Source: an optimization exercise on an open RTL-to-GDS flow (aim: small area). Production flows keep margins and buffers that such runs may drop.
At most, simulation tests tie the RTL to the original design; equivalence was not proved.
Not every run is shown, and edits may drop behaviour that the tests do not exercise.
Function not checked in runs 2 to 7: the RTL went through the layout flow alone.
Power is estimated from default activity; no workload was simulated.

$ cat flow/run.sh
#!/bin/bash
# synth_recipe.tcl (not shown) runs the flow's synth.tcl, then flattens the netlist and writes it again
# the make line also repeats each setting of config.mk as NAME=value (left out here)
make -C /OpenROAD-flow-scripts/flow DESIGN_CONFIG=/design/flow/config.mk WORK_HOME=/design/flow/orfs CLKGATE_MAP_FILE= SYNTH_SCRIPT=/design/flow/synth_recipe.tcl finish
$ cat flow/config.mk
export PLATFORM = sky130hd
export DESIGN_NAME = top
export DESIGN_NICKNAME = top
export VERILOG_FILES = /design/flow/design.v
export SDC_FILE = /design/flow/constraint.sdc
export NUM_CORES = 4
export LEC_CHECK = 0
export CAP_MARGIN = 20
export CORE_MARGIN = 2
export CORE_UTILIZATION = 40
export SLEW_MARGIN = 20
$ cat flow/constraint.sdc
create_clock -name core_clock -period 12.0 [get_ports {clk}]
set_input_delay 2.4000 -clock core_clock [delete_from_list [all_inputs] [get_ports {clk}]]
set_output_delay 2.4000 -clock core_clock [all_outputs]
set_load 0.01 [all_outputs]
$ cat flow/design.v
`timescale 1ns / 1ps
module wave( 
	input clk,
	input rst,
	input [3:0]node,
	output reg wav
	);
	reg [25:0]hi;
	reg [5:0]lo;
	reg [5:0]max;
	always@(*)
	begin
		case(node)
			1:max=48;
			2:max=43;
			3:max=38;
			4:max=36;
			5:max=32;
			6:max=28;
			7:max=25;
			8:max=24;
			9:max=21;
			10:max=19;
			11:max=18;
			12:max=16;
			13:max=14;
			14:max=13;
			15:max=12;
			default:max=6'bxxxxxx;
		endcase
	end
	wire hit=(node==0)?((&hi)&&(&lo)):((|hi)||lo>=max);
	always@(posedge clk)
	begin
		if(rst)
		begin
			hi<=0;
			lo<=0;
			wav<=0;
		end
		else if(hit)
		begin
			hi<=0;
			lo<=0;
			wav<=~wav;
		end
		else
			{hi,lo}<={hi,lo}+1;
	end
endmodule
module music(
	input clk,
	input rst,
	input rst_n,
	output beep
	);
	reg [12:0]cnt;
	reg [1:0]msel; 
	reg t;
	reg t_q;
	reg [2:0]left;
	reg wt;
	reg [3:0]node;
	reg [5:0]idx;
	reg [3:0]mnote;
	reg [2:0]mdelay;
	wire t_rise=t&~t_q;
	wave w(clk,rst,node,beep);
	wire hit=(msel==0)||(msel==1&&cnt==250)||(msel==2&&cnt==5172);
	always@(posedge clk)
	begin
		if(rst)begin
			cnt<=0;
			t<=0;
			t_q<=0;
		end else begin
			t_q<=t;
			if(~rst_n)
				cnt<=0;
			else if(hit)
			begin
				cnt<=0;
				t<=~t;
			end
			else
				cnt<=cnt+1;
		end
	end
	always@(*)
	begin
		case(idx)
			0:mnote=4'h5; 1:mnote=4'h8; 2:mnote=4'h8; 3:mnote=4'h9;
			4:mnote=4'h8; 5:mnote=4'h7; 6:mnote=4'h6; 7:mnote=4'h6;
			8:mnote=4'h6; 9:mnote=4'h9; 10:mnote=4'h9; 11:mnote=4'ha;
			12:mnote=4'h9; 13:mnote=4'h8; 14:mnote=4'h7; 15:mnote=4'h5;
			16:mnote=4'h5; 17:mnote=4'ha; 18:mnote=4'ha; 19:mnote=4'hb;
			20:mnote=4'ha; 21:mnote=4'h9; 22:mnote=4'h8; 23:mnote=4'h6;
			24:mnote=4'h5; 25:mnote=4'h5; 26:mnote=4'h6; 27:mnote=4'h9;
			28:mnote=4'h7; 29:mnote=4'h8; 30:mnote=4'h5; 31:mnote=4'h8;
			32:mnote=4'h8; 33:mnote=4'h8; 34:mnote=4'h7; 35:mnote=4'h7;
			36:mnote=4'h8; 37:mnote=4'h7; 38:mnote=4'h6; 39:mnote=4'h5;
			40:mnote=4'h9; 41:mnote=4'ha; 42:mnote=4'h9; 43:mnote=4'h8;
			44:mnote=4'hc; 45:mnote=4'h5; 46:mnote=4'h5; 47:mnote=4'h5;
			48:mnote=4'h6; 49:mnote=4'h9; 50:mnote=4'h7; 51:mnote=4'h8;
			default:mnote=4'bxxxx;
		endcase
	end
	always@(*)
	begin
		case(idx)
			0:mdelay=2; 1:mdelay=2; 2:mdelay=1; 3:mdelay=1;
			4:mdelay=1; 5:mdelay=1; 6:mdelay=2; 7:mdelay=2;
			8:mdelay=2; 9:mdelay=2; 10:mdelay=1; 11:mdelay=1;
			12:mdelay=1; 13:mdelay=1; 14:mdelay=2; 15:mdelay=2;
			16:mdelay=2; 17:mdelay=2; 18:mdelay=1; 19:mdelay=1;
			20:mdelay=1; 21:mdelay=1; 22:mdelay=2; 23:mdelay=2;
			24:mdelay=1; 25:mdelay=1; 26:mdelay=2; 27:mdelay=2;
			28:mdelay=2; 29:mdelay=4; 30:mdelay=2; 31:mdelay=2;
			32:mdelay=2; 33:mdelay=2; 34:mdelay=4; 35:mdelay=2;
			36:mdelay=2; 37:mdelay=2; 38:mdelay=2; 39:mdelay=4;
			40:mdelay=2; 41:mdelay=2; 42:mdelay=2; 43:mdelay=2;
			44:mdelay=2; 45:mdelay=2; 46:mdelay=1; 47:mdelay=1;
			48:mdelay=2; 49:mdelay=2; 50:mdelay=2; 51:mdelay=6;
			default:mdelay=3'bxxx;
		endcase
	end
	always@(posedge clk)
	begin
		if(rst)
			msel<=0;
		else if(rst_n&&t_rise&&left==1)
			msel<=wt?2:1;
	end
	always@(posedge clk)
	begin
		if(rst|~rst_n)begin
			left<=1;
			wt<=0;
			node<=0;
			idx<=0;
		end else if(t_rise) begin
			left<=left-1;
			if(left==1)
			begin
				if(wt)
				begin
					idx<=(idx==51)?0:idx+1;
					node<=mnote;
					left<=mdelay;
					wt<=0;
				end
				else
				begin
					node<=0;
					left<=1;
					wt<=1;
				end
			end
		end
	end
endmodule
`timescale 1ns / 1ps
module button( 
	input in,
	input clk,
	input rst,
	output reg op
	);
	reg out;
	reg [8:0]cnt;
	wire hit=(&cnt[8:4])&cnt[2]; 
	always@(posedge clk)
	begin
		if(rst)
		begin
			out<=0;
			cnt<=0;
			op<=0;
		end
		else
		begin
			op<=hit&in;
			if(hit)
			begin
				out<=in;
				cnt<=0;
			end
			else if(in!=out)
				cnt<=cnt+1;
			else
				cnt<=0;
		end
	end
endmodule
module switch( 
	input in,
	input clk,
	input rst,
	output reg out
	);
	reg [8:0]cnt;
	wire hit=(&cnt[8:4])&cnt[2]; 
	always@(posedge clk)
	begin
		if(rst)
		begin
			out<=0;
			cnt<=0;
		end
		else
		begin
			if(hit)
			begin
				out<=in;
				cnt<=0;
			end
			else if(in!=out)
				cnt<=cnt+1;
			else
				cnt<=0;
		end
	end
endmodule
module timebase(
	input clk,
	input rst,
	output reg [6:0]t7, 
	output rise_a, 
	output rise_b, 
	output rise_c, 
	output rise_d, 
	output rise_e, 
	output sq_f 
	);
	reg [1:0]m3; 
	reg [3:0]qa; 
	reg [10:0]qb; 
	reg [12:0]qc; 
	reg [12:0]qd; 
	reg [2:0]qf; 
	reg [7:0]qe; 
	wire tick6=t7[0]&(m3==2); 
	wire p3=t7[0]&(m3==0); 
	wire pge3=p3|(~t7[0]&(m3==1))|(t7[0]&(m3==2)); 
	assign rise_a=(qa==6)&&(t7[1:0]==2); 
	assign rise_b=(qb==833)&&p3; 
	assign rise_c=(qc==2083)&&p3; 
	assign rise_d=(qd==3333)&&p3; 
	assign rise_e=(qe==125)&&t7[0]; 
	assign sq_f=(qf>=4)||(qf==3&&pge3); 
	always@(posedge clk)
	begin
		if(rst)
		begin
			t7<=0;
			m3<=0;
			qa<=0;
			qb<=0;
			qc<=0;
			qd<=0;
			qf<=0;
			qe<=0;
		end
		else
		begin
			t7<=t7+1;
			m3<=(m3==2)?0:m3+1;
			if(t7[1:0]==3)
				qa<=(qa==12)?0:qa+1;
			if(t7[0])
				qe<=(qe==250)?0:qe+1;
			if(tick6)
			begin
				qb<=(qb==1666)?0:qb+1;
				qc<=(qc==4166)?0:qc+1;
				qd<=(qd==6666)?0:qd+1;
				qf<=(qf==6)?0:qf+1;
			end
		end
	end
endmodule
module twinkle8( 
	input clk,
	input rst,
	input rise,
	input [6:0]cnt,
	output [7:0]o
	);
	reg [7:0]br0;
	always@(posedge clk)
	begin
		if(rst)
			br0<=0;
		else if(rise)
			br0<=br0+1;
	end
	genvar i;
	generate
		for(i=0;i<8;i=i+1)
		begin:tw
			wire [2:0]hb=br0[7:5]+i;
			wire [6:0]br=hb[2]?~{hb[1:0],br0[4:0]}:{hb[1:0],br0[4:0]};
			assign o[i]=br>=cnt;
		end
	endgenerate
endmodule
module sound(
	input clk,
	input rst,
	input press,
	input guesswrong,
	input win,
	input press_sound,
	output beep
	);
	wire music_out;
	reg press_en;
	reg [12:0]press_cnt;
	reg guesswrong_en;
	reg [3:0]guesswrong_node;
	reg [11:0]guesswrong_cnt;
	wire guesswrong_sound;
	music music1(clk,rst,win,music_out);
	wave wv(clk,rst,guesswrong_node,guesswrong_sound);
	always@(posedge clk)
	begin
		if(rst)begin
			press_en<=0;
			press_cnt<=0;
		end else if(press)begin
			press_en<=1;
			press_cnt<=5000;
		end else if(press_cnt!=0) begin
			press_cnt<=press_cnt-1;
		end else begin
			press_en<=0;
		end
	end
	always@(posedge clk)
	begin
		if(rst)begin
			guesswrong_en<=0;
			guesswrong_node<=0;
			guesswrong_cnt<=0;
		end else if(guesswrong)begin
			guesswrong_en<=1;
			guesswrong_node<=15;
			guesswrong_cnt<=2500;
		end else if(guesswrong_cnt!=0)
			guesswrong_cnt<=guesswrong_cnt-1;
		else begin
			guesswrong_cnt<=2500;
			if(guesswrong_node>1)
				guesswrong_node<=guesswrong_node-1;
			else
				guesswrong_en<=0;
		end
	end
	assign beep=press_en?press_sound:
		guesswrong_en?guesswrong_sound:
		win?music_out:1'b1;
endmodule
module top(
	input clk, 
	input rst, 
	input [7:0]sw, 
	input [3:0]btn, 
	output [3:0]an, 
	output reg [6:0]seg, 
	output dp, 
	output [7:0]led, 
	output beep 
	);
	wire key_l,key_r,key_i,key_d;
	wire sw0,sw1,sw5,sw6,sw7;
	button b1(btn[3],clk,rst,key_l);
	button b2(btn[2],clk,rst,key_r);
	button b3(btn[1],clk,rst,key_i);
	button b4(btn[0],clk,rst,key_d);
	switch s0(sw[0],clk,rst,sw0);
	switch s1(sw[1],clk,rst,sw1);
	switch s5(sw[5],clk,rst,sw5);
	switch s6(sw[6],clk,rst,sw6);
	switch s7(sw[7],clk,rst,sw7);
	wire [6:0]t7;
	wire rise_a,rise_b,rise_c,rise_d,rise_e,sq_f;
	timebase tb1(clk,rst,t7,rise_a,rise_b,rise_c,rise_d,rise_e,sq_f);
	reg [1:0]gamestate; 
	reg [3:0]curr_rec; 
	reg win;
	reg [15:0]ans;
	reg edit_rst;
	reg mem_we;
	reg gameover_rst;
	reg guess_wrong;
	reg [1:0]curr; 
	reg [15:0]num; 
	reg [15:0]rnd;
	reg [15:0]random;
	wire nosame_ok=num[3:0]!=num[7:4]&&num[3:0]!=num[11:8]&&num[3:0]!=num[15:12]&&
		num[7:4]!=num[11:8]&&num[7:4]!=num[15:12]&&num[11:8]!=num[15:12];
	wire rnd_ok=rnd[3:0]!=rnd[7:4]&&rnd[3:0]!=rnd[11:8]&&rnd[3:0]!=rnd[15:12]&&
		rnd[7:4]!=rnd[11:8]&&rnd[7:4]!=rnd[15:12]&&rnd[11:8]!=rnd[15:12];
	wire hit4=num==ans; 
	always@(posedge clk)
	begin
		if(rst)begin
			gamestate<=0;
			curr_rec<=0;
			win<=0;
			ans<=16'h1234;
			edit_rst<=0;
			mem_we<=0;
			gameover_rst<=0;
			guess_wrong<=0;
		end
		else if(sw7)begin
			gamestate<=0;
			curr_rec<=0;
			win<=0;
		end
		else begin
			guess_wrong<=0;
			case(gamestate)
				0:begin
					if(key_l|key_r|key_i|key_d)begin
						gamestate<=1;
						curr_rec<=0;
						ans<=random;
						edit_rst<=1;
					end
				end
				1:begin
					edit_rst<=0;
					if(sw1&&~sw0)begin 
						gamestate<=2;
						if(nosame_ok)begin
							curr_rec<=curr_rec+1;
							mem_we<=1;
							if(~hit4)
								guess_wrong<=1;
						end
					end
				end
				2:begin
					if(nosame_ok)begin
						mem_we<=0;
						if(hit4)begin
							win<=1;
							curr_rec<=curr_rec-1;
							gamestate<=3;
							gameover_rst<=1;
						end else if(curr_rec==8)begin
							win<=0;
							gamestate<=3;
							gameover_rst<=1;
						end
					end
					if(~sw1)
						gamestate<=1;
				end
				3:begin
					gameover_rst<=0;
					if(~sw1)begin
						gamestate<=0;
						curr_rec<=0;
						win<=0;
					end
				end
			endcase
		end
	end
	wire play=~sw6&&(gamestate==1||gamestate==2);
	wire edit_on=play&&~sw0&&gamestate==1;
	wire rec_on=play&&sw0;
	wire edit_l=edit_on&key_l;
	wire edit_r=edit_on&key_r;
	wire edit_i=edit_on&key_i;
	wire edit_d=edit_on&key_d;
	wire rec_i=rec_on&key_i;
	wire rec_d=rec_on&key_d;
	wire [3:0]cd=num[curr*4+:4];
	wire [3:0]cd_new=edit_i?(cd==9?4'd0:cd+4'd1):(cd==0?4'd9:cd-4'd1);
	always@(posedge clk)
	begin
		if(rst|edit_rst)
			curr<=3;
		else if(edit_l)
			curr<=curr+1;
		else if(edit_r)
			curr<=curr-1;
	end
	always@(posedge clk)
	begin
		if(rst|edit_rst)
			num<=0;
		else if(edit_i|edit_d)
			num[curr*4+:4]<=cd_new;
	end
	always@(posedge clk)
	begin
		if(rst)
			rnd<=0;
		else
		begin
			rnd[3:0]<=(rnd[3:0]==9)?4'd0:rnd[3:0]+4'd1;
			if(rnd[3:0]==9)
				rnd[7:4]<=(rnd[7:4]==9)?4'd0:rnd[7:4]+4'd1;
			if(rnd[7:0]==8'h99)
				rnd[11:8]<=(rnd[11:8]==9)?4'd0:rnd[11:8]+4'd1;
			if(rnd[11:0]==12'h999)
				rnd[15:12]<=(rnd[15:12]==9)?4'd0:rnd[15:12]+4'd1;
		end
	end
	always@(posedge clk)
	begin
		if(rst)
			random<=16'd123;
		else if(rnd_ok)
			random<=rnd;
	end
	reg we_q;
	reg [15:0]mem0,mem1,mem2,mem3,mem4,mem5,mem6,mem7;
	reg [2:0]showrec;
	wire [2:0]currrec=curr_rec[2:0];
	wire [2:0]mem_addr=(sw6||gamestate==0||gamestate==3)?3'd0:sw0?showrec:currrec;
	wire mem_wr=mem_we&~we_q;
	wire [15:0]wdata=num&{16{~rst}};
	always@(posedge clk)
	begin
		if(rst)
			we_q<=0;
		else
			we_q<=mem_we;
	end
	always@(posedge clk) if(rst||(mem_wr&&mem_addr==0)) mem0<=wdata;
	always@(posedge clk) if(rst||(mem_wr&&mem_addr==1)) mem1<=wdata;
	always@(posedge clk) if(rst||(mem_wr&&mem_addr==2)) mem2<=wdata;
	always@(posedge clk) if(rst||(mem_wr&&mem_addr==3)) mem3<=wdata;
	always@(posedge clk) if(rst||(mem_wr&&mem_addr==4)) mem4<=wdata;
	always@(posedge clk) if(rst||(mem_wr&&mem_addr==5)) mem5<=wdata;
	always@(posedge clk) if(rst||(mem_wr&&mem_addr==6)) mem6<=wdata;
	always@(posedge clk) if(rst||(mem_wr&&mem_addr==7)) mem7<=wdata;
	reg [15:0]memdata; 
	always@(*)
	begin
		case(showrec)
			0:memdata=mem0;
			1:memdata=mem1;
			2:memdata=mem2;
			3:memdata=mem3;
			4:memdata=mem4;
			5:memdata=mem5;
			6:memdata=mem6;
			7:memdata=mem7;
		endcase
	end
	reg [1:0]rstate;
	always@(posedge clk)
	begin
		if(rst|~sw0|rec_i|rec_d)
			rstate<=0;
		else if(rise_c)
			rstate<=(rstate==2)?2'd0:rstate+2'd1;
	end
	always@(posedge clk)
	begin
		if(rst)
			showrec<=0;
		else if(showrec>=currrec)
			showrec<=0;
		else if(rec_i)
			showrec<=(showrec+3'd1==currrec)?3'd0:showrec+3'd1;
		else if(rec_d)
			showrec<=(showrec!=0)?showrec-3'd1:currrec-3'd1;
	end
	reg blink;
	reg [3:0]hk; 
	reg [4:0]ck; 
	reg cl; 
	reg ls; 
	always@(posedge clk)
	begin
		if(rst)
		begin
			blink<=0;
			hk<=0;
		end
		else if(rise_b)
		begin
			blink<=~blink;
			hk<=(hk==8)?4'd0:hk+4'd1;
		end
	end
	always@(posedge clk)
	begin
		if(rst)
		begin
			cl<=0;
			ck<=0;
		end
		else if(gameover_rst)
		begin
			cl<=1;
			ck<=0;
		end
		else if(rise_b)
			ck<=(ck==18)?5'd0:ck+5'd1;
	end
	always@(posedge clk)
	begin
		if(rst|gameover_rst)
			ls<=0;
		else if(rise_d)
			ls<=~ls;
	end
	reg [1:0]c;
	always@(posedge clk)
	begin
		if(rst)
			c<=0;
		else if(rise_a)
			c<=c+2'd1;
	end
	assign an=~(4'b0001<<c);
	wire [15:0]jn=sw0?memdata:num;
	wire [3:0]xd=jn[c*4+:4];
	wire [3:0]ad=ans[c*4+:4];
	wire [2:0]ja=(jn[3:0]==ans[3:0])+(jn[7:4]==ans[7:4])+(jn[11:8]==ans[11:8])+(jn[15:12]==ans[15:12]);
	wire [2:0]jb=(jn[3:0]==ans[7:4])+(jn[3:0]==ans[11:8])+(jn[3:0]==ans[15:12])
			  +(jn[7:4]==ans[3:0])+(jn[7:4]==ans[11:8])+(jn[7:4]==ans[15:12])
			  +(jn[11:8]==ans[3:0])+(jn[11:8]==ans[7:4])+(jn[11:8]==ans[15:12])
			  +(jn[15:12]==ans[3:0])+(jn[15:12]==ans[7:4])+(jn[15:12]==ans[11:8]);
	reg [4:0]jch;
	always@(*)
	begin
		case(c)
			3:jch={2'd0,ja};
			2:jch=5'd10;
			1:jch={2'd0,jb};
			0:jch=5'd11;
		endcase
	end
	reg [4:0]hch;
	always@(*)
	begin
		case((hk+4'd3-c)%9)
			0,1,2,3:hch=5'd31;
			4:hch=5'd16;
			5:hch=5'd14;
			6,7:hch=5'd18;
			default:hch=5'd0;
		endcase
	end
	reg [4:0]cch;
	always@(*)
	begin
		case((ck+5'd3-c)%19)
			0,1,2,3:cch=5'd31;
			4:cch=5'd12;
			5:cch=5'd29;
			6:cch=5'd19;
			7:cch=5'd9;
			8:cch=5'd22;
			9:cch=5'd10;
			10:cch=5'd23;
			11:cch=5'd24;
			12:cch=5'd18;
			13:cch=5'd10;
			14:cch=5'd23;
			15:cch=5'd28;
			16:cch=5'd29;
			17:cch=5'd19;
			default:cch=5'd5;
		endcase
	end
	reg [4:0]n; 
	always@(*)
	begin
		if(sw6)
			n={1'b0,ad};
		else if(gamestate==0)
			n=hch;
		else if(gamestate==3)
		begin
			if(win)
				n=cl?cch:5'd0;
			else if(ls)
				n={1'b0,ad};
			else
				case(c)
					3:n=5'd18;
					2:n=5'd0;
					1:n=5'd5;
					0:n=5'd14;
				endcase
		end
		else if(sw0)
		begin
			if(currrec==0)
				case(c)
					3:n=5'd19;
					2:n=5'd29;
					1:n=5'd19;
					0:n=5'd14;
				endcase
			else
				case(rstate)
					0:case(c)
						3:n={1'b0,{1'b0,showrec}+4'd1};
						2:n=5'd29;
						1:n=5'd15;
						0:n={2'd0,currrec};
					endcase
					1:n={1'b0,xd};
					2:n=jch;
					3:n=5'd0;
				endcase
		end
		else if(gamestate==1)
			n=(~blink&&curr==c)?5'd27:{1'b0,xd};
		else if(nosame_ok)
			n=jch;
		else
			case(c)
				3:n=5'd14;
				2:n=5'd22;
				1:n=5'd22;
				0:n=5'd31;
			endcase
	end
	always@(*)
	begin
		case(n)
			0:seg=7'b1000000; 
			1:seg=7'b1111001; 
			2:seg=7'b0100100; 
			3:seg=7'b0110000; 
			4:seg=7'b0011001; 
			5:seg=7'b0010010; 
			6:seg=7'b0000010; 
			7:seg=7'b1111000; 
			8:seg=7'b0000000; 
			9:seg=7'b0010000; 
			10:seg=7'b0001000; 
			11:seg=7'b0000011; 
			12:seg=7'b1000110; 
			13:seg=7'b0100001; 
			14:seg=7'b0000110; 
			15:seg=7'b0001110; 
			16:seg=7'b0001001; 
			17:seg=7'b1110001; 
			18:seg=7'b1000111; 
			19:seg=7'b0101011; 
			20:seg=7'b0001100; 
			21:seg=7'b0011000; 
			22:seg=7'b0101111; 
			23:seg=7'b0000111; 
			24:seg=7'b1000001; 
			25:seg=7'b0010001; 
			26:seg=7'b0111111; 
			27:seg=7'b1110111; 
			28:seg=7'b1111011; 
			29:seg=7'b0100011; 
			30:seg=7'b1100011; 
			31:seg=7'b1111111;
		endcase
	end
	wire [7:0]tw;
	twinkle8 twinkle81(clk,rst,rise_e,t7,tw);
	wire sound_out;
	sound sound1(clk,rst,key_l|key_r|key_i|key_d,guess_wrong,win,sq_f,sound_out);
	assign beep=sw5?sound_out:1'b1;
	assign dp=1;
	assign led=(8'b11111111<<curr_rec)&tw;
endmodule
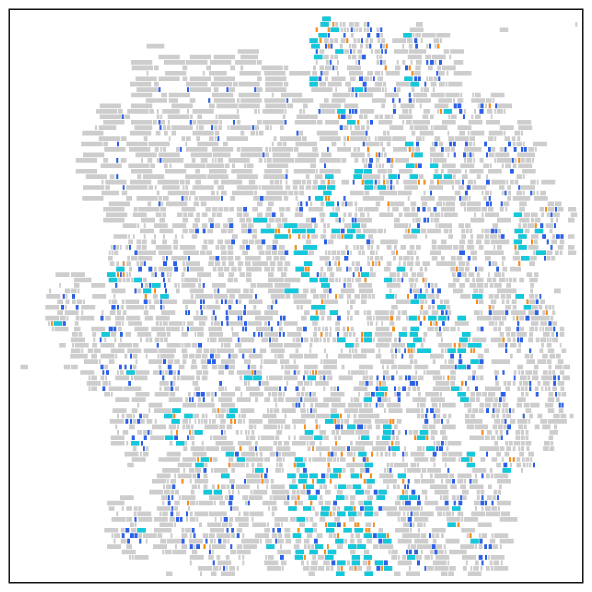
*Logic cells by family, run 1*
(2 px per um)
color	family	cells
blue	nand cells	547
orange	inv cells	167
cyan	fa/ha/maj cells	223
fraction of area in multi-input gates: 52.4%
most common cell after layout, fill and taps aside: nor2_1
Cell Count, Final, Fillers Out: 4751

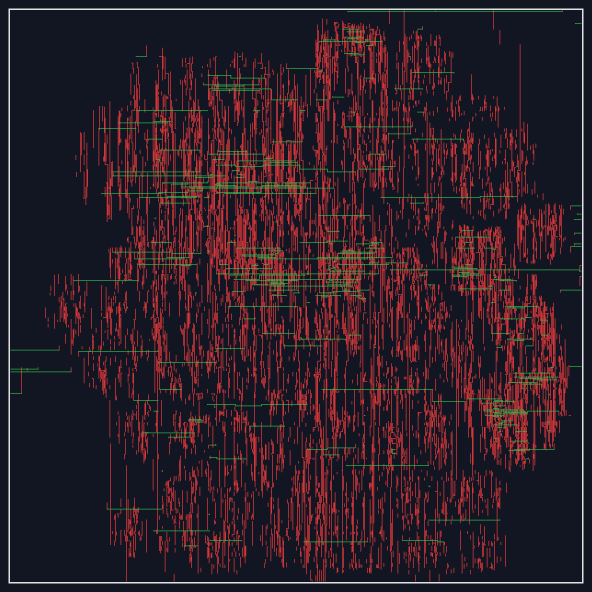
*Metal layers overlaid, run 1*
(2 px per um) Two of the layers only.
color	layer	wire length
green	M3	3780 um
red	M2	33.4 mm

==> results by group, run 1 <==
Run status
  • Status: complete, no violations

Clock network
  • Clock-pin slew on the worst setup and hold paths: about 0.06 ns
  • CTS tree: done
  • Clk sink count: 535
  • Max Root-Sink Buffers: 3
  • # resized after CTS: 11
  • Htree depth: 2
  • Setup Buffers After CTS: 4

Timing
  • Unrepaired setup endpoints after global routing: true
  • Min cycle time layout: 11.58 ns
  • Final hold vios: 0
  • Number of setup violations in the final report: 0

Floorplanning
  • Rows: 103
  • Die width: 286 um
  • Top Ports: 35

Setup path
  • CP startpoint: c[1]$_SDFFE_PP0P_
  • CP Class: reg2out
  • Crit path required time: 9.60 ns
  • Worst path depth: 35
  • Critical Path End: seg[5]
  • Register-to-register setup slack: between 7 and 8 ns
  • Crit-path max FO: 8
  • FF-to-FF path depth: 15
  • Reg-to-Reg Start: sound1.guesswrong_cnt[0]$_SDFF_PP0_
  • Critical Path Source Type: flip-flop
  • CP top delay family: compound AO/OA/AOI/OAI gates

Final layout
  • Final non-clock buffer share: around 3%
  • Clock-cell share: 5.42%
  • Largest class: multi-input gates
  • Share of cells above drive strength 1: 8.11%
  • Flip-flop and latch count: 535
  • Final net count: 3888
  • Largest regs: sound1.music1.w.hi: 26 flops, sound1.wv.hi: 26 flops
  • Multi-In Gates: 2761

Min path
  • Min-delay src: sound1.guesswrong_cnt[0]$_SDFF_PP0_
  • Hold Path Class: reg2reg
  • Hold depth: 1
  • Hold endpoint: sound1.guesswrong_cnt[0]$_SDFF_PP0_

Power and ir drop
  • Total power draw: 0.00418 W
  • Leakage: 13.6 nW

Synth
  • Cells after Synth: about 3600
  • Warnings from Yosys: 8

Detailed routing
  • Detail Route Antenna Nets: 0
  • Initial DRC Count: 1675
  • DRT Wirelength: 73600 um
  • Vias: approximately 25000

Global routing
  • Largest net degree at the start of global routing: 123
  • Vias in the first global route: 24200
  • Initial antenna violation count: 0
  • Gr usage total: 17.8%

Place
  • Worst slack at placement: between 0.15 and 0.2 ns
  • Dpl hpwl: between 50000 and 60000 um

Job
  • Max-cap violations: 0
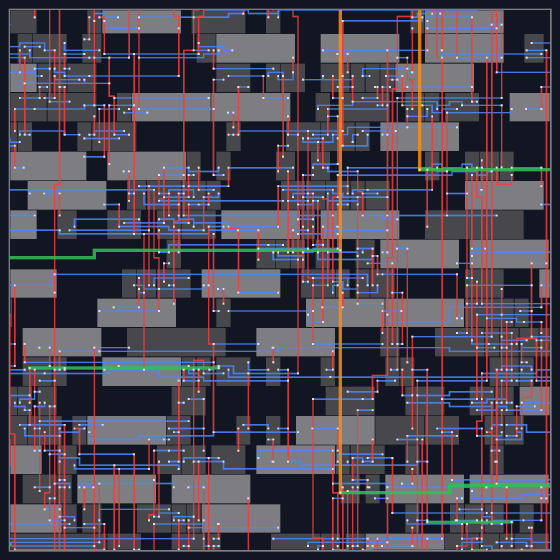
*Zoomed window, run 1*
Region (118, 61) to (168, 111) um. Cells in gray, sequential cells in the stronger gray; small squares are vias.
color	layer
red	M2
green	M3
orange	M4
blue	M1
most frequent	dfxtp_1 (36), nor2_1 (30), nand2_1 (17)
netlist names of flops here include	`sound1.press_cnt` (13), `sound1.guesswrong_cnt` (7), `tb1.t7` (4)
cells with their middle in the window	178
sequential cells in the window	36

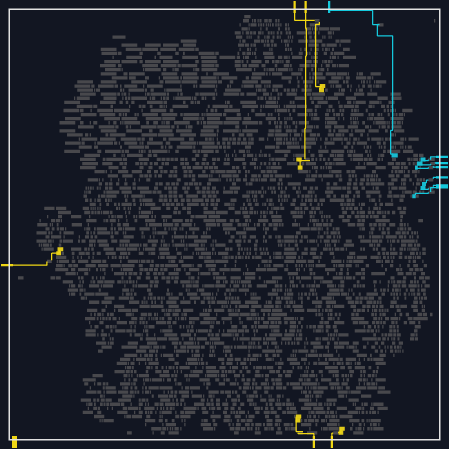
*Wires at chosen ports, followed through buffers, run 1*
(1.5 px per um)
color	port	bits	direction	edge	end cells	wire
yellow	`sw`	8	input	5 south, 2 north, 1 west	10	262 um
cyan	`seg`	7	output	6 east, 1 north	7	215 um

## run 1: cells by family (layout without fill, tap and decap cells)
family	Yosys count	after routing	share of synthesized area (%)
and+or+nand+nor	1385	1385	20.6
adders and majority gates	223	223	9.03
buffers and inverters	353	405	4.32
DFF	535	535	37.7
xor gates and xnor gates	407	407	11.2
muxes	78	78	2.98
other	2	3	0.0236
AOI/OAI and AO/OA	665	665	14.1
## run 1: stage by stage
stage | cells | cell area, um^2
2_1_floorplan | 3649 | 31800
3_3_place_gp | 4623 | 33300
3_5_place_dp | 4623 | 33300
4_1_cts | 4736 | 35400
5_1_grt | 4751 | 35700
6_report | 4751 | 35700
## run 1: where the power goes
part           leakage, nW  internal (W)  switching [W]  total (W)
Combinational         8.02      0.000196       0.000260   0.000456
Clock                0.957       0.00103       0.000741    0.00177
Sequential            4.61       0.00191      0.0000441    0.00195
## run 1: layer usage
layer  wire length [um]  GRT usage (%)
met1              35000           24.4
met2              33400           29.1
met3               3780           2.88
met4               1430           4.69
met5                  0              0
### Full-chip view from the flow's report step, run 1

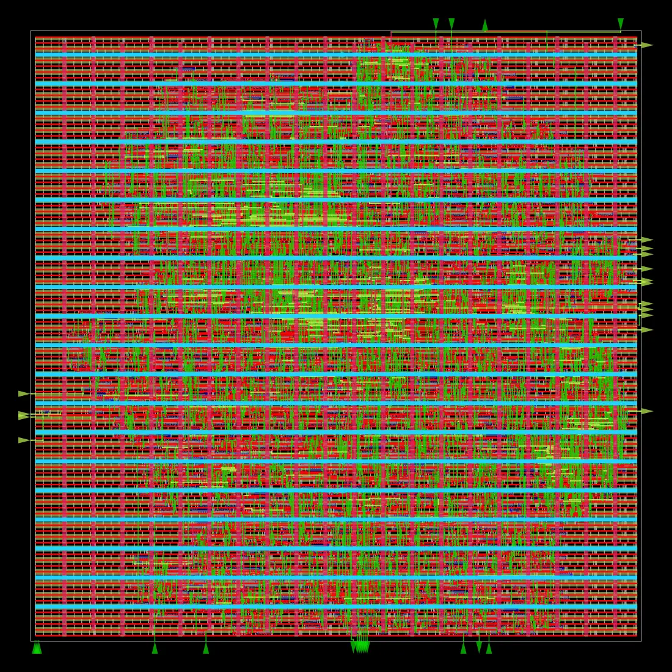

==> run 2: a larger rewrite; changed files in full <==
==> flow/design.v <==
`timescale 1ns / 1ps
module wave(
	input clk,
	input rst,
	input [3:0]node,
	output reg wav
	);
	reg [31:0]cnt;
	reg [31:0]max;
	always@(*)
	begin
		case(node)
			0:max=-1;
			1:max=48;
			2:max=43;
			3:max=38;
			4:max=36;
			5:max=32;
			6:max=28;
			7:max=25;
			8:max=24;
			9:max=21;
			10:max=19;
			11:max=18;
			12:max=16;
			13:max=14;
			14:max=13;
			15:max=12;
		endcase
	end
	always@(posedge clk)
	begin
		if(rst)
		begin
			cnt<=0;
			wav<=0;
		end
		else if(cnt>=max)
		begin
			cnt<=0;
			wav<=~wav;
		end
		else
			cnt<=cnt+1;
	end
endmodule
module music(
	input clk,
	input rst,
	input rst_n,
	output beep
   );
	reg [207:0]music;
	reg [207:0]delay;
	reg [31:0]max;
	reg [31:0]cnt;
	reg t;
	reg t_q;
	reg [3:0]left;
	reg wt;
	reg [3:0]node;
	wire t_rise=t&~t_q;
	wave w(clk,rst,node,beep);
	always@(posedge clk)
	begin
		if(rst)begin
			cnt<=0;
			t<=0;
			t_q<=0;
		end else begin
			t_q<=t;
			if(~rst_n)
				cnt<=0;
			else if(cnt>=max)
			begin
				cnt<=0;
				t<=~t;
			end
			else
				cnt<=cnt+1;
		end
	end
	always@(posedge clk)
	begin
		if(rst)begin
			left<=0;
			wt<=0;
			node<=0;
			music<=0;
			delay<=0;
			max<=0;
		end else if(~rst_n)begin
			left<=1;
			wt<=0;
			node<=0;
			music<=208'h58898766699a98755aaba986556978_58887787659a98c5556978;
			delay<=208'h221111222211112222111122112224_2222422224222222112226;
		end else if(t_rise) begin
			left<=left-1;
			if(left==1)
			begin
				if(wt)
				begin
					music<={music[203:0],music[207:204]};
					delay<={delay[203:0],delay[207:204]};
					node<=music[207:204];
					left<=delay[207:204];
					max<=5172;
					wt<=0;
				end
				else
				begin
					node<=0;
					left<=1;
					max<=250;
					wt<=1;
				end
			end
		end
	end
endmodule
`timescale 1ns / 1ps
module button( 
	input in,
	input clk,
	input rst,
	output reg op
	);
	reg out;
	reg [31:0] cnt;
	always@(posedge clk)
	begin
		if(rst)
		begin
			out<=0;
			cnt<=0;
			op<=0;
		end
		else
		begin
			if(in!=out)
				cnt<=cnt+1;
			else
				cnt<=0;
			if(cnt>=500)
			begin
				out<=in;
				cnt<=0;
			end
			if(cnt>=500&&in)
			begin
				op<=1;
			end
			if(op)
				op<=0;
		end
	end
endmodule
module switch( 
	input in,
	input clk,
	input rst,
	output reg out
	);
	reg [31:0] cnt;
	always@(posedge clk)
	begin
		if(rst)
		begin
			out<=0;
			cnt<=0;
		end
		else
		begin
			if(in!=out)
				cnt<=cnt+1;
			else
				cnt<=0;
			if(cnt>=500)
			begin
				out<=in;
				cnt<=0;
			end
		end
	end
endmodule
module clock( 
	input clk,
	input rst,
	input [31:0]max,
	output reg c,
	output rise
	);
	reg [31:0]count1;
	reg c_q;
	assign rise=c&~c_q;
	always@(posedge clk)
	begin
		if(rst)
		begin
			count1<=0;
			c<=0;
			c_q<=0;
		end
		else
		begin
			c_q<=c;
			if(count1>=max)
			begin
				count1<=0;
				c<=~c;
			end
			else count1<=count1+1;
		end
	end
endmodule
module display( 
	input clk,
	input rst,
	input [19:0]num,
	output reg [3:0]an,
	output reg [6:0]seg
	);
	wire t0,t1;
	reg [1:0]c;
	reg [4:0]n;
	clock cl(clk,rst,25,t0,t1);
	always@(posedge clk)
	begin
		if(rst)
		begin
			an<=4'b1110;
			c<=0;
		end
		else if(t1)
		begin
			an<={an[2:0],an[3]};
			c<=c+1;
		end
	end
	always@(*)
	begin
		case(n)
			0:seg=7'b1000000; 
			1:seg=7'b1111001; 
			2:seg=7'b0100100; 
			3:seg=7'b0110000; 
			4:seg=7'b0011001; 
			5:seg=7'b0010010; 
			6:seg=7'b0000010; 
			7:seg=7'b1111000; 
			8:seg=7'b0000000; 
			9:seg=7'b0010000; 
			10:seg=7'b0001000; 
			11:seg=7'b0000011; 
			12:seg=7'b1000110; 
			13:seg=7'b0100001; 
			14:seg=7'b0000110; 
			15:seg=7'b0001110; 
			16:seg=7'b0001001; 
			17:seg=7'b1110001; 
			18:seg=7'b1000111; 
			19:seg=7'b0101011; 
			20:seg=7'b0001100; 
			21:seg=7'b0011000; 
			22:seg=7'b0101111; 
			23:seg=7'b0000111; 
			24:seg=7'b1000001; 
			25:seg=7'b0010001; 
			26:seg=7'b0111111; 
			27:seg=7'b1110111; 
			28:seg=7'b1111011; 
			29:seg=7'b0100011; 
			30:seg=7'b1100011; 
			31:seg=7'b1111111;
		endcase
	end
	always@(*)
	begin
		case(c)
			0:n=num[4:0];
			1:n=num[9:5];
			2:n=num[14:10];
			3:n=num[19:15];
		endcase
	end
endmodule
module edit( 
	input clk,
	input rst,
	input left,
	input right,
	input inc,
	input dec,
	output reg [1:0]curr,
	output reg [15:0]num
	);
	always@(posedge clk)
	begin
		if(rst)
			curr<=3;
		else if(left)
			curr<=curr+1;
		else if(right)
			curr<=curr-1;
	end
	always@(posedge clk)
	begin
		if(rst)begin
			num<=0;
		end
		else if(inc)
			case(curr)
				0:num[3:0]<=num[3:0]<9?num[3:0]+1:0;
				1:num[7:4]<=num[7:4]<9?num[7:4]+1:0;
				2:num[11:8]<=num[11:8]<9?num[11:8]+1:0;
				3:num[15:12]<=num[15:12]<9?num[15:12]+1:0;
			endcase
		else if(dec)
			case(curr)
				0:num[3:0]<=num[3:0]>0?num[3:0]-1:9;
				1:num[7:4]<=num[7:4]>0?num[7:4]-1:9;
				2:num[11:8]<=num[11:8]>0?num[11:8]-1:9;
				3:num[15:12]<=num[15:12]>0?num[15:12]-1:9;
			endcase
	end
endmodule
module showedit( 
	input clk,
	input rst,
	input [15:0]num,
	input [1:0]curr,
	output reg [19:0]data
	);
	wire t0,t;
	reg s;
	clock cl(clk,rst,5000,t0,t);
	always@(posedge clk)
	begin
		if(rst)
			s<=0;
		else if(t)
			s<=~s;
	end
	always@(*)
	begin
		if(s)
			data={1'b0,num[15:12],1'b0,num[11:8],1'b0,num[7:4],1'b0,num[3:0]};
		else
			case(curr)
				0:data={1'b0,num[15:12],1'b0,num[11:8],1'b0,num[7:4],5'd27};
				1:data={1'b0,num[15:12],1'b0,num[11:8],5'd27,1'b0,num[3:0]};
				2:data={1'b0,num[15:12],5'd27,1'b0,num[7:4],1'b0,num[3:0]};
				3:data={5'd27,1'b0,num[11:8],1'b0,num[7:4],1'b0,num[3:0]};
			endcase
	end
endmodule
module mem( 
	input clk,
	input rst,
	input [2:0]addr,
	input [15:0]idata,
	input we,
	output reg [15:0]odata
	);
	reg [15:0]data0;
	reg [15:0]data1;
	reg [15:0]data2;
	reg [15:0]data3;
	reg [15:0]data4;
	reg [15:0]data5;
	reg [15:0]data6;
	reg [15:0]data7;
	reg we_q;
	always@(*)
	begin
		case(addr)
			0:odata=data0;
			1:odata=data1;
			2:odata=data2;
			3:odata=data3;
			4:odata=data4;
			5:odata=data5;
			6:odata=data6;
			7:odata=data7;
		endcase
	end
	always@(posedge clk)
	begin
		if(rst)
		begin
			we_q<=0;
			data0<=0;
			data1<=0;
			data2<=0;
			data3<=0;
			data4<=0;
			data5<=0;
			data6<=0;
			data7<=0;
		end
		else
		begin
			we_q<=we;
			if(we&~we_q)
				case(addr)
					0:data0<=idata;
					1:data1<=idata;
					2:data2<=idata;
					3:data3<=idata;
					4:data4<=idata;
					5:data5<=idata;
					6:data6<=idata;
					7:data7<=idata;
				endcase
		end
	end
endmodule
module nosame( 
	input [15:0]num,
	output ok
	);
	wire [3:0]n0;
	wire [3:0]n1;
	wire [3:0]n2;
	wire [3:0]n3;
	assign n0=num[3:0];
	assign n1=num[7:4];
	assign n2=num[11:8];
	assign n3=num[15:12];
	assign ok=n0!=n1&&n0!=n2&&n0!=n3&&n1!=n2&&n1!=n3&&n2!=n3;
endmodule
module judge( 
	input [15:0]ans,
	input [15:0]num,
	output [2:0]a,
	output [2:0]b
	);
	wire [3:0]n0;
	wire [3:0]n1;
	wire [3:0]n2;
	wire [3:0]n3;
	wire [3:0]a0;
	wire [3:0]a1;
	wire [3:0]a2;
	wire [3:0]a3;
	assign n0=num[3:0];
	assign n1=num[7:4];
	assign n2=num[11:8];
	assign n3=num[15:12];
	assign a0=ans[3:0];
	assign a1=ans[7:4];
	assign a2=ans[11:8];
	assign a3=ans[15:12];
	assign a=(n0==a0)+(n1==a1)+(n2==a2)+(n3==a3);
	assign b=(n0==a1)+(n0==a2)+(n0==a3)
			  +(n1==a0)+(n1==a2)+(n1==a3)
			  +(n2==a0)+(n2==a1)+(n2==a3)
			  +(n3==a0)+(n3==a1)+(n3==a2);
endmodule
module showjudge( 
	input [15:0]ans,
	input [15:0]num,
	output [19:0]data
	);
	wire [2:0]a;
	wire [2:0]b;
	judge j(ans,num,a,b);
	assign data={2'd0,a,5'd10,2'd0,b,5'd11}; 
endmodule
module showrec( 
	input clk,
	input grst,
	input rst,
	input [2:0]currrec,
	input inc,
	input dec,
	input [15:0]memdata,
	input [15:0]ans,
	output reg [19:0]data,
	output [2:0]addr
	);
	wire c0,c;
	clock cl(clk,grst,12500,c0,c);
	reg [1:0]state;
	reg [2:0]showrec;
	wire [19:0]judgedata;
	showjudge sj(ans,memdata,judgedata);
	wire [3:0]showrecplus1;
	assign showrecplus1=showrec+1;
	assign addr=showrec;
	wire operate;
	assign operate=inc|dec|rst;
	always@(posedge clk)
	begin
		if(grst|operate)
			state<=0;
		else if(c)
		begin
			if(state==2)
				state<=0;
			else
				state<=state+1;
		end
	end
	always@(*)
	begin
		if(currrec==0)
			data={5'd19,5'd29,5'd19,5'd14};
		else
			case(state)
				0:data={1'd0,showrecplus1,5'd29,5'd15,2'd0,currrec};
				1:data={1'b0,memdata[15:12],1'b0,memdata[11:8],1'b0,memdata[7:4],1'b0,memdata[3:0]};
				2:data=judgedata;
				3:data=0;
			endcase
	end
	always@(posedge clk)
	begin
		if(grst)
			showrec<=0;
		else if(showrec>=currrec)
			showrec<=0;
		else if(inc)
		begin
			if(showrec<currrec-1)
				showrec<=showrec+1;
			else
				showrec<=0;
		end
		else if(dec)
		begin
			if(showrec>0)
				showrec<=showrec-1;
			else
				showrec<=currrec-1;
		end
	end
endmodule
module hello( 
	input clk,
	input rst,
	output [19:0]data
	);
	reg [44:0]txt;
	wire c0,c;
	clock cl(clk,rst,5000,c0,c);
	always@(posedge clk)
	begin
		if(rst)
			txt<={5'd31,5'd31,5'd31,5'd31,5'd16,5'd14,5'd18,5'd18,5'd0};
		else if(c)
			txt<={txt[39:0],txt[44:40]};
	end
	assign data=txt[44:25];
endmodule
module cong( 
	input clk,
	input grst,
	input rst,
	output [19:0]data
	);
	reg [94:0]txt;
	wire c0,c;
	clock cl(clk,grst,5000,c0,c);
	always@(posedge clk)
	begin
		if(grst)
			txt<=0;
		else if(rst)
			txt<={5'd31,5'd31,5'd31,5'd31,5'd12,5'd29,5'd19,5'd9,5'd22,5'd10,5'd23,5'd24,5'd18,5'd10,5'd23,5'd28,5'd29,5'd19,5'd5};
		else if(c)
			txt<={txt[89:0],txt[94:90]};
	end
	assign data=txt[94:75];
endmodule
module lose( 
	input clk,
	input grst,
	input rst,
	input [15:0]num,
	output [19:0]data
	);
	wire c0,c;
	clock cl(clk,grst,20000,c0,c);
	reg s;
	always@(posedge clk)
	begin
		if(grst|rst)
			s<=0;
		else if(c)
			s<=~s;
	end
	assign data=s?{1'b0,num[15:12],1'b0,num[11:8],1'b0,num[7:4],1'b0,num[3:0]}:{5'd18,5'd0,5'd5,5'd14};
endmodule
module gameover(
	input clk,
	input grst,
	input rst,
	input win,
	input [15:0]num,
	output [19:0]data
	);
	wire [19:0]data1,data2;
	cong cong1(clk,grst,rst,data1);
	lose lose1(clk,grst,rst,num,data2);
	assign data=win?data1:data2;
endmodule
module rndgen( 
	input clk,
	input rst,
	output reg [15:0]random
	);
	reg [15:0]rnd;
	wire ok;
	nosame n(rnd,ok);
	always@(posedge clk)
	begin
		if(rst)
			random<=16'd123;
		else if(ok)
			random<=rnd;
	end
	always@(posedge clk)
	begin
		if(rst)
			rnd<=0;
		else
		begin
			if(rnd[3:0]<9)
				rnd[3:0]<=rnd[3:0]+1;
			else
				rnd[3:0]<=0;
			if(rnd[3:0]==9)
				if(rnd[7:4]<9)
					rnd[7:4]<=rnd[7:4]+1;
				else
					rnd[7:4]<=0;
			if(rnd[7:4]==9&&rnd[3:0]==9)
				if(rnd[11:8]<9)
					rnd[11:8]<=rnd[11:8]+1;
				else
					rnd[11:8]<=0;
			if(rnd[11:8]==9&&rnd[7:4]==9&&rnd[3:0]==9)
				if(rnd[15:12]<9)
					rnd[15:12]<=rnd[15:12]+1;
				else
					rnd[15:12]<=0;
		end
	end
endmodule
module submit(
	input [15:0]ans,
	input [15:0]num,
	output [19:0]data
	);
	wire [19:0]sjdata;
	wire ok;
	showjudge sj(ans,num,sjdata);
	nosame n(num,ok);
	assign data=ok?sjdata:{5'd14,5'd22,5'd22,5'd31};
endmodule
module twinkle(
	input clk,
	input rst,
	input [2:0]n,
	output o
	);
	reg [7:0]br0;
	reg [6:0]cnt;
	wire c0,c;
	wire [7:0]br;
	wire [7:0]brc=(br0+(n<<5))%256;
	clock c1(clk,rst,250,c0,c);
	assign br=brc<128?brc:255-brc;
	always@(posedge clk)
	begin
		if(rst)
			br0<=0;
		else if(c)
			br0<=br0+1;
	end
	always@(posedge clk)
	begin
		if(rst)
			cnt<=0;
		else
			cnt<=cnt+1;
	end
	assign o=br>=cnt;
endmodule
module twinkle8(
	input clk,
	input rst,
	output [7:0]o
	);
	twinkle t0(clk,rst,0,o[0]);
	twinkle t1(clk,rst,1,o[1]);
	twinkle t2(clk,rst,2,o[2]);
	twinkle t3(clk,rst,3,o[3]);
	twinkle t4(clk,rst,4,o[4]);
	twinkle t5(clk,rst,5,o[5]);
	twinkle t6(clk,rst,6,o[6]);
	twinkle t7(clk,rst,7,o[7]);
endmodule
module sound(
	input clk,
	input rst,
	input press,
	input guesswrong,
	input win,
	output reg beep
	);
	wire music_out;
	reg press_en;
	reg [31:0]press_cnt;
	reg guesswrong_en;
	wire press_sound;
	wire press_rise;
	wire guesswrong_sound;
	reg [3:0]guesswrong_node;
	music music1(clk,rst,win,music_out);
	always@(posedge clk)
	begin
		if(rst)begin
			press_en<=0;
			press_cnt<=0;
		end else if(press)begin
			press_en<=1;
			press_cnt<=5000;
		end else if(press_cnt>0) begin
			press_cnt<=press_cnt-1;
		end else if(press_cnt==0) begin
			press_en<=0;
		end
	end
	clock c1(clk,rst,20,press_sound,press_rise);
	wave wv(clk,rst,guesswrong_node,guesswrong_sound);
	reg [31:0]guesswrong_cnt;
	always@(posedge clk)
	begin
		if(rst)begin
			guesswrong_en<=0;
			guesswrong_node<=0;
			guesswrong_cnt<=0;
		end else if(guesswrong)begin
			guesswrong_en<=1;
			guesswrong_node<=15;
			guesswrong_cnt<=2500;
		end else if(guesswrong_cnt>0)
			guesswrong_cnt<=guesswrong_cnt-1;
		else if(guesswrong_cnt==0)begin
			guesswrong_cnt<=2500;
			if(guesswrong_node>1)
				guesswrong_node<=guesswrong_node-1;
			else
				guesswrong_en<=0;
		end
	end
	always@(*)
	begin
		if(press_en)
			beep=press_sound;
		else if(guesswrong_en)
			beep=guesswrong_sound;
		else if(win)
			beep=music_out;
		else
			beep=1;
	end
endmodule
module top(
	input clk, 
	input rst, 
	input [7:0]sw, 
	input [3:0]btn, 
	output [3:0]an, 
	output [6:0]seg, 
	output dp, 
	output [7:0]led, 
	output beep 
	);
	wire [19:0]edit_disp;
	wire [19:0]hello_disp;
	wire [19:0]rec_disp;
	wire [19:0]submit_disp;
	wire [19:0]gameover_disp;
	reg [19:0]disp;
	wire key_l,key_r,key_i,key_d;
	reg edit_l,edit_r,edit_i,edit_d;
	reg rec_i,rec_d;
	wire [15:0]mem_odata;
	reg [2:0]mem_addr;
	wire [2:0]rec_addr;
	wire [15:0]mem_idata;
	reg mem_we;
	reg [3:0]curr_rec; 
	reg [15:0]ans; 
	wire [15:0]edit_num; 
	reg [1:0]gamestate; 
	wire [15:0]random;
	wire nosame_ok;
	wire sw0,sw1,sw2,sw3,sw4,sw5,sw6,sw7;
	wire sound_out;
	wire [2:0]judge_a,judge_b;
	reg win;
	reg gameover_rst;
	wire showrec_rst;
	reg edit_rst;
	wire [7:0]tw;
	reg guess_wrong;
	always@(posedge clk)
	begin
		if(rst)begin
			gamestate<=0;
			curr_rec<=0;
			win<=0;
			ans<=16'h1234;
			edit_rst<=0;
			mem_we<=0;
			gameover_rst<=0;
			guess_wrong<=0;
		end
		else if(sw7)begin
			gamestate<=0;
			curr_rec<=0;
			win<=0;
		end
		else begin
			guess_wrong<=0;
			case(gamestate)
				0:begin
					if(key_l|key_r|key_i|key_d)begin
						gamestate<=1;
						curr_rec<=0;
						ans<=random;
						edit_rst<=1;
					end
				end
				1:begin
					edit_rst<=0;
					if(sw1&&~sw0)begin 
						gamestate<=2;
						if(nosame_ok)begin
							curr_rec<=curr_rec+1;
							mem_we<=1;
							if(judge_a!=4)
								guess_wrong<=1;
						end
					end
				end
				2:begin
					if(nosame_ok)begin
						mem_we<=0;
						if(judge_a==4)begin
							win<=1;
							curr_rec<=curr_rec-1;
							gamestate<=3;
							gameover_rst<=1;
						end else if(curr_rec==8)begin
							win<=0;
							gamestate<=3;
							gameover_rst<=1;
						end
					end
					if(~sw1)
						gamestate<=1;
				end
				3:begin
					gameover_rst<=0;
					if(~sw1)begin
						gamestate<=0;
						curr_rec<=0;
						win<=0;
					end
				end
			endcase
		end
	end
	always@(*)
	begin
		if(sw6)begin 
			disp={1'b0,ans[15:12],1'b0,ans[11:8],1'b0,ans[7:4],1'b0,ans[3:0]};
			mem_addr=0;
			edit_i=0;
			edit_d=0;
			edit_l=0;
			edit_r=0;
			rec_i=0;
			rec_d=0;
		end else
		if(gamestate==0)begin 
			disp=hello_disp;
			mem_addr=0;
			edit_l=0;
			edit_r=0;
			edit_i=0;
			edit_d=0;
			rec_i=0;
			rec_d=0;
		end else if(gamestate==3)begin 
			disp=gameover_disp;
			mem_addr=0;
			edit_i=0;
			edit_d=0;
			edit_l=0;
			edit_r=0;
			rec_i=0;
			rec_d=0;
		end else if(sw0)begin 
			disp=rec_disp;
			mem_addr=rec_addr;
			edit_l=0;
			edit_r=0;
			edit_i=0;
			edit_d=0;
			rec_i=key_i;
			rec_d=key_d;
		end else begin
			if(gamestate==1)begin 
				disp=edit_disp;
				mem_addr=curr_rec[2:0];
				edit_i=key_i;
				edit_d=key_d;
				edit_l=key_l;
				edit_r=key_r;
				rec_i=0;
				rec_d=0;
			end else begin 
				disp=submit_disp;
				mem_addr=curr_rec[2:0];
				edit_i=0;
				edit_d=0;
				edit_l=0;
				edit_r=0;
				rec_i=0;
				rec_d=0;
			end
		end
	end
	button b1(btn[3],clk,rst,key_l);
	button b2(btn[2],clk,rst,key_r);
	button b3(btn[1],clk,rst,key_i);
	button b4(btn[0],clk,rst,key_d);
	switch s0(sw[0],clk,rst,sw0);
	switch s1(sw[1],clk,rst,sw1);
	switch s2(sw[2],clk,rst,sw2);
	switch s3(sw[3],clk,rst,sw3);
	switch s4(sw[4],clk,rst,sw4);
	switch s5(sw[5],clk,rst,sw5);
	switch s6(sw[6],clk,rst,sw6);
	switch s7(sw[7],clk,rst,sw7);
	rndgen rndgen1(clk,rst,random);
	mem mem1(clk,rst,mem_addr,mem_idata,mem_we,mem_odata);
	assign mem_idata=edit_num;
	display display1(clk,rst,disp,an,seg);
	hello hello1(clk,rst,hello_disp);
	sound sound1(clk,rst,key_l|key_r|key_i|key_d,guess_wrong,win,sound_out);
	assign beep=sw5?sound_out:1;
	wire [1:0]edit_currdigit;
	edit edit1(clk,rst|edit_rst,edit_l,edit_r,edit_i,edit_d,edit_currdigit,edit_num);
	showedit showedit1(clk,rst,edit_num,edit_currdigit,edit_disp);
	showrec showrec1(clk,rst,showrec_rst,curr_rec[2:0],rec_i,rec_d,mem_odata,ans,rec_disp,rec_addr);
	assign showrec_rst=~sw0;
	nosame nosame1(edit_num,nosame_ok);
	judge judge1(ans,edit_num,judge_a,judge_b);
	submit submit1(ans,edit_num,submit_disp);
	gameover gameover1(clk,rst,gameover_rst,win,ans,gameover_disp);
	twinkle8 twinkle81(clk,rst,tw);
	assign dp=1;
	assign led=(8'b11111111<<curr_rec)&tw;
endmodule
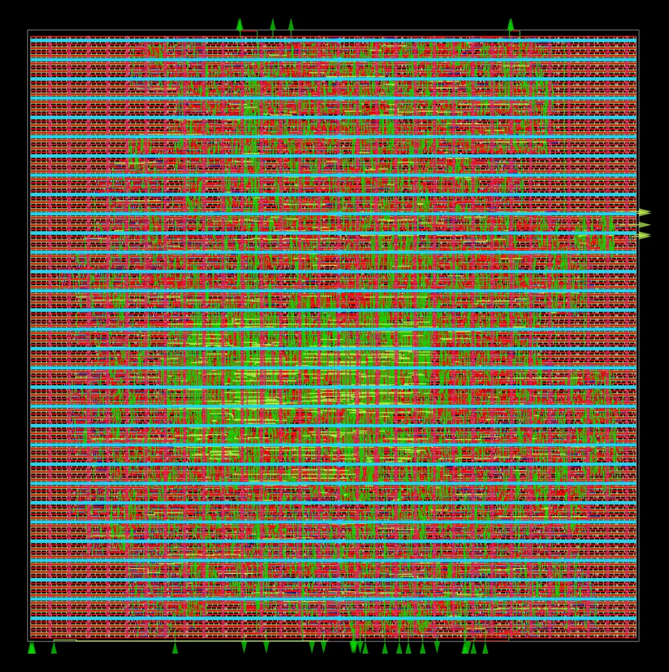
*Full-chip view from the flow's report step, run 2*
die width: 432 um
Cell Count, Final, Fillers Out: 11000
Chip Height: 432 um

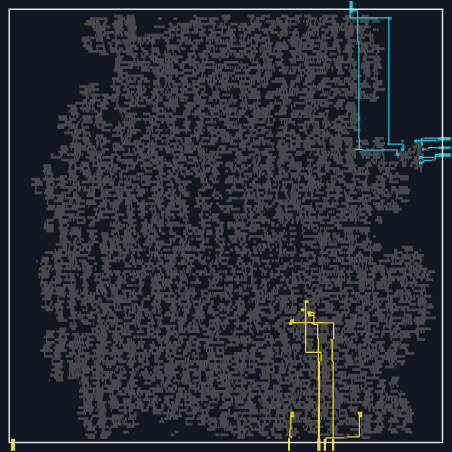
*Wires at chosen ports, followed through buffers, run 2*
(1 px per um)
color	port	bits	direction	edge	end cells	wire
cyan	`seg`	7	output	5 east, 2 north	7	495 um
yellow	`sw`	8	input	south	10	563 um
I/O Buffers: 30
Top Ports: 35

==> run 2 against run 1 <==
Still clean on timing, DRC and antenna. Routed wire length is 110% higher. Non-clock buffer count is 8 lower. Setup slack worse by 0.050 ns. Cell area is 140% higher. Sequential cell count is 1366 higher. Clock skew is 0.0045 ns lower. Sequential power grew to 3.4 times the previous value. Critical endpoint is now seg[3]. Largest cell class is now registers. Largest power group unchanged.
==> results by group, run 2 <==
Clock network
  • Htree depth: 4 (was 2)
  • Max Root-Sink Buffers: 3 (unchanged)
  • Clock-pin slew on the worst setup and hold paths: 0.06 ns (about the same)
  • CTS tree: done (unchanged)

Detailed routing
  • Initial DRC Count: 3532 (was 1675)
  • Vias: 53900 (was 25300)
  • Detail Route Antenna Nets: 0 (unchanged)
  • Top sig layer: met4 (unchanged)
  • DR WL met3: 7690 um (was 3780 um)

Min path
  • Hold endpoint: hello1.txt[10]$_SDFFE_PP0P_ (was sound1.guesswrong_cnt[0]$_SDFF_PP0_)
  • Hold Path Class: reg2reg (unchanged)
  • Hold depth: 2 (was 1)

Global routing
  • GRT Max-Usage Layer: met2 (unchanged)
  • Met1 GRT Util: 21.4% (was 24.4%)
  • Gr usage total: 16.1% (was 17.8%)
  • Initial antenna violation count: 3 (was 0)

Synth
  • Warnings from Yosys: 25 (was 8)
  • Area share of and/or/nand/nor cells after synthesis: 19.3% (was 20.6%)
  • Largest family of logic cells by synthesized area: simple AND/OR/NAND/NOR gates (unchanged)
  • Compound-Gate Fraction of Synth Area: 10.6% (was 14.1%)
  • Post-synthesis mux area share: 1.11% (was 2.98%)
  • XOR/XNOR Fraction of Synth Area: 7.98% (was 11.2%)

Timing
  • Number of setup violations in the final report: 0 (unchanged)
  • Unrepaired setup endpoints after global routing: false (was true)

Power and ir drop
  • P_seq: 0.00671 W (was 0.00195 W)
  • Sw power: 0.00332 W (was 0.00104 W)
  • Comb power frac: 8.0% (was 10.9%)
  • P_comb: 0.00113 W (was 0.000456 W)
  • Clk power: 0.00628 W (was 0.00177 W)

Job
  • Max-cap violations: 0 (unchanged)

Final layout
  • Design Area, Final: 0.0846 mm^2 (was 0.0357 mm^2)
  • Share of cells above drive strength 1: 5.83% (was 8.11%)
  • Largest regs: sound1.music1.delay: 208 flops, sound1.music1.music: 208 flops, gameover1.cong1.txt: 95 flops (was sound1.music1.w.hi: 26 flops, sound1.wv.hi: 26 flops)

Place
  • Placed Cells: 10700 (was 4623)
  • Dpl hpwl: 97100 um (was 51400 um)

Floorplanning
  • Rows: 156 (was 103)

Setup path
  • Crit path required time: 9.60 ns (about the same)
  • CP top delay family: adder cells (was compound AO/OA/AOI/OAI gates)
  • CP Class: reg2out (unchanged)
  • Critical Path Source Type: flip-flop (unchanged)

Run status
  • Status: complete, no violations (unchanged)
-- run 2: final cells by class --
class                           instances  share of cell area, %
Clock buffer                          282                   6.71
Sequential cell                      1901                   45.0
Timing Repair Buffer                  121                   1.23
Inverter                              238                   1.06
Multi-Input combinational cell       6057                   41.1
Antenna cell                            1                0.00296
Tap cell                             2370                   3.51
Clock inverter                         74                   1.37
-- run 2: how the worst max path moves through the flow --
stage / to / slack (ns) / from
after floorplan: seg[5] / 2.79 / gamestate[0]$_SDFFE_PP0P_
after global placement: seg[3] / 0.96 / s0.out$_SDFFE_PP0P_
after detailed placement: seg[3] / 1.04 / s0.out$_SDFFE_PP0P_
after CTS: seg[3] / 0.05 / s0.out$_SDFFE_PP0P_
after global routing: seg[3] / 0.02 / s0.out$_SDFFE_PP0P_
final: seg[3] / 0.37 / s0.out$_SDFFE_PP0P_
-- run 2: timing repair --
| action | CTS | global route |
|---|---|---|
| endpoints found under the setup margin | 0 | 7 |
| buffers inserted | 0 | 9 |
| hold buffers | 0 | 0 |
| hold endpoints to repair | 0 | 0 |
| resized for setup | 0 | 24 |
### Zoomed window, run 2

Region (191, 105) to (241, 155) um. Cells in gray, sequential cells in the stronger gray; small squares are vias.
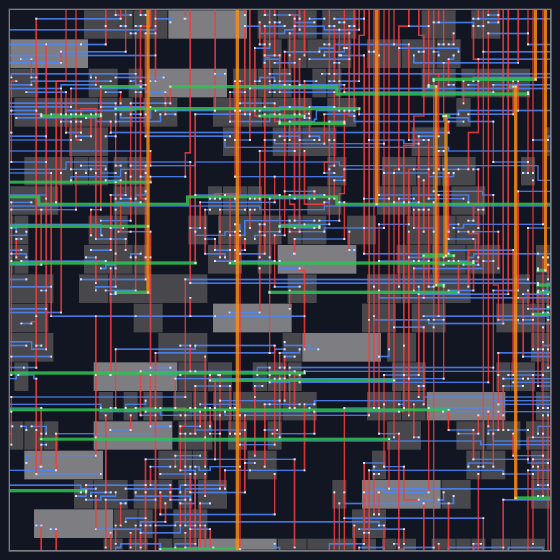

==> run 3: a larger rewrite; changed files in full <==
removed: flow/run.sh
==> flow/design.v <==
`timescale 1ns / 1ps
module wave( 
	input clk,
	input rst,
	input z,
	input [5:0]max,
	output reg wav
	);
	reg [25:0]hi;
	reg [5:0]lo;
	function ge6(input [5:0]a,input [5:0]b);
		integer k;
		reg r;
		begin
			r=1;
			for(k=0;k<6;k=k+1)
				r=(a[k]&~b[k])|(~(a[k]^b[k])&r);
			ge6=r;
		end
	endfunction
	wire hit=z?((&hi)&(&lo)):((|hi)|ge6(lo,max));
	always@(posedge clk)
	begin
		if(rst|hit)
		begin
			hi<=0;
			lo<=0;
		end
		else
			{hi,lo}<={hi,lo}+32'd1;
		if(rst)
			wav<=0;
		else if(hit)
			wav<=~wav;
	end
endmodule
module music(
	input clk,
	input rst,
	input rst_n,
	output beep
	);
	reg [12:0]cnt; 
	reg [1:0]msel; 
	reg t;
	reg t_q;
	reg [2:0]left; 
	reg wt;
	reg [3:0]node;
	reg [5:0]idx; 
	reg [3:0]mnote;
	reg [2:0]mdelay;
	reg [5:0]mmax;
	wire t_rise=t&~t_q;
	always@(*)
	begin
		case(node)
			5:mmax=32;
			6:mmax=28;
			7:mmax=25;
			8:mmax=24;
			9:mmax=21;
			10:mmax=19;
			11:mmax=18;
			default:mmax=16;
		endcase
	end
	wave w(clk,rst,node==0,mmax,beep);
	wire hit=(msel==0)|(msel==1&(~cnt[1]&cnt[2]&~cnt[3]&~cnt[7]&cnt[8]))|(msel==2&(cnt[0]&~cnt[1]&~cnt[2]&~cnt[3]&cnt[5]&~cnt[6]&~cnt[9]&cnt[10]&cnt[11]&cnt[12]));
	always@(posedge clk)
	begin
		if(rst|~rst_n|hit)
			cnt<=0;
		else
			cnt<={cnt[11:0],~(cnt[7]^cnt[12])};
		if(rst)
			t<=0;
		else if(rst_n&hit)
			t<=~t;
		if(rst)
			t_q<=0;
		else
			t_q<=t;
	end
	always@(*)
	begin
		case(idx)
			6'd0:begin mnote=4'h5; mdelay=3'd4; end
			6'd1:begin mnote=4'h8; mdelay=3'd4; end
			6'd2:begin mnote=4'h8; mdelay=3'd0; end
			6'd5:begin mnote=4'h9; mdelay=3'd0; end
			6'd10:begin mnote=4'h8; mdelay=3'd0; end
			6'd21:begin mnote=4'h7; mdelay=3'd0; end
			6'd42:begin mnote=4'h6; mdelay=3'd4; end
			6'd20:begin mnote=4'h6; mdelay=3'd4; end
			6'd41:begin mnote=4'h6; mdelay=3'd4; end
			6'd19:begin mnote=4'h9; mdelay=3'd4; end
			6'd38:begin mnote=4'h9; mdelay=3'd0; end
			6'd12:begin mnote=4'ha; mdelay=3'd0; end
			6'd25:begin mnote=4'h9; mdelay=3'd0; end
			6'd50:begin mnote=4'h8; mdelay=3'd0; end
			6'd36:begin mnote=4'h7; mdelay=3'd4; end
			6'd8:begin mnote=4'h5; mdelay=3'd4; end
			6'd17:begin mnote=4'h5; mdelay=3'd4; end
			6'd34:begin mnote=4'ha; mdelay=3'd4; end
			6'd4:begin mnote=4'ha; mdelay=3'd0; end
			6'd9:begin mnote=4'hb; mdelay=3'd0; end
			6'd18:begin mnote=4'ha; mdelay=3'd0; end
			6'd37:begin mnote=4'h9; mdelay=3'd0; end
			6'd11:begin mnote=4'h8; mdelay=3'd4; end
			6'd22:begin mnote=4'h6; mdelay=3'd4; end
			6'd45:begin mnote=4'h5; mdelay=3'd0; end
			6'd27:begin mnote=4'h5; mdelay=3'd0; end
			6'd54:begin mnote=4'h6; mdelay=3'd4; end
			6'd44:begin mnote=4'h9; mdelay=3'd4; end
			6'd24:begin mnote=4'h7; mdelay=3'd4; end
			6'd49:begin mnote=4'h8; mdelay=3'd3; end
			6'd35:begin mnote=4'h5; mdelay=3'd4; end
			6'd7:begin mnote=4'h8; mdelay=3'd4; end
			6'd14:begin mnote=4'h8; mdelay=3'd4; end
			6'd29:begin mnote=4'h8; mdelay=3'd4; end
			6'd58:begin mnote=4'h7; mdelay=3'd3; end
			6'd52:begin mnote=4'h7; mdelay=3'd4; end
			6'd40:begin mnote=4'h8; mdelay=3'd4; end
			6'd16:begin mnote=4'h7; mdelay=3'd4; end
			6'd33:begin mnote=4'h6; mdelay=3'd4; end
			6'd3:begin mnote=4'h5; mdelay=3'd3; end
			6'd6:begin mnote=4'h9; mdelay=3'd4; end
			6'd13:begin mnote=4'ha; mdelay=3'd4; end
			6'd26:begin mnote=4'h9; mdelay=3'd4; end
			6'd53:begin mnote=4'h8; mdelay=3'd4; end
			6'd43:begin mnote=4'hc; mdelay=3'd4; end
			6'd23:begin mnote=4'h5; mdelay=3'd4; end
			6'd46:begin mnote=4'h5; mdelay=3'd0; end
			6'd28:begin mnote=4'h5; mdelay=3'd0; end
			6'd57:begin mnote=4'h6; mdelay=3'd4; end
			6'd51:begin mnote=4'h9; mdelay=3'd4; end
			6'd39:begin mnote=4'h7; mdelay=3'd4; end
			6'd15:begin mnote=4'h8; mdelay=3'd2; end
			default:begin mnote=4'bxxxx; mdelay=3'bxxx; end
		endcase
	end
	wire left1=left==3'd0;
	always@(posedge clk)
	begin
		if(rst)
			msel<=0;
		else if(rst_n&t_rise&left1)
			msel<=wt?2'd2:2'd1;
	end
	always@(posedge clk)
	begin
		if(rst|~rst_n)begin
			left<=3'd0;
			wt<=0;
			node<=0;
			idx<=0;
		end else if(t_rise) begin
			if(left1)
			begin
				if(wt)
				begin
					idx<=(idx[0]&idx[1]&idx[2]&idx[3])?6'd0:{idx[4:0],~(idx[0]^idx[5])};
					node<=mnote;
					left<=mdelay;
					wt<=0;
				end
				else
				begin
					node<=0;
					left<=3'd0;
					wt<=1;
				end
			end
			else
				left<={left[1:0],~(left[0]^left[2])};
		end
	end
endmodule
`timescale 1ns / 1ps
module button( 
	input in,
	input clk,
	input rst,
	output reg op
	);
	reg out;
	reg [8:0]cnt; 
	wire hit=(cnt[0]&cnt[1]&cnt[2]&~cnt[3]&~cnt[4]&~cnt[5]&~cnt[6]&cnt[7]&~cnt[8]);
	always@(posedge clk)
	begin
		if(rst)
		begin
			out<=0;
			op<=0;
		end
		else
		begin
			op<=hit&in;
			if(hit)
				out<=in;
		end
		if(rst|hit|(in==out))
			cnt<=0;
		else
			cnt<={cnt[7:0],~(cnt[3]^cnt[8])};
	end
endmodule
module switch( 
	input in,
	input clk,
	input rst,
	output reg out
	);
	reg [8:0]cnt;
	wire hit=(cnt[0]&cnt[1]&cnt[2]&~cnt[3]&~cnt[4]&~cnt[5]&~cnt[6]&cnt[7]&~cnt[8]);
	always@(posedge clk)
	begin
		if(rst)
			out<=0;
		else if(hit)
			out<=in;
		if(rst|hit|(in==out))
			cnt<=0;
		else
			cnt<={cnt[7:0],~(cnt[3]^cnt[8])};
	end
endmodule
module timebase(
	input clk,
	input rst,
	output reg [6:0]t7, 
	output rise_a, 
	output rise_b, 
	output rise_c, 
	output rise_d, 
	output rise_e, 
	output reg sq_f 
	);
	reg [5:0]qa;
	reg [13:0]qb;
	reg [14:0]qc;
	reg [15:0]qd;
	reg [8:0]qe;
	reg [4:0]qf;
	assign rise_a=(qa[0]&qa[1]&qa[2]&qa[3]);
	assign rise_b=(qb[1]&qb[2]&qb[4]&~qb[6]&qb[7]&~qb[8]&~qb[9]&~qb[10]&~qb[11]&qb[12]&qb[13]);
	assign rise_c=(qc[0]&~qc[1]&qc[2]&~qc[3]&qc[4]&~qc[5]&~qc[6]&qc[8]&~qc[9]&~qc[10]&~qc[11]&~qc[12]&~qc[13]);
	assign rise_d=(qd[0]&~qd[1]&~qd[2]&~qd[3]&qd[4]&~qd[5]&~qd[6]&~qd[7]&~qd[8]&qd[11]&qd[12]&qd[13]&~qd[14]&~qd[15]);
	assign rise_e=(qe[0]&qe[1]&qe[2]&qe[3]&~qe[4]&~qe[5]&~qe[6]&~qe[7]&qe[8]);
	wire end_f=(~qf[0]&~qf[1]&~qf[3]&qf[4]);
	always@(posedge clk)
	begin
		if(rst)
		begin
			t7<=0;
			qa<=6'd27;
			qb<=14'd4899;
			qc<=15'd1034;
			qd<=16'd62712;
			qe<=9'd319;
			qf<=0;
			sq_f<=0;
		end
		else
		begin
			t7<=t7+7'd1;
			qa<=rise_a?6'd0:{qa[4:0],~(qa[0]^qa[5])};
			qb<=rise_b?14'd0:{qb[12:0],~(qb[12]^qb[13])};
			qc<=rise_c?15'd0:{qc[13:0],~(qc[0]^qc[14])};
			qd<=rise_d?16'd0:{qd[14:0],~(qd[2]^qd[15])};
			qe<=rise_e?9'd0:{qe[7:0],~(qe[3]^qe[8])};
			qf<=end_f?5'd0:{qf[3:0],~(qf[0]^qf[4])};
			if(end_f)
				sq_f<=~sq_f;
		end
	end
endmodule
module twinkle8( 
	input clk,
	input rst,
	input rise,
	input [6:0]cnt,
	output [7:0]o
	);
	reg [7:0]br0;
	always@(posedge clk)
	begin
		if(rst)
			br0<=0;
		else if(rise)
			br0<=br0+8'd1;
	end
	function ge5(input [4:0]a,input [4:0]b);
		integer k;
		reg r;
		begin
			r=1;
			for(k=0;k<5;k=k+1)
				r=(a[k]&~b[k])|(~(a[k]^b[k])&r);
			ge5=r;
		end
	endfunction
	wire p=ge5(br0[4:0],cnt[4:0]);
	wire q=ge5(~cnt[4:0],br0[4:0]);
	genvar i;
	generate
		for(i=0;i<8;i=i+1)
		begin:tw
			wire [2:0]hb=br0[7:5]+i;
			wire [1:0]h=hb[2]?~hb[1:0]:hb[1:0];
			wire e=hb[2]?q:p;
			assign o[i]=(h>cnt[6:5])|((h==cnt[6:5])&e);
		end
	endgenerate
endmodule
module sound(
	input clk,
	input rst,
	input press,
	input guesswrong,
	input win,
	input press_sound,
	output beep
	);
	wire music_out;
	reg press_en;
	reg [12:0]press_cnt; 
	reg guesswrong_en;
	reg [3:0]guesswrong_node; 
	reg [11:0]guesswrong_cnt; 
	reg [5:0]guesswrong_max;
	wire guesswrong_sound;
	music music1(clk,rst,win,music_out);
	always@(*)
	begin
		case(guesswrong_node)
			4'd8:guesswrong_max=6'd48;
			4'd12:guesswrong_max=6'd43;
			4'd14:guesswrong_max=6'd38;
			4'd7:guesswrong_max=6'd36;
			4'd11:guesswrong_max=6'd32;
			4'd13:guesswrong_max=6'd28;
			4'd6:guesswrong_max=6'd25;
			4'd3:guesswrong_max=6'd24;
			4'd9:guesswrong_max=6'd21;
			4'd4:guesswrong_max=6'd19;
			4'd10:guesswrong_max=6'd18;
			4'd5:guesswrong_max=6'd16;
			4'd2:guesswrong_max=6'd14;
			4'd1:guesswrong_max=6'd13;
			4'd0:guesswrong_max=6'd12;
			default:guesswrong_max=6'bxxxxxx;
		endcase
	end
	wave wv(clk,rst,guesswrong_node==4'b1111,guesswrong_max,guesswrong_sound);
	wire press_end=(~press_cnt[0]&~press_cnt[1]&~press_cnt[2]&~press_cnt[3]&press_cnt[4]&~press_cnt[7]&~press_cnt[9]&press_cnt[10]&press_cnt[11]&~press_cnt[12]);
	always@(posedge clk)
	begin
		if(rst|press)
			press_cnt<=0;
		else
			press_cnt<={press_cnt[11:0],~(press_cnt[5]^press_cnt[12])};
		if(rst)
			press_en<=0;
		else if(press)
			press_en<=1;
		else if(press_end)
			press_en<=0;
	end
	wire gw_end=(~guesswrong_cnt[1]&guesswrong_cnt[2]&~guesswrong_cnt[3]&guesswrong_cnt[4]&guesswrong_cnt[5]&~guesswrong_cnt[6]&guesswrong_cnt[7]&~guesswrong_cnt[8]&~guesswrong_cnt[9]&~guesswrong_cnt[11]);
	wire gw_last=guesswrong_node==4'd8||guesswrong_node==4'b1111;
	always@(posedge clk)
	begin
		if(rst)
			guesswrong_cnt<=12'd1204;
		else if(guesswrong|gw_end)
			guesswrong_cnt<=0;
		else
			guesswrong_cnt<={guesswrong_cnt[10:0],~(guesswrong_cnt[0]^guesswrong_cnt[11])};
		if(rst)begin
			guesswrong_en<=0;
			guesswrong_node<=4'b1111;
		end else if(guesswrong)begin
			guesswrong_en<=1;
			guesswrong_node<=4'd0;
		end else if(gw_end)begin
			if(~gw_last)
				guesswrong_node<={guesswrong_node[2:0],~(guesswrong_node[0]^guesswrong_node[3])};
			else
				guesswrong_en<=0;
		end
	end
	assign beep=press_en?press_sound:
		guesswrong_en?guesswrong_sound:
		win?music_out:1'b1;
endmodule
module top(
	input clk, 
	input rst, 
	input [7:0]sw, 
	input [3:0]btn, 
	output [3:0]an, 
	output reg [6:0]seg, 
	output dp, 
	output [7:0]led, 
	output beep 
	);
	wire key_l,key_r,key_i,key_d;
	wire sw0,sw1,sw5,sw6,sw7;
	button b1(btn[3],clk,rst,key_l);
	button b2(btn[2],clk,rst,key_r);
	button b3(btn[1],clk,rst,key_i);
	button b4(btn[0],clk,rst,key_d);
	switch s0(sw[0],clk,rst,sw0);
	switch s1(sw[1],clk,rst,sw1);
	switch s5(sw[5],clk,rst,sw5);
	switch s6(sw[6],clk,rst,sw6);
	switch s7(sw[7],clk,rst,sw7);
	wire [6:0]t7;
	wire rise_a,rise_b,rise_c,rise_d,rise_e,sq_f;
	timebase tb1(clk,rst,t7,rise_a,rise_b,rise_c,rise_d,rise_e,sq_f);
	reg [1:0]gamestate; 
	reg [3:0]curr_rec; 
	reg win;
	reg [15:0]ans;
	reg edit_rst;
	reg mem_we;
	reg gameover_rst;
	reg guess_wrong;
	reg [1:0]curr; 
	reg [15:0]num; 
	reg [15:0]rnd;
	reg [15:0]random;
	wire nosame_ok=num[3:0]!=num[7:4]&&num[3:0]!=num[11:8]&&num[3:0]!=num[15:12]&&
		num[7:4]!=num[11:8]&&num[7:4]!=num[15:12]&&num[11:8]!=num[15:12];
	wire rnd_ok=rnd[3:0]!=rnd[7:4]&&rnd[3:0]!=rnd[11:8]&&rnd[3:0]!=rnd[15:12]&&
		rnd[7:4]!=rnd[11:8]&&rnd[7:4]!=rnd[15:12]&&rnd[11:8]!=rnd[15:12];
	wire hit4=num==ans; 
	always@(posedge clk)
	begin
		if(rst)begin
			gamestate<=0;
			curr_rec<=0;
			win<=0;
			ans<=16'h1234;
			edit_rst<=0;
			mem_we<=0;
			gameover_rst<=0;
			guess_wrong<=0;
		end
		else if(sw7)begin
			gamestate<=0;
			curr_rec<=0;
			win<=0;
		end
		else begin
			guess_wrong<=0;
			case(gamestate)
				0:begin
					if(key_l|key_r|key_i|key_d)begin
						gamestate<=1;
						curr_rec<=0;
						ans<=random;
						edit_rst<=1;
					end
				end
				1:begin
					edit_rst<=0;
					if(sw1&&~sw0)begin 
						gamestate<=2;
						if(nosame_ok)begin
							curr_rec<=curr_rec+4'd1;
							mem_we<=1;
							if(~hit4)
								guess_wrong<=1;
						end
					end
				end
				2:begin
					if(nosame_ok)begin
						mem_we<=0;
						if(hit4)begin
							win<=1;
							curr_rec<=curr_rec-4'd1;
							gamestate<=3;
							gameover_rst<=1;
						end else if(curr_rec==8)begin
							win<=0;
							gamestate<=3;
							gameover_rst<=1;
						end
					end
					if(~sw1)
						gamestate<=1;
				end
				3:begin
					gameover_rst<=0;
					if(~sw1)begin
						gamestate<=0;
						curr_rec<=0;
						win<=0;
					end
				end
			endcase
		end
	end
	wire play=~sw6&&(gamestate==1||gamestate==2);
	wire edit_on=play&&~sw0&&gamestate==1;
	wire rec_on=play&&sw0;
	wire edit_l=edit_on&key_l;
	wire edit_r=edit_on&key_r;
	wire edit_i=edit_on&key_i;
	wire edit_d=edit_on&key_d;
	wire rec_i=rec_on&key_i;
	wire rec_d=rec_on&key_d;
	function [3:0]inc10(input [3:0]d);
		case(d)
			0:inc10=1; 1:inc10=2; 2:inc10=3; 3:inc10=4; 4:inc10=5;
			5:inc10=6; 6:inc10=7; 7:inc10=8; 8:inc10=9; default:inc10=0;
		endcase
	endfunction
	function [3:0]dec10(input [3:0]d);
		case(d)
			1:dec10=0; 2:dec10=1; 3:dec10=2; 4:dec10=3; 5:dec10=4;
			6:dec10=5; 7:dec10=6; 8:dec10=7; 9:dec10=8; default:dec10=9;
		endcase
	endfunction
	reg [3:0]cd;
	always@(*)
	begin
		case(curr)
			0:cd=num[3:0];
			1:cd=num[7:4];
			2:cd=num[11:8];
			3:cd=num[15:12];
		endcase
	end
	wire [3:0]cd_new=edit_i?inc10(cd):dec10(cd);
	always@(posedge clk)
	begin
		if(rst|edit_rst)
			curr<=3;
		else if(edit_l)
			curr<={curr[1]^curr[0],~curr[0]};
		else if(edit_r)
			curr<={curr[1]^~curr[0],~curr[0]};
	end
	always@(posedge clk)
	begin
		if(rst|edit_rst)
			num<=0;
		else if(edit_i|edit_d)
			case(curr)
				0:num[3:0]<=cd_new;
				1:num[7:4]<=cd_new;
				2:num[11:8]<=cd_new;
				3:num[15:12]<=cd_new;
			endcase
	end
	always@(posedge clk)
	begin
		if(rst)
			rnd<=0;
		else
		begin
			rnd[3:0]<=inc10(rnd[3:0]);
			if(rnd[3:0]==9)
				rnd[7:4]<=inc10(rnd[7:4]);
			if(rnd[7:0]==8'h99)
				rnd[11:8]<=inc10(rnd[11:8]);
			if(rnd[11:0]==12'h999)
				rnd[15:12]<=inc10(rnd[15:12]);
		end
	end
	always@(posedge clk)
	begin
		if(rst)
			random<=16'd123;
		else if(rnd_ok)
			random<=rnd;
	end
	reg we_q;
	reg [15:0]mem0,mem1,mem2,mem3,mem4,mem5,mem6,mem7;
	reg [2:0]showrec;
	wire [2:0]currrec=curr_rec[2:0];
	wire [2:0]mem_addr=(sw6||gamestate==0||gamestate==3)?3'd0:sw0?showrec:currrec;
	wire mem_wr=mem_we&~we_q;
	wire [15:0]wdata=num&{16{~rst}};
	always@(posedge clk)
	begin
		if(rst)
			we_q<=0;
		else
			we_q<=mem_we;
	end
	always@(posedge clk) if(rst||(mem_wr&&mem_addr==0)) mem0<=wdata;
	always@(posedge clk) if(rst||(mem_wr&&mem_addr==1)) mem1<=wdata;
	always@(posedge clk) if(rst||(mem_wr&&mem_addr==2)) mem2<=wdata;
	always@(posedge clk) if(rst||(mem_wr&&mem_addr==3)) mem3<=wdata;
	always@(posedge clk) if(rst||(mem_wr&&mem_addr==4)) mem4<=wdata;
	always@(posedge clk) if(rst||(mem_wr&&mem_addr==5)) mem5<=wdata;
	always@(posedge clk) if(rst||(mem_wr&&mem_addr==6)) mem6<=wdata;
	always@(posedge clk) if(rst||(mem_wr&&mem_addr==7)) mem7<=wdata;
	reg [15:0]memdata; 
	always@(*)
	begin
		case(showrec)
			0:memdata=mem0;
			1:memdata=mem1;
			2:memdata=mem2;
			3:memdata=mem3;
			4:memdata=mem4;
			5:memdata=mem5;
			6:memdata=mem6;
			7:memdata=mem7;
		endcase
	end
	reg [1:0]rstate;
	always@(posedge clk)
	begin
		if(rst|~sw0|rec_i|rec_d)
			rstate<=0;
		else if(rise_c)
			rstate<={rstate[0],~rstate[1]&~rstate[0]};
	end
	always@(posedge clk)
	begin
		if(rst)
			showrec<=0;
		else if(showrec>=currrec)
			showrec<=0;
		else if(rec_i)
			showrec<=(showrec+3'd1==currrec)?3'd0:showrec+3'd1;
		else if(rec_d)
			showrec<=(showrec!=0)?showrec-3'd1:currrec-3'd1;
	end
	reg blink;
	reg [3:0]hk; 
	reg [4:0]ck; 
	reg cl; 
	reg ls; 
	always@(posedge clk)
	begin
		if(rst)
		begin
			blink<=0;
			hk<=0;
		end
		else if(rise_b)
		begin
			blink<=~blink;
			hk<=(hk[1]&hk[2])?4'd0:{hk[2:0],~(hk[0]^hk[3])};
		end
	end
	always@(posedge clk)
	begin
		if(rst)
		begin
			cl<=0;
			ck<=0;
		end
		else if(gameover_rst)
		begin
			cl<=1;
			ck<=0;
		end
		else if(rise_b)
			ck<=(~ck[0]&~ck[1]&ck[4])?5'd0:{ck[3:0],~(ck[0]^ck[4])};
	end
	always@(posedge clk)
	begin
		if(rst|gameover_rst)
			ls<=0;
		else if(rise_d)
			ls<=~ls;
	end
	reg [1:0]c;
	always@(posedge clk)
	begin
		if(rst)
			c<=0;
		else if(rise_a)
			c<={c[1]^c[0],~c[0]};
	end
	assign an={~(c[1]&c[0]),~(c[1]&~c[0]),~(~c[1]&c[0]),~(~c[1]&~c[0])};
	wire [15:0]jn=sw0?memdata:num;
	reg [3:0]xd,ad;
	always@(*)
	begin
		case(c)
			0:begin xd=jn[3:0]; ad=ans[3:0]; end
			1:begin xd=jn[7:4]; ad=ans[7:4]; end
			2:begin xd=jn[11:8]; ad=ans[11:8]; end
			3:begin xd=jn[15:12]; ad=ans[15:12]; end
		endcase
	end
	wire [3:0]e0={jn[3:0]==ans[15:12],jn[3:0]==ans[11:8],jn[3:0]==ans[7:4],jn[3:0]==ans[3:0]};
	wire [3:0]e1={jn[7:4]==ans[15:12],jn[7:4]==ans[11:8],jn[7:4]==ans[7:4],jn[7:4]==ans[3:0]};
	wire [3:0]e2={jn[11:8]==ans[15:12],jn[11:8]==ans[11:8],jn[11:8]==ans[7:4],jn[11:8]==ans[3:0]};
	wire [3:0]e3={jn[15:12]==ans[15:12],jn[15:12]==ans[11:8],jn[15:12]==ans[7:4],jn[15:12]==ans[3:0]};
	wire [3:0]m=c[1]?{e3[3],e2[2],e1[1],e0[0]}:
		{e3[2]|e3[1]|e3[0],e2[3]|e2[1]|e2[0],e1[3]|e1[2]|e1[0],e0[3]|e0[2]|e0[1]};
	reg [2:0]jcnt;
	always@(*)
	begin
		case(m)
			4'b0000:jcnt=0;
			4'b0001,4'b0010,4'b0100,4'b1000:jcnt=1;
			4'b0011,4'b0101,4'b0110,4'b1001,4'b1010,4'b1100:jcnt=2;
			4'b1111:jcnt=4;
			default:jcnt=3;
		endcase
	end
	wire [4:0]jch=c[0]?{2'd0,jcnt}:{4'b0101,~c[1]};
	reg [4:0]hch;
	always@(*)
	begin
		case({hk,c})
			{4'd0,2'd0}:hch=5'd31;
			{4'd0,2'd1}:hch=5'd31;
			{4'd0,2'd2}:hch=5'd31;
			{4'd0,2'd3}:hch=5'd31;
			{4'd1,2'd0}:hch=5'd16;
			{4'd1,2'd1}:hch=5'd31;
			{4'd1,2'd2}:hch=5'd31;
			{4'd1,2'd3}:hch=5'd31;
			{4'd2,2'd0}:hch=5'd14;
			{4'd2,2'd1}:hch=5'd16;
			{4'd2,2'd2}:hch=5'd31;
			{4'd2,2'd3}:hch=5'd31;
			{4'd5,2'd0}:hch=5'd18;
			{4'd5,2'd1}:hch=5'd14;
			{4'd5,2'd2}:hch=5'd16;
			{4'd5,2'd3}:hch=5'd31;
			{4'd10,2'd0}:hch=5'd18;
			{4'd10,2'd1}:hch=5'd18;
			{4'd10,2'd2}:hch=5'd14;
			{4'd10,2'd3}:hch=5'd16;
			{4'd4,2'd0}:hch=5'd0;
			{4'd4,2'd1}:hch=5'd18;
			{4'd4,2'd2}:hch=5'd18;
			{4'd4,2'd3}:hch=5'd14;
			{4'd9,2'd0}:hch=5'd31;
			{4'd9,2'd1}:hch=5'd0;
			{4'd9,2'd2}:hch=5'd18;
			{4'd9,2'd3}:hch=5'd18;
			{4'd3,2'd0}:hch=5'd31;
			{4'd3,2'd1}:hch=5'd31;
			{4'd3,2'd2}:hch=5'd0;
			{4'd3,2'd3}:hch=5'd18;
			{4'd6,2'd0}:hch=5'd31;
			{4'd6,2'd1}:hch=5'd31;
			{4'd6,2'd2}:hch=5'd31;
			{4'd6,2'd3}:hch=5'd0;
			default:hch=5'bxxxxx;
		endcase
	end
	reg [4:0]cch;
	always@(*)
	begin
		case({ck,c})
			{5'd0,2'd0}:cch=5'd31;
			{5'd0,2'd1}:cch=5'd31;
			{5'd0,2'd2}:cch=5'd31;
			{5'd0,2'd3}:cch=5'd31;
			{5'd1,2'd0}:cch=5'd12;
			{5'd1,2'd1}:cch=5'd31;
			{5'd1,2'd2}:cch=5'd31;
			{5'd1,2'd3}:cch=5'd31;
			{5'd2,2'd0}:cch=5'd29;
			{5'd2,2'd1}:cch=5'd12;
			{5'd2,2'd2}:cch=5'd31;
			{5'd2,2'd3}:cch=5'd31;
			{5'd5,2'd0}:cch=5'd19;
			{5'd5,2'd1}:cch=5'd29;
			{5'd5,2'd2}:cch=5'd12;
			{5'd5,2'd3}:cch=5'd31;
			{5'd10,2'd0}:cch=5'd9;
			{5'd10,2'd1}:cch=5'd19;
			{5'd10,2'd2}:cch=5'd29;
			{5'd10,2'd3}:cch=5'd12;
			{5'd21,2'd0}:cch=5'd22;
			{5'd21,2'd1}:cch=5'd9;
			{5'd21,2'd2}:cch=5'd19;
			{5'd21,2'd3}:cch=5'd29;
			{5'd11,2'd0}:cch=5'd10;
			{5'd11,2'd1}:cch=5'd22;
			{5'd11,2'd2}:cch=5'd9;
			{5'd11,2'd3}:cch=5'd19;
			{5'd22,2'd0}:cch=5'd23;
			{5'd22,2'd1}:cch=5'd10;
			{5'd22,2'd2}:cch=5'd22;
			{5'd22,2'd3}:cch=5'd9;
			{5'd12,2'd0}:cch=5'd24;
			{5'd12,2'd1}:cch=5'd23;
			{5'd12,2'd2}:cch=5'd10;
			{5'd12,2'd3}:cch=5'd22;
			{5'd25,2'd0}:cch=5'd18;
			{5'd25,2'd1}:cch=5'd24;
			{5'd25,2'd2}:cch=5'd23;
			{5'd25,2'd3}:cch=5'd10;
			{5'd19,2'd0}:cch=5'd10;
			{5'd19,2'd1}:cch=5'd18;
			{5'd19,2'd2}:cch=5'd24;
			{5'd19,2'd3}:cch=5'd23;
			{5'd7,2'd0}:cch=5'd23;
			{5'd7,2'd1}:cch=5'd10;
			{5'd7,2'd2}:cch=5'd18;
			{5'd7,2'd3}:cch=5'd24;
			{5'd14,2'd0}:cch=5'd28;
			{5'd14,2'd1}:cch=5'd23;
			{5'd14,2'd2}:cch=5'd10;
			{5'd14,2'd3}:cch=5'd18;
			{5'd29,2'd0}:cch=5'd29;
			{5'd29,2'd1}:cch=5'd28;
			{5'd29,2'd2}:cch=5'd23;
			{5'd29,2'd3}:cch=5'd10;
			{5'd27,2'd0}:cch=5'd19;
			{5'd27,2'd1}:cch=5'd29;
			{5'd27,2'd2}:cch=5'd28;
			{5'd27,2'd3}:cch=5'd23;
			{5'd23,2'd0}:cch=5'd5;
			{5'd23,2'd1}:cch=5'd19;
			{5'd23,2'd2}:cch=5'd29;
			{5'd23,2'd3}:cch=5'd28;
			{5'd15,2'd0}:cch=5'd31;
			{5'd15,2'd1}:cch=5'd5;
			{5'd15,2'd2}:cch=5'd19;
			{5'd15,2'd3}:cch=5'd29;
			{5'd30,2'd0}:cch=5'd31;
			{5'd30,2'd1}:cch=5'd31;
			{5'd30,2'd2}:cch=5'd5;
			{5'd30,2'd3}:cch=5'd19;
			{5'd28,2'd0}:cch=5'd31;
			{5'd28,2'd1}:cch=5'd31;
			{5'd28,2'd2}:cch=5'd31;
			{5'd28,2'd3}:cch=5'd5;
			default:cch=5'bxxxxx;
		endcase
	end
	reg [4:0]n; 
	always@(*)
	begin
		if(sw6)
			n={1'b0,ad};
		else if(gamestate==0)
			n=hch;
		else if(gamestate==3)
		begin
			if(win)
				n=cl?cch:5'd0;
			else if(ls)
				n={1'b0,ad};
			else
				case(c)
					3:n=5'd18;
					2:n=5'd0;
					1:n=5'd5;
					0:n=5'd14;
				endcase
		end
		else if(sw0)
		begin
			if(currrec==0)
				case(c)
					3:n=5'd19;
					2:n=5'd29;
					1:n=5'd19;
					0:n=5'd14;
				endcase
			else
				case(rstate)
					0:case(c)
						3:n={1'b0,{1'b0,showrec}+4'd1};
						2:n=5'd29;
						1:n=5'd15;
						0:n={2'd0,currrec};
					endcase
					1:n={1'b0,xd};
					default:n=jch;
				endcase
		end
		else if(gamestate==1)
			n=(~blink&&curr==c)?5'd27:{1'b0,xd};
		else if(nosame_ok)
			n=jch;
		else
			case(c)
				3:n=5'd14;
				2:n=5'd22;
				1:n=5'd22;
				0:n=5'd31;
			endcase
	end
	always@(*)
	begin
		case(n)
			0:seg=7'b1000000; 
			1:seg=7'b1111001; 
			2:seg=7'b0100100; 
			3:seg=7'b0110000; 
			4:seg=7'b0011001; 
			5:seg=7'b0010010; 
			6:seg=7'b0000010; 
			7:seg=7'b1111000; 
			8:seg=7'b0000000; 
			9:seg=7'b0010000; 
			10:seg=7'b0001000; 
			11:seg=7'b0000011; 
			12:seg=7'b1000110; 
			13:seg=7'b0100001; 
			14:seg=7'b0000110; 
			15:seg=7'b0001110; 
			16:seg=7'b0001001; 
			17:seg=7'b1110001; 
			18:seg=7'b1000111; 
			19:seg=7'b0101011; 
			20:seg=7'b0001100; 
			21:seg=7'b0011000; 
			22:seg=7'b0101111; 
			23:seg=7'b0000111; 
			24:seg=7'b1000001; 
			25:seg=7'b0010001; 
			26:seg=7'b0111111; 
			27:seg=7'b1110111; 
			28:seg=7'b1111011; 
			29:seg=7'b0100011; 
			30:seg=7'b1100011; 
			31:seg=7'b1111111;
		endcase
	end
	wire [7:0]tw;
	twinkle8 twinkle81(clk,rst,rise_e,t7,tw);
	wire sound_out;
	sound sound1(clk,rst,key_l|key_r|key_i|key_d,guess_wrong,win,sq_f,sound_out);
	assign beep=sw5?sound_out:1'b1;
	assign dp=1;
	assign led={curr_rec<=7,curr_rec<=6,curr_rec<=5,curr_rec<=4,curr_rec<=3,curr_rec<=2,curr_rec<=1,curr_rec==0}&tw;
endmodule
==> flow/flow/run.sh <==
#!/bin/bash
# standard layout, output kept in standard.log
bash standard.sh > standard.log 2>&1
==> flow/standard.sh <==
#!/bin/bash
# synth_recipe.tcl (not shown) runs the flow's synth.tcl, then flattens the netlist and writes it again
# the make line also repeats each setting of config.mk as NAME=value (left out here)
make -C /OpenROAD-flow-scripts/flow DESIGN_CONFIG=/design/flow/config.mk WORK_HOME=/design/flow/orfs CLKGATE_MAP_FILE= SYNTH_SCRIPT=/design/flow/synth_recipe.tcl "${@:-finish}"
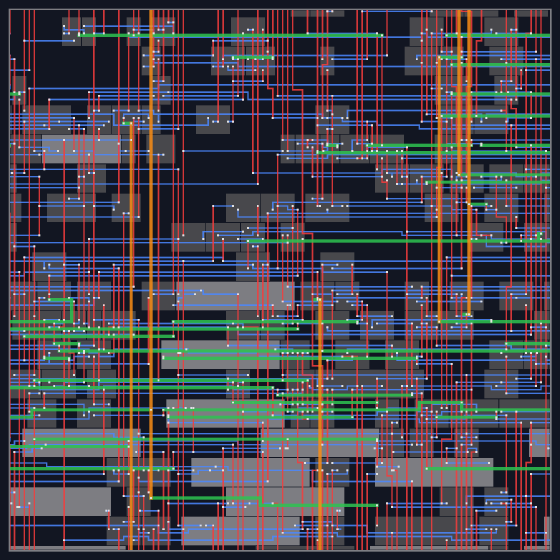
*Zoomed window, run 3*
Region (107, 54) to (157, 104) um. Cells in gray, sequential cells in the stronger gray; small squares are vias.
color	layer
orange	M4
blue	M1
green	M3
red	M2
most frequent	xor2_1 (33), xnor2_1 (10), edfxtp_1 (10)
netlist names of flops here include	`mem0` (2), `mem6` (2)
cells with their middle in the window	123
sequential cells in the window	11

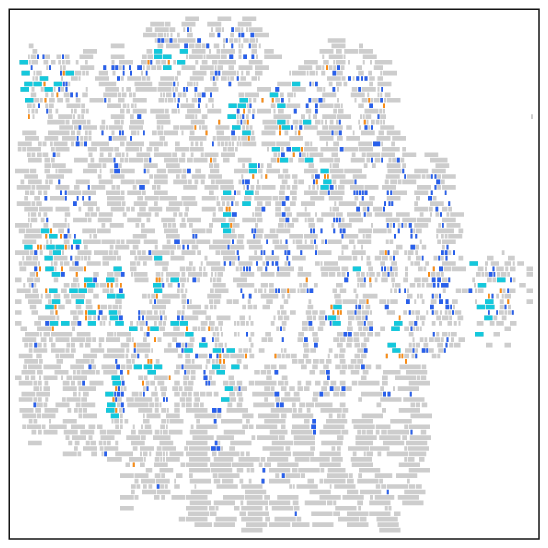
*Logic cells by family, run 3*
(2 px per um)
color	family	cells
cyan	fa/ha/maj cells	116
blue	nand cells	417
orange	inv cells	97

==> run 3 against run 2 <==
First-iteration DRC count down 59%. Non-clock buffer count down 59. Setup slack better by 1.9 ns. Die area down 63%. Final cell count down 66%. Cell area down 65%. Global-route usage up 2.1 points. Via count down 61%. Clock power down 72%. Combinational power down 68%. Largest power group unchanged.
==> results by group, run 3 <==
Run status
  • Status: complete, no violations (unchanged)

Final layout
  • Diodes inserted: 0 (was 1)
  • Largest class: multi-input gates (was registers)
  • Multi-In Gates: 2054 (was 6057)
  • Largest regs: sound1.music1.w.hi: 26 flops, sound1.wv.hi: 26 flops (was sound1.music1.delay: 208 flops, sound1.music1.music: 208 flops, gameover1.cong1.txt: 95 flops)
  • Flip-flop and latch count: 541 (was 1901)
  • Fraction of area in registers: 40.6% (was 45.0%)
  • Fraction of area in multi-input gates: 46.3% (was 41.1%)

Min path
  • Hold endpoint: tb1.qd[10]$_SDFF_PP1_ (was hello1.txt[10]$_SDFFE_PP0P_)

Floorplanning
  • Top Ports: 35 (unchanged)
  • # Taps: 873 (was 2370)

Timing
  • Min cycle time layout: 9.69 ns (was 11.63 ns)
  • Number of setup violations in the final report: 0 (unchanged)

Power and ir drop
  • Comb power frac: 9.0% (was 8.0%)
  • Internal power: 0.00308 W (was 0.0108 W)

Synth
  • Synth Area in Adders: 5.36% (was 5.30%)
  • Area share of and/or/nand/nor cells after synthesis: 20.2% (was 19.3%)

Setup path
  • Crit path required time: 9.60 ns (about the same)
  • CP startpoint: showrec[0]$_SDFFE_PP0P_ (was s0.out$_SDFFE_PP0P_)
  • Reg-to-Reg Start: win$_SDFFE_PP0P_ (was ans[0]$_SDFFE_PP0P_)
  • Crit-path max FO: 33 (was 28)
  • FF-to-FF path depth: 10 (was 13)
  • Register-to-register setup slack: 8.24 ns (was 7.79 ns)

Clock network
  • Clock-pin slew on the worst setup and hold paths: 0.07 ns (was 0.06 ns)
  • Clk sink count: 541 (was 1901)
  • Hold Buf Count CTS: 0 (unchanged)
  • CTS tree: done (unchanged)
  • Max Root-Sink Buffers: 3 (unchanged)

Global routing
  • Met2 usage: 29.4% (was 26.7%)
  • Met1 GRT Util: 25.1% (was 21.4%)

Detailed routing
  • Initial DRC Count: 1464 (was 3532)
## run 3: power groups by stage
stage	Sequential (W)	Combinational, W	Clock (W)
after floorplan	0.00197	0.000252	0
after global placement	0.00198	0.000350	0
after detailed placement	0.00199	0.000357	0
after CTS	0.00195	0.000359	0.00181
after global routing	0.00195	0.000398	0.00188
final	0.00195	0.000365	0.00176
## run 3: worst max-delay path, stage by stage (launching register included)
cell,delay [ns]
dfxtp_1,0.48
inv_1,0.22
ha_1,0.24
buf_4,0.25
nor4_4,0.86
and3_1,0.25
o32a_1,0.39
xor2_1,0.11
o41ai_1,0.34
o21a_1,0.25
inv_1,0.06
ha_1,0.22
nand2_1,0.12
o22ai_1,0.09
a31o_2,0.22
o21ai_0,0.28
a31oi_4,0.19
o21ai_2,0.37
inv_1,0.18
ha_1,0.41
xnor2_1,0.19
a211oi_1,0.10
a21oi_1,0.24
clkdlybuf4s50_1,0.58
## run 3: stage by stage
step / instances / worst slack [ns] / total power (W)
floorplan: 2886 / 4.70 / 0.00223
global placement: 3626 / 3.15 / 0.00233
detailed placement: 3626 / 3.02 / 0.00234
CTS: 3728 / 2.32 / 0.00411
global route: 3729 / 1.92 / 0.00423
finish: 3729 / 2.31 / 0.00407
### Metal layers overlaid, run 3

(2 px per um) Two of the layers only.
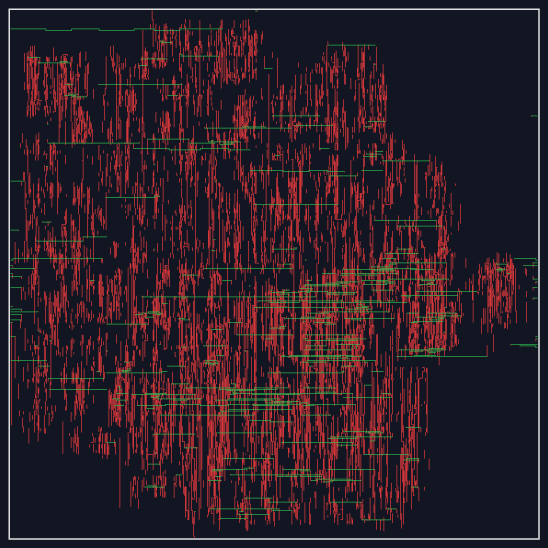

==> inputs of run 4 (changes only) <==
==> flow/flow/run.sh (replaced) <==
#!/bin/bash
# Own flow: the standard synthesis, then its combinational logic re-mapped
# for area by ABC (flip-flop instances untouched), then the standard layout.
# Each tool writes its full output to a log file in this folder.
set -euo pipefail
R=$PWD/orfs/results/$FLOW_PLATFORM/top/base
LIB=$FLOW_HOME/platforms/$FLOW_PLATFORM/lib/sky130_fd_sc_hd__tt_025C_1v80.lib
YOSYS=$FLOW_HOME/../tools/install/yosys/bin/yosys
command -v "$YOSYS" >/dev/null 2>&1 || YOSYS=yosys

bash standard.sh synth > synth_std.log 2>&1
cp $R/1_2_yosys.v netlist_std.v

FFS=$(grep -o "sky130_fd_sc_hd__[a-z]*df[a-z0-9_]*" netlist_std.v | sort -u | tr '\n' ' ')
sed -e "s#@LIB@#$LIB#g" -e "s#@FFS@#$FFS#g" -e "s#@ABC@#$PWD/flow/area.abc#g" \
    -e "s#@IN@#$PWD/netlist_std.v#g" -e "s#@OUT@#$PWD/netlist_resyn.v#g" flow/resyn.ys > resyn.ys
"$YOSYS" -l resyn.log -s resyn.ys > /dev/null 2>&1

cp netlist_resyn.v $R/1_2_yosys.v
rm -f $R/1_synth.odb $R/1_synth.sdc
bash standard.sh synth > synth_odb.log 2>&1
bash standard.sh > layout.log 2>&1
==> flow/flow/area.abc (new file) <==
strash
balance -l
resub -K 6 -l
rewrite -l
resub -K 6 -N 2 -l
refactor -l
resub -K 8 -l
balance -l
resub -K 8 -N 2 -l
rewrite -l
resub -K 10 -l
rewrite -z -l
resub -K 10 -N 2 -l
balance -l
resub -K 12 -l
refactor -z -l
resub -K 12 -N 2 -l
rewrite -z -l
balance -l
&get -n
&deepsyn -T 60
&put
dch -f
amap
==> flow/flow/resyn.ys (new file) <==
# re-map the combinational logic of the standard synthesis netlist
read_liberty -ignore_miss_func @LIB@
read_verilog @IN@
hierarchy -top top
setattr -mod -set keep_hierarchy 1 @FFS@
flatten top
select -module top
opt_clean
abc -liberty @LIB@ -script @ABC@ -dont_use sky130_fd_sc_hd__probe_p_8 -dont_use sky130_fd_sc_hd__probec_p_8 -dont_use *lpflow*
opt_clean -purge
hilomap -singleton -hicell sky130_fd_sc_hd__conb_1 HI -locell sky130_fd_sc_hd__conb_1 LO
splitnets
opt_clean -purge
select -clear
tee -o resyn_stat.txt stat -liberty @LIB@ top
select top
write_verilog -noattr -nohex -nodec -selected @OUT@
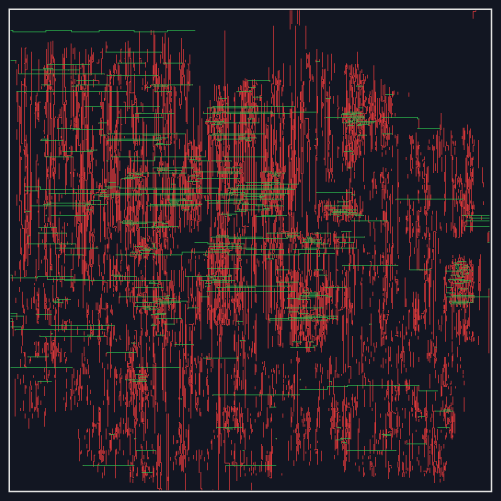
*Metal layers overlaid, run 4*
(2 px per um) Two of the layers only.
color	layer	wire length
green	M3	4340 um
red	M2	28.4 mm

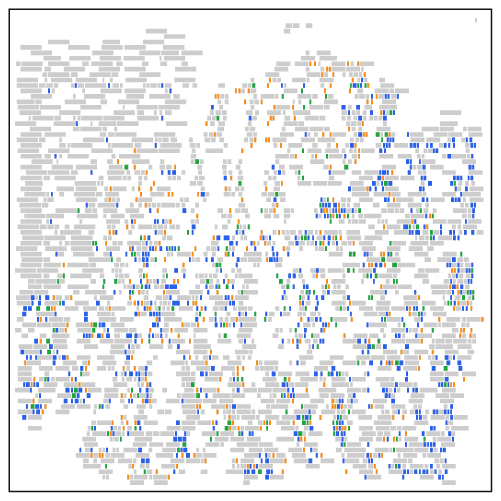
*Logic cells by family, run 4*
(2 px per um)
color	family	cells
green	nand cells	189
blue	nor cells	615
orange	inv cells	321
fraction of area in multi-input gates: 35.2%
Cell Count, Final, Fillers Out: 3402
most common cell after layout, fill and taps aside: dfxtp_1

==> run 4 against run 3 <==
Global-route usage grew 3.0 points. Clock power shrank 2%. Maximum frequency fell by 7.0%. Cell area shrank 14%. Power down 3.4%. Largest cell class is now registers. Largest power group unchanged. Highest routed layer unchanged.
==> results by group, run 4 <==
Final layout
  • Diodes inserted: 0 (unchanged)
  • Share of cells above drive strength 1: 4.86% (was 6.79%)
  • Final net count: 2625 (was 2942)

Setup path
  • Worst path depth: 24 (was 23)
  • CP Class: reg2out (unchanged)
  • Critical Path End: seg[4] (was seg[6])
  • Crit-path max FO: 23 (was 33)
  • FF-to-FF path depth: 26 (was 10)
  • CP startpoint: showrec[0]$_SDFFE_PP0P_ (unchanged)
  • Crit path required time: 9.60 ns (about the same)
  • Critical Path Max Stage Delay: 1.06 ns (was 0.86 ns)

Detailed routing
  • Routed met2 length: 28400 um (was 29500 um)
  • Initial DRC Count: 1748 (was 1464)
  • DRT Wirelength: 62300 um (was 65300 um)
  • DR WL met3: 4340 um (was 4020 um)
  • Vias: 19700 (was 20800)
  • Detail Route Antenna Nets: 0 (unchanged)

Floorplanning
  • Chip Height: 240 um (was 264 um)
  • Rows: 86 (was 95)

Power and ir drop
  • P_seq: 0.00196 W (was 0.00195 W)
  • Reg power frac: 49.9% (was 47.8%)
  • Comb power frac: 6.2% (was 9.0%)
  • Clk power: 0.00172 W (was 0.00176 W)
  • P_comb: 0.000245 W (was 0.000365 W)
  • Total power draw: 0.00393 W (was 0.00407 W)
  • Pwr top: sequential cells (unchanged)

Global routing
  • Largest net degree at the start of global routing: 68 (was 80)
  • Gr usage total: 21.2% (was 18.3%)
  • Vias in the first global route: 18400 (was 20000)

Clock network
  • Max Root-Sink Buffers: 3 (unchanged)
  • Clk sink count: 541 (unchanged)
  • Clock-pin slew on the worst setup and hold paths: 0.06 ns (was 0.07 ns)
  • Htree depth: 2 (unchanged)
  • CTS tree: done (unchanged)

Timing
  • Setup ws final: 1.58 ns (was 2.31 ns)
  • Final hold vios: 0 (unchanged)
  • Min cycle time layout: 10.42 ns (was 9.69 ns)

Place
  • Worst slack at placement: 2.18 ns (was 3.02 ns)
  • Cell Area, Placed: 0.0239 mm^2 (was 0.0279 mm^2)

Min path
  • Min-delay src: sound1.music1.cnt[6]$_SDFF_PP0_ (was tb1.qd[9]$_SDFF_PP0_)
  • Hold depth: 2 (unchanged)

Run status
  • Status: complete, no violations (unchanged)

Job
  • Max-cap violations: 0 (unchanged)
==> run 4: per-layer routing <==
| metal | vias up | global-route usage, % |
|---|---|---|
| li1 | 9488 | - |
| met1 | 9284 | 28.5 |
| met2 | 769 | 35.0 |
| met3 | 128 | 3.04 |
| met4 | 0 | 7.17 |
| met5 | - | 0 |
==> run 4: metrics by stage <==
| stage | cells | utilization (%) | hold slack (ns) |
|---|---|---|---|
| 5_1_grt | 3402 | 46.6 | 0.434 |
| 3_5_place_dp | 3299 | 43.2 | 0.411 |
| 3_3_place_gp | 3299 | 43.2 | 0.405 |
| 6_report | 3402 | 46.6 | 0.417 |
| 4_1_cts | 3400 | 46.6 | 0.407 |
| 2_1_floorplan | 2486 | - | 0.397 |
==> run 4: area by class of cell <==
type / count / area, um^2 / area share (%)
clock buffers: 81 / 1650 / 6.41
clock inverters: 20 / 196 / 0.764
inverters: 321 / 1210 / 4.69
multi-input cells: 1624 / 9050 / 35.2
flip-flops and latches: 541 / 12100 / 47.1
well taps: 748 / 936 / 3.64
repair buffers: 67 / 571 / 2.22
### Zoomed window, run 4

Region (95, 47) to (145, 97) um. Cells in gray, sequential cells in the stronger gray; small squares are vias.
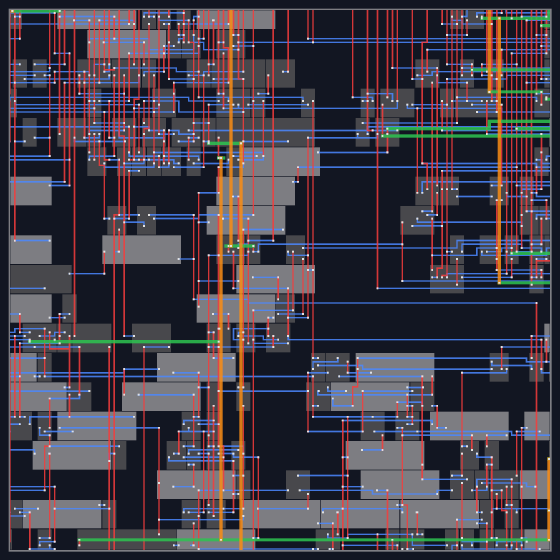

==> inputs of run 5 (changes only) <==
--- a/flow/config.mk
+++ b/flow/config.mk
@@ -7,5 +7,6 @@
 export LEC_CHECK = 0
 export CAP_MARGIN = 20
 export CORE_MARGIN = 2
-export CORE_UTILIZATION = 40
+export CORE_UTILIZATION = 60
+export CTS_BUF_LIST = sky130_fd_sc_hd__clkbuf_4
 export SLEW_MARGIN = 20
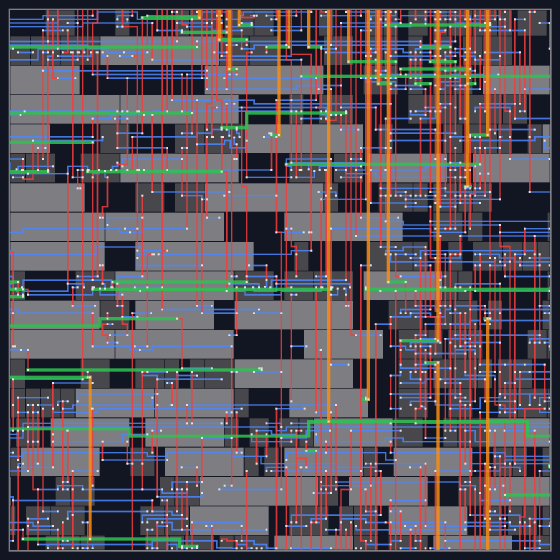
*Zoomed window, run 5*
Region (74, 34) to (124, 84) um. Cells in gray, sequential cells in the stronger gray; small squares are vias.
color	layer
green	M3
orange	M4
red	M2
blue	M1
cells with their middle in the window	193
netlist names of flops here include	`sound1.music1.cnt` (7), `b4.cnt` (5), `mem1` (3)
most frequent	nor2_1 (29), dfxtp_1 (23), clkinv_1 (22)
sequential cells in the window	44

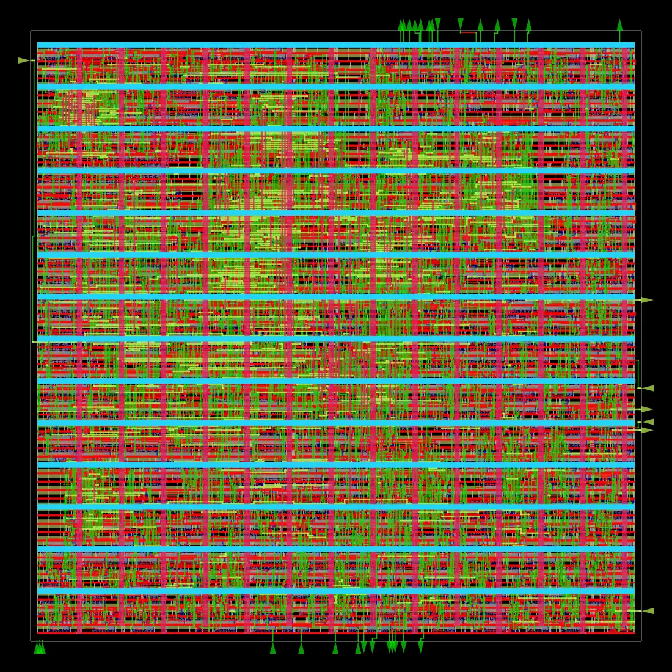
*Full-chip view from the flow's report step, run 5*
DRT Wirelength: 60000 um
die width: 198 um
Final Core Density: 68.8%
Cell Count, Final, Fillers Out: 3305
Chip Height: 198 um

==> run 5 against run 4 <==
Sequential cell count did not move. Largest power group unchanged. Worst hold slack got worse by 0.028 ns. Combinational power rose by 34%. Sequential power barely moved. Highest routed layer unchanged.
==> results by group, run 5 <==
Place
  • Cell Area, Placed: 0.0237 mm^2 (was 0.0239 mm^2)
  • I/O Buffers: 30 (unchanged)
  • Dpl hpwl: 40400 um (was 42000 um)

Detailed routing
  • Detail Route Antenna Nets: 0 (unchanged)
  • Initial DRC Count: 1907 (was 1748)
  • Vias: 20500 (was 19700)

Timing
  • Min cycle time layout: 10.15 ns (was 10.42 ns)
  • Final hold vios: 0 (unchanged)
  • Unrepaired setup endpoints after global routing: false (unchanged)

Run status
  • Status: complete, no violations (unchanged)

Final layout
  • Share of cells above drive strength 1: 8.96% (was 4.86%)
  • Largest regs: sound1.music1.w.hi: 26 flops, sound1.wv.hi: 26 flops (unchanged)
  • Most common cell after layout, fill and taps aside: nor2_1 (was dfxtp_1)

Setup path
  • Register-to-register setup slack: 6.63 ns (was 6.68 ns)
  • FF-to-FF path depth: 24 (was 26)
  • Critical Path Max Stage Delay: 0.91 ns (was 1.06 ns)
  • Critical Path Source Type: flip-flop (unchanged)
  • WP buf/inv: 5 (unchanged)
  • CP Class: reg2out (unchanged)
  • CP startpoint: showrec[0]$_SDFFE_PP0P_ (unchanged)
  • Critical Path End: seg[6] (was seg[4])
  • Crit path required time: 9.60 ns (about the same)
  • Critical Path Slowest Stage Cell: a221oi_1 (was a222oi_1)
  • Reg-to-Reg Start: sound1.wv.lo[1]$_SDFF_PP0_ (unchanged)
  • Crit-path max FO: 19 (was 23)

Job
  • Max-cap violations: 0 (unchanged)

Synth
  • Warnings from Yosys: 8 (unchanged)
  • Cells after Synth: 2540 (was 2486)

Floorplanning
  • Rows: 70 (was 86)
  • Top Ports: 35 (unchanged)

Clock network
  • Clk sink count: 541 (unchanged)
  • Clock-pin slew on the worst setup and hold paths: 0.06 ns (about the same)
  • # resized after CTS: 0 (unchanged)
  • Setup Buffers After CTS: 0 (unchanged)

Min path
  • Hold depth: 2 (unchanged)
  • Hold endpoint: sound1.music1.left[1]$_SDFFE_PP0P_ (was sound1.music1.cnt[7]$_SDFF_PP0_)
  • Min-delay src: sound1.music1.mdelay[1]$_DFF_P_ (was sound1.music1.cnt[6]$_SDFF_PP0_)

Global routing
  • Initial antenna violation count: 1 (was 0)
  • Gr usage total: 31.0% (was 21.2%)
  • Vias in the first global route: 19900 (was 18400)

Power and ir drop
  • Leakage: 8.98 nW (was 8.94 nW)
run 5: area by class of cell:
cell class	instances	area, um^2
Clock buffer	202	1520
Multi-Input combinational cell	1662	9160
Sequential cell	541	12100
Inverter	337	1260
Fill cell	2926	11500
Antenna cell	1	2.50
Clock inverter	29	120
Timing Repair Buffer	65	568
Tap cell	468	586
run 5: power breakdown:
part	internal, W	leakage (nW)	total [W]	switching, W
combinational	0.000109	3.32	0.000329	0.000221
sequential	0.00194	4.67	0.00198	0.0000403
clock	0.000766	0.992	0.00148	0.000711
run 5: per-layer routing:
layer | part of all wire, % | wire length, um | track usage [%] | up-vias
li1 | - | - | - | 9822
met1 | 42 | 25200 | 40.1 | 9459
met2 | 46 | 27400 | 49.4 | 1037
met3 | 9.0 | 5430 | 7.24 | 195
met4 | 3.4 | 2040 | 14.5 | 0
met5 | 0 | 0 | 0 | -
run 5: through the flow:
step	power, W	instances	setup slack [ns]	hold slack [ns]
floorplan	0.00221	2540	4.12	0.397
global placement	0.00233	3072	2.96	0.402
detailed placement	0.00234	3072	2.95	0.410
CTS	0.00381	3303	2.05	0.390
global route	0.00396	3305	1.21	0.423
finish	0.00379	3305	1.85	0.389
### Logic cells by family, run 5

(3 px per um)
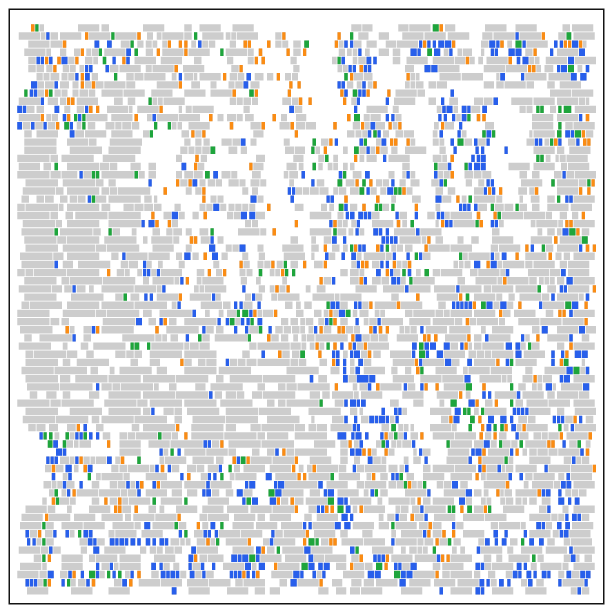

==> inputs of run 6 (changes only) <==
--- a/flow/config.mk
+++ b/flow/config.mk
@@ -7,6 +7,8 @@
 export LEC_CHECK = 0
 export CAP_MARGIN = 20
 export CORE_MARGIN = 2
-export CORE_UTILIZATION = 60
-export CTS_BUF_LIST = sky130_fd_sc_hd__clkbuf_4
+export CORE_UTILIZATION = 50
+export CTS_BUF_LIST = sky130_fd_sc_hd__clkbuf_8
+export CTS_CLUSTER_DIAMETER = 40
+export CTS_CLUSTER_SIZE = 20
 export SLEW_MARGIN = 20
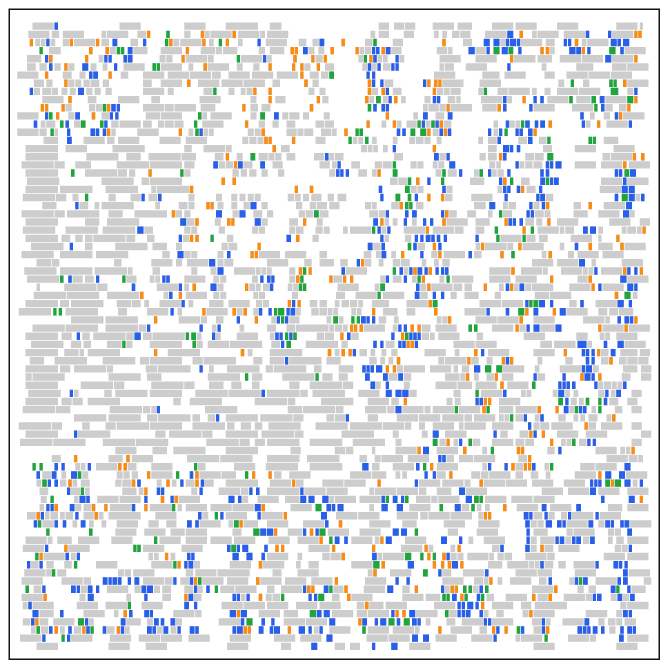
*Logic cells by family, run 6*
(3 px per um)
color	family	cells	where
blue	nor cells	645	all over the die
orange	inv cells	337	all over the die
green	nand cells	203	all over the die

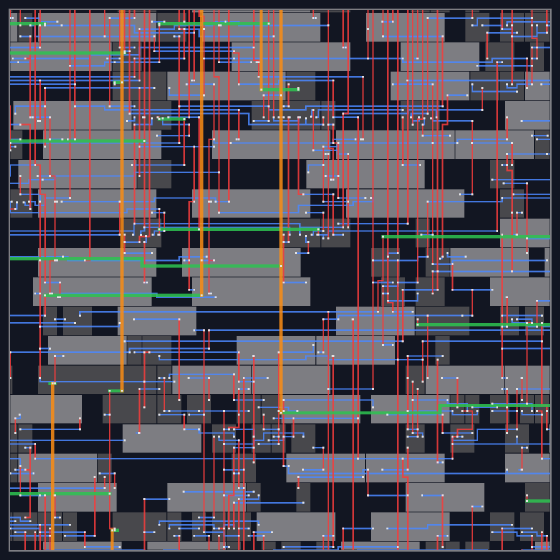
*Zoomed window, run 6*
Region (83, 40) to (133, 90) um. Cells in gray, sequential cells in the stronger gray; small squares are vias.
color	layer
orange	M4
blue	M1
green	M3
red	M2
most frequent	dfxtp_1 (30), edfxtp_1 (18)
netlist names of flops here include	`b4.cnt` (7), `sound1.press_cnt` (5), `tb1.qf` (5)
cells with their middle in the window	122
sequential cells in the window	48

==> run 6 against run 5 <==
Sequential cell count unchanged. Non-clock buffer count decreased by 2. Synthesized area unchanged. Via count decreased by 3.3%. Clock power increased by 7%. Maximum frequency increased by 3.7%. Highest routed layer is now met5.
==> results by group, run 6 <==
Final layout
  • Design Area, Final: 0.0255 mm^2 (was 0.0253 mm^2)
  • Final net count: 2691 (was 2759)
  • Sequential cell area: 0.0121 mm^2 (unchanged)
  • Final Core Density: 57.6% (was 68.8%)

Power and ir drop
  • Internal power: 0.00286 W (was 0.00281 W)
  • P_comb: 0.000331 W (was 0.000329 W)
  • Clk power: 0.00159 W (was 0.00148 W)
  • Leakage: 8.81 nW (was 8.98 nW)
  • Sw power: 0.00104 W (was 0.000972 W)
  • Power share of the clock group: 40.9% (was 39.0%)
  • P_seq: 0.00198 W (about the same)

Setup path
  • WP buf/inv: 4 (was 5)
  • Critical Path End: seg[6] (unchanged)
  • CP cell instances: clkinv_1, nor2_2, buf_4, a222oi_1, and3_1, a221oi_1, clkinv_1, o22ai_1, or4_1, nand3_1, a32o_1, nand2_1, o21ai_0, o21ai_0, a21oi_1, nor2_1, o41ai_1, o21ai_0, nor2_1, nor2_1, nor2_1, or3_1, o31ai_1, clkdlybuf4s50_1
  • FF-to-FF path depth: 28 (was 24)
  • CP startpoint: showrec[0]$_SDFFE_PP0P_ (unchanged)
  • Critical Path Slowest Stage Cell: a221oi_1 (unchanged)
  • Critical Path Max Stage Delay: 0.91 ns (about the same)

Place
  • Worst slack at placement: 3.15 ns (was 2.95 ns)
  • Placed Cells: 3195 (was 3072)
  • I/O Buffers: 30 (unchanged)

Timing
  • Min cycle time layout: 9.79 ns (was 10.15 ns)
  • Setup ws final: 2.21 ns (was 1.85 ns)
  • Number of setup violations in the final report: 0 (unchanged)

Job
  • Max-cap violations: 0 (unchanged)

Floorplanning
  • Top Ports: 35 (unchanged)
  • Chip Height: 216 um (was 198 um)
  • Die width: 216 um (was 198 um)

Detailed routing
  • Vias: 19800 (was 20500)

Clock network
  • Clock-pin slew on the worst setup and hold paths: 0.08 ns (was 0.06 ns)
  • Htree depth: 3 (was 4)
  • CTS tree: done (unchanged)
  • Clk sink count: 541 (unchanged)

Min path
  • Hold Path Class: reg2reg (unchanged)

Global routing
  • Met2 usage: 40.6% (was 49.4%)

Run status
  • Status: complete, no violations (unchanged)
run 6: how the worst min path moves through the flow:
stage,from,depth (start not counted),to
global placement,sound1.wv.lo[0]$_SDFF_PP0_,1,sound1.wv.lo[0]$_SDFF_PP0_
finish,sound1.press_cnt[10]$_SDFF_PP0_,2,sound1.press_cnt[11]$_SDFF_PP0_
floorplan,tb1.qc[5]$_SDFF_PP0_,2,tb1.qc[6]$_SDFF_PP0_
global route,b3.cnt[4]$_SDFF_PP0_,2,b3.cnt[5]$_SDFF_PP0_
CTS,sound1.press_cnt[10]$_SDFF_PP0_,2,sound1.press_cnt[11]$_SDFF_PP0_
detailed placement,tb1.qc[10]$_SDFF_PP1_,2,tb1.qc[11]$_SDFF_PP0_
run 6: tightest hold or removal path, delay by kind of cell, from the launching register on:
family / cells / cell delay (ns)
buffers and inverters: 1 / 0.05
AND/OR/NAND/NOR: 1 / 0.04
flip-flops: 1 / 0.30
run 6: cell type report:
cell class	count	area share, %
antenna	1	0.00981
clock buffer	74	3.99
clock inverter	57	2.63
inverter	337	4.96
multi-input combinational	1662	35.9
sequential	541	47.5
tap	592	2.90
timing repair buffer	63	2.14
### Metal layers overlaid, run 6

(3 px per um) Two of the layers only.
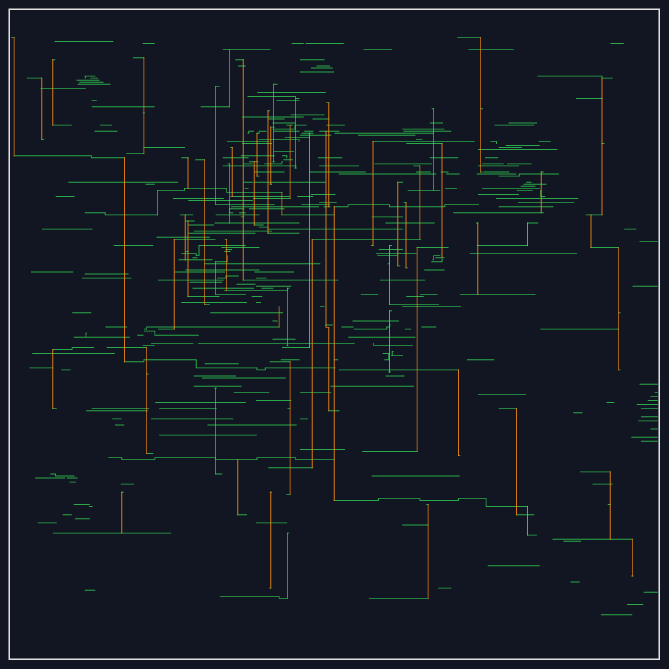

==> inputs of run 7 (changes only) <==
--- a/flow/design.v
+++ b/flow/design.v
@@ -580,13 +580,29 @@
 		else if(rnd_ok)
 			random<=rnd;
 	end
+	function [6:0]enc2(input [3:0]a,input [3:0]b);
+		case({a[3],b[3]})
+			2'b00:enc2={1'b0,a[2:0],b[2:0]};
+			2'b10:enc2={3'b100,a[0],b[2:0]};
+			2'b01:enc2={3'b101,b[0],a[2:0]};
+			2'b11:enc2={5'b11000,a[0],b[0]};
+		endcase
+	endfunction
+	function [7:0]dec2(input [6:0]x);
+		casez(x[6:4])
+			3'b0??:dec2={1'b0,x[5:3],1'b0,x[2:0]};
+			3'b100:dec2={3'b100,x[3],1'b0,x[2:0]};
+			3'b101:dec2={1'b0,x[2:0],3'b100,x[3]};
+			default:dec2={3'b100,x[1],3'b100,x[0]};
+		endcase
+	endfunction
 	reg we_q;
-	reg [15:0]mem0,mem1,mem2,mem3,mem4,mem5,mem6,mem7;
+	reg [13:0]mem0,mem1,mem2,mem3,mem4,mem5,mem6,mem7;
 	reg [2:0]showrec;
 	wire [2:0]currrec=curr_rec[2:0];
 	wire [2:0]mem_addr=(sw6||gamestate==0||gamestate==3)?3'd0:sw0?showrec:currrec;
 	wire mem_wr=mem_we&~we_q;
-	wire [15:0]wdata=num&{16{~rst}};
+	wire [13:0]wdata={enc2(num[15:12],num[11:8]),enc2(num[7:4],num[3:0])}&{14{~rst}};
 	always@(posedge clk)
 	begin
 		if(rst)
@@ -602,20 +618,21 @@
 	always@(posedge clk) if(rst||(mem_wr&&mem_addr==5)) mem5<=wdata;
 	always@(posedge clk) if(rst||(mem_wr&&mem_addr==6)) mem6<=wdata;
 	always@(posedge clk) if(rst||(mem_wr&&mem_addr==7)) mem7<=wdata;
-	reg [15:0]memdata; 
+	reg [13:0]memraw; 
 	always@(*)
 	begin
 		case(showrec)
-			0:memdata=mem0;
-			1:memdata=mem1;
-			2:memdata=mem2;
-			3:memdata=mem3;
-			4:memdata=mem4;
-			5:memdata=mem5;
-			6:memdata=mem6;
-			7:memdata=mem7;
+			0:memraw=mem0;
+			1:memraw=mem1;
+			2:memraw=mem2;
+			3:memraw=mem3;
+			4:memraw=mem4;
+			5:memraw=mem5;
+			6:memraw=mem6;
+			7:memraw=mem7;
 		endcase
 	end
+	wire [15:0]memdata={dec2(memraw[13:7]),dec2(memraw[6:0])};
 	reg [1:0]rstate;
 	always@(posedge clk)
 	begin
--- a/flow/flow/run.sh
+++ b/flow/flow/run.sh
@@ -19,4 +19,6 @@
 cp netlist_resyn.v $R/1_2_yosys.v
 rm -f $R/1_synth.odb $R/1_synth.sdc
 bash standard.sh synth > synth_odb.log 2>&1
+# clock tree: large buffers on clusters of flip-flops, no dummy loads
+export CTS_ARGS="-sink_clustering_enable -repair_clock_nets -sink_clustering_size 16 -sink_clustering_max_diameter 50 -buf_list {sky130_fd_sc_hd__clkbuf_8 sky130_fd_sc_hd__clkbuf_16} -dont_use_dummy_load"
 bash standard.sh > layout.log 2>&1
==> flow/config.mk (replaced) <==
export PLATFORM = sky130hd
export DESIGN_NAME = top
export DESIGN_NICKNAME = top
export VERILOG_FILES = /design/flow/design.v
export SDC_FILE = /design/flow/constraint.sdc
export NUM_CORES = 4
export LEC_CHECK = 0
export CAP_MARGIN = 0
export CORE_MARGIN = 2
export CORE_UTILIZATION = 50
export SLEW_MARGIN = 0
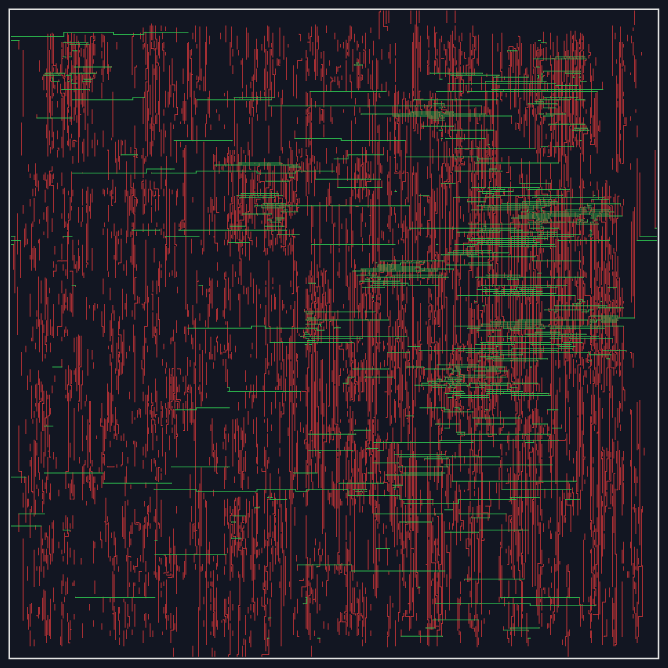
*Metal layers overlaid, run 7*
(3 px per um) Two of the layers only.
color	layer	wire length
green	M3	4890 um
red	M2	28.2 mm
Vias: 20100
DRT Wirelength: 62700 um
WL/cell: 19.0 um
gr usage total: 26.8%

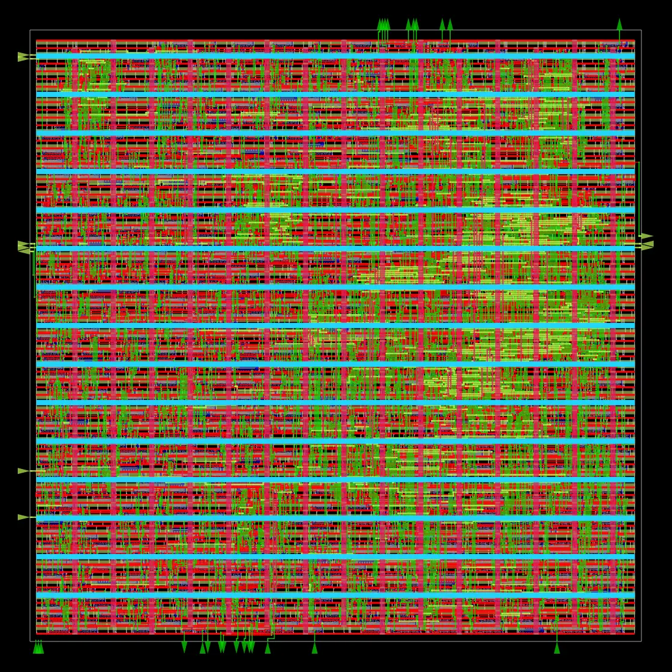
*Full-chip view from the flow's report step, run 7*
Final Core Density: 56.1%
die width: 216 um
Rows: 77

==> run 7 against run 6 <==
Routed wire length rose by 2.5%. Setup slack got worse by 1.3 ns. Die area fell by 0.28%. Synthesized area fell by 0.28%. Sequential share of layout area fell by 0.59 points. Clock power fell by 22%. Combinational power rose by 6.6%. Clock skew rose by 0.027 ns. Core utilization fell by 1.5 points.
==> results by group, run 7 <==
Final layout
  • Multi-In Gates: 1743 (was 1662)
  • Design Area, Final: 0.0248 mm^2 (was 0.0255 mm^2)
  • Diodes inserted: 0 (was 1)
  • Largest class: registers (unchanged)
  • Footprint of the multi-input gates: 0.00956 mm^2 (was 0.00915 mm^2)
  • Share of cells above drive strength 1: 2.73% (was 6.11%)
  • Most common cell after layout, fill and taps aside: nor2_1 (unchanged)
  • Fraction of area in registers: 46.9% (was 47.5%)
  • # fillers: 4090 (was 4051)
  • Cell Count, Final, Fillers Out: 3300 (was 3327)
  • Final net count: 2724 (was 2691)
  • Clock-cell share: 4.54% (was 6.62%)

Floorplanning
  • # Taps: 592 (unchanged)
  • Top Ports: 35 (unchanged)

Timing
  • Number of setup violations in the final report: 0 (unchanged)
  • Final hold vios: 0 (unchanged)
  • Min cycle time layout: 11.04 ns (was 9.79 ns)
  • Unrepaired setup endpoints after global routing: false (unchanged)
  • Setup ws final: 0.958 ns (was 2.21 ns)

Setup path
  • Critical Path Slowest Stage Cell: o21ai_0 (was a221oi_1)
  • FF-to-FF path depth: 35 (was 28)
  • Critical Path Source Type: flip-flop (unchanged)
  • Most used cell, CP: nor2_1 (unchanged)

Global routing
  • Largest net degree at the start of global routing: 48 (was 60)
  • Vias in the first global route: 18800 (about the same)
  • GRT Max-Usage Layer: met2 (unchanged)
  • Met3 Resource Use GR: 4.83% (was 4.88%)
  • Initial antenna violation count: 0 (was 2)
  • Met1 GRT Util: 36.9% (was 36.1%)

Place
  • Worst slack at placement: 1.46 ns (was 3.15 ns)
  • Cell Area, Placed: 0.0237 mm^2 (was 0.0238 mm^2)
  • Dpl hpwl: 43600 um (was 41100 um)
  • I/O Buffers: 30 (unchanged)
  • Placed Cells: 3255 (was 3195)

Detailed routing
  • DR WL met3: 4890 um (was 3880 um)
  • Routed met2 length: 28200 um (was 26900 um)
  • Initial DRC Count: 2008 (was 1835)
  • Met1 WL: 28000 um (was 28400 um)
  • Top sig layer: met4 (was met5)

Synth
  • Warnings from Yosys: 8 (unchanged)

Job
  • Max-cap violations: 0 (unchanged)

Clock network
  • Clk sink count: 525 (was 541)
  • Htree depth: 2 (was 3)
  • Clock-pin slew on the worst setup and hold paths: 0.06 ns (was 0.08 ns)
  • CTS tree: done (unchanged)
  • Hold Buf Count CTS: 0 (unchanged)
  • Setup Buffers After CTS: 0 (unchanged)

Run status
  • Status: complete, no violations (unchanged)

Min path
  • Min-delay src: b4.cnt[6]$_SDFF_PP0_ (was sound1.press_cnt[10]$_SDFF_PP0_)
  • Hold depth: 2 (unchanged)
  • Hold endpoint: b4.cnt[7]$_SDFF_PP0_ (was sound1.press_cnt[11]$_SDFF_PP0_)
  • Hold Path Class: reg2reg (unchanged)

Power and ir drop
  • Leakage: 8.44 nW (was 8.81 nW)
  • Total power draw: 0.00355 W (was 0.00390 W)
## run 7: timing repair
| item | CTS | global route |
|---|---|---|
| endpoints found under the hold margin | 0 | 0 |
| resized for setup | 0 | 2 |
| setup endpoints to repair | 0 | 4 |
## run 7: how the worst max path moves through the flow
stage | start | endpoint | slack, ns | depth (start not counted)
floorplan | showrec[1]$_SDFFE_PP0P_ | seg[2] | 3.08 | 35
global placement | showrec[0]$_SDFFE_PP0P_ | seg[1] | 1.70 | 27
detailed placement | showrec[0]$_SDFFE_PP0P_ | seg[2] | 1.46 | 32
CTS | showrec[0]$_SDFFE_PP0P_ | seg[2] | 0.79 | 32
global route | showrec[0]$_SDFFE_PP0P_ | seg[3] | 0.22 | 32
finish | showrec[0]$_SDFFE_PP0P_ | seg[3] | 0.96 | 30
## run 7: worst max-delay path: cells and delay by family (launching register included)
| family | cells | cell delay (ns) |
|---|---|---|
| simple gates | 13 | 2.06 |
| flops | 1 | 0.38 |
| buf+inv | 7 | 2.19 |
| compound gates | 10 | 3.40 |
## run 7: report_power, final
part / switching (W) / total [W] / internal (W)
registers: 0.0000543 / 0.00196 / 0.00190
logic: 0.000242 / 0.000353 / 0.000111
clock network: 0.000580 / 0.00124 / 0.000658

[afterwards: timing with drivers on the ports]
No port has a modelled driver above. Below, the same layouts with a new extraction and two added sets of constraints.
Step 1, drivers: a clkbuf_16 drives clk and a buf_2 each remaining input, both assumed.
Step 2 moves the port delays by t, midway between the first and last clock arrival at a register: inputs arrive t later, outputs are due t later. That takes back most of the time a late clock gives input paths.
Slacks: ideal / step 1 / step 2; pairs: ideal / step 1.
run	t (ns)	setup WS [ns]	slew at the worst register clock pin (ns)	pins driven straight from the clock port
run 1	0.677	0.425 / 0.362 / 1.039	0.07 / 0.07	1
run 2	0.902	0.375 / 0.291 / 1.193	0.06 / 0.06	1
run 3	0.675	2.308 / 2.250 / 2.925	0.07 / 0.07	1
run 4	0.650	1.584 / 1.527 / 2.177	0.06 / 0.06	1
run 5	0.849	1.849 / 1.802 / 2.651	0.08 / 0.08	1
run 6	0.717	2.215 / 2.158 / 2.875	0.09 / 0.09	1
run 7	0.606	0.958 / 0.901 / 1.507	0.07 / 0.07	1
After both steps every run listed still meets setup and hold.
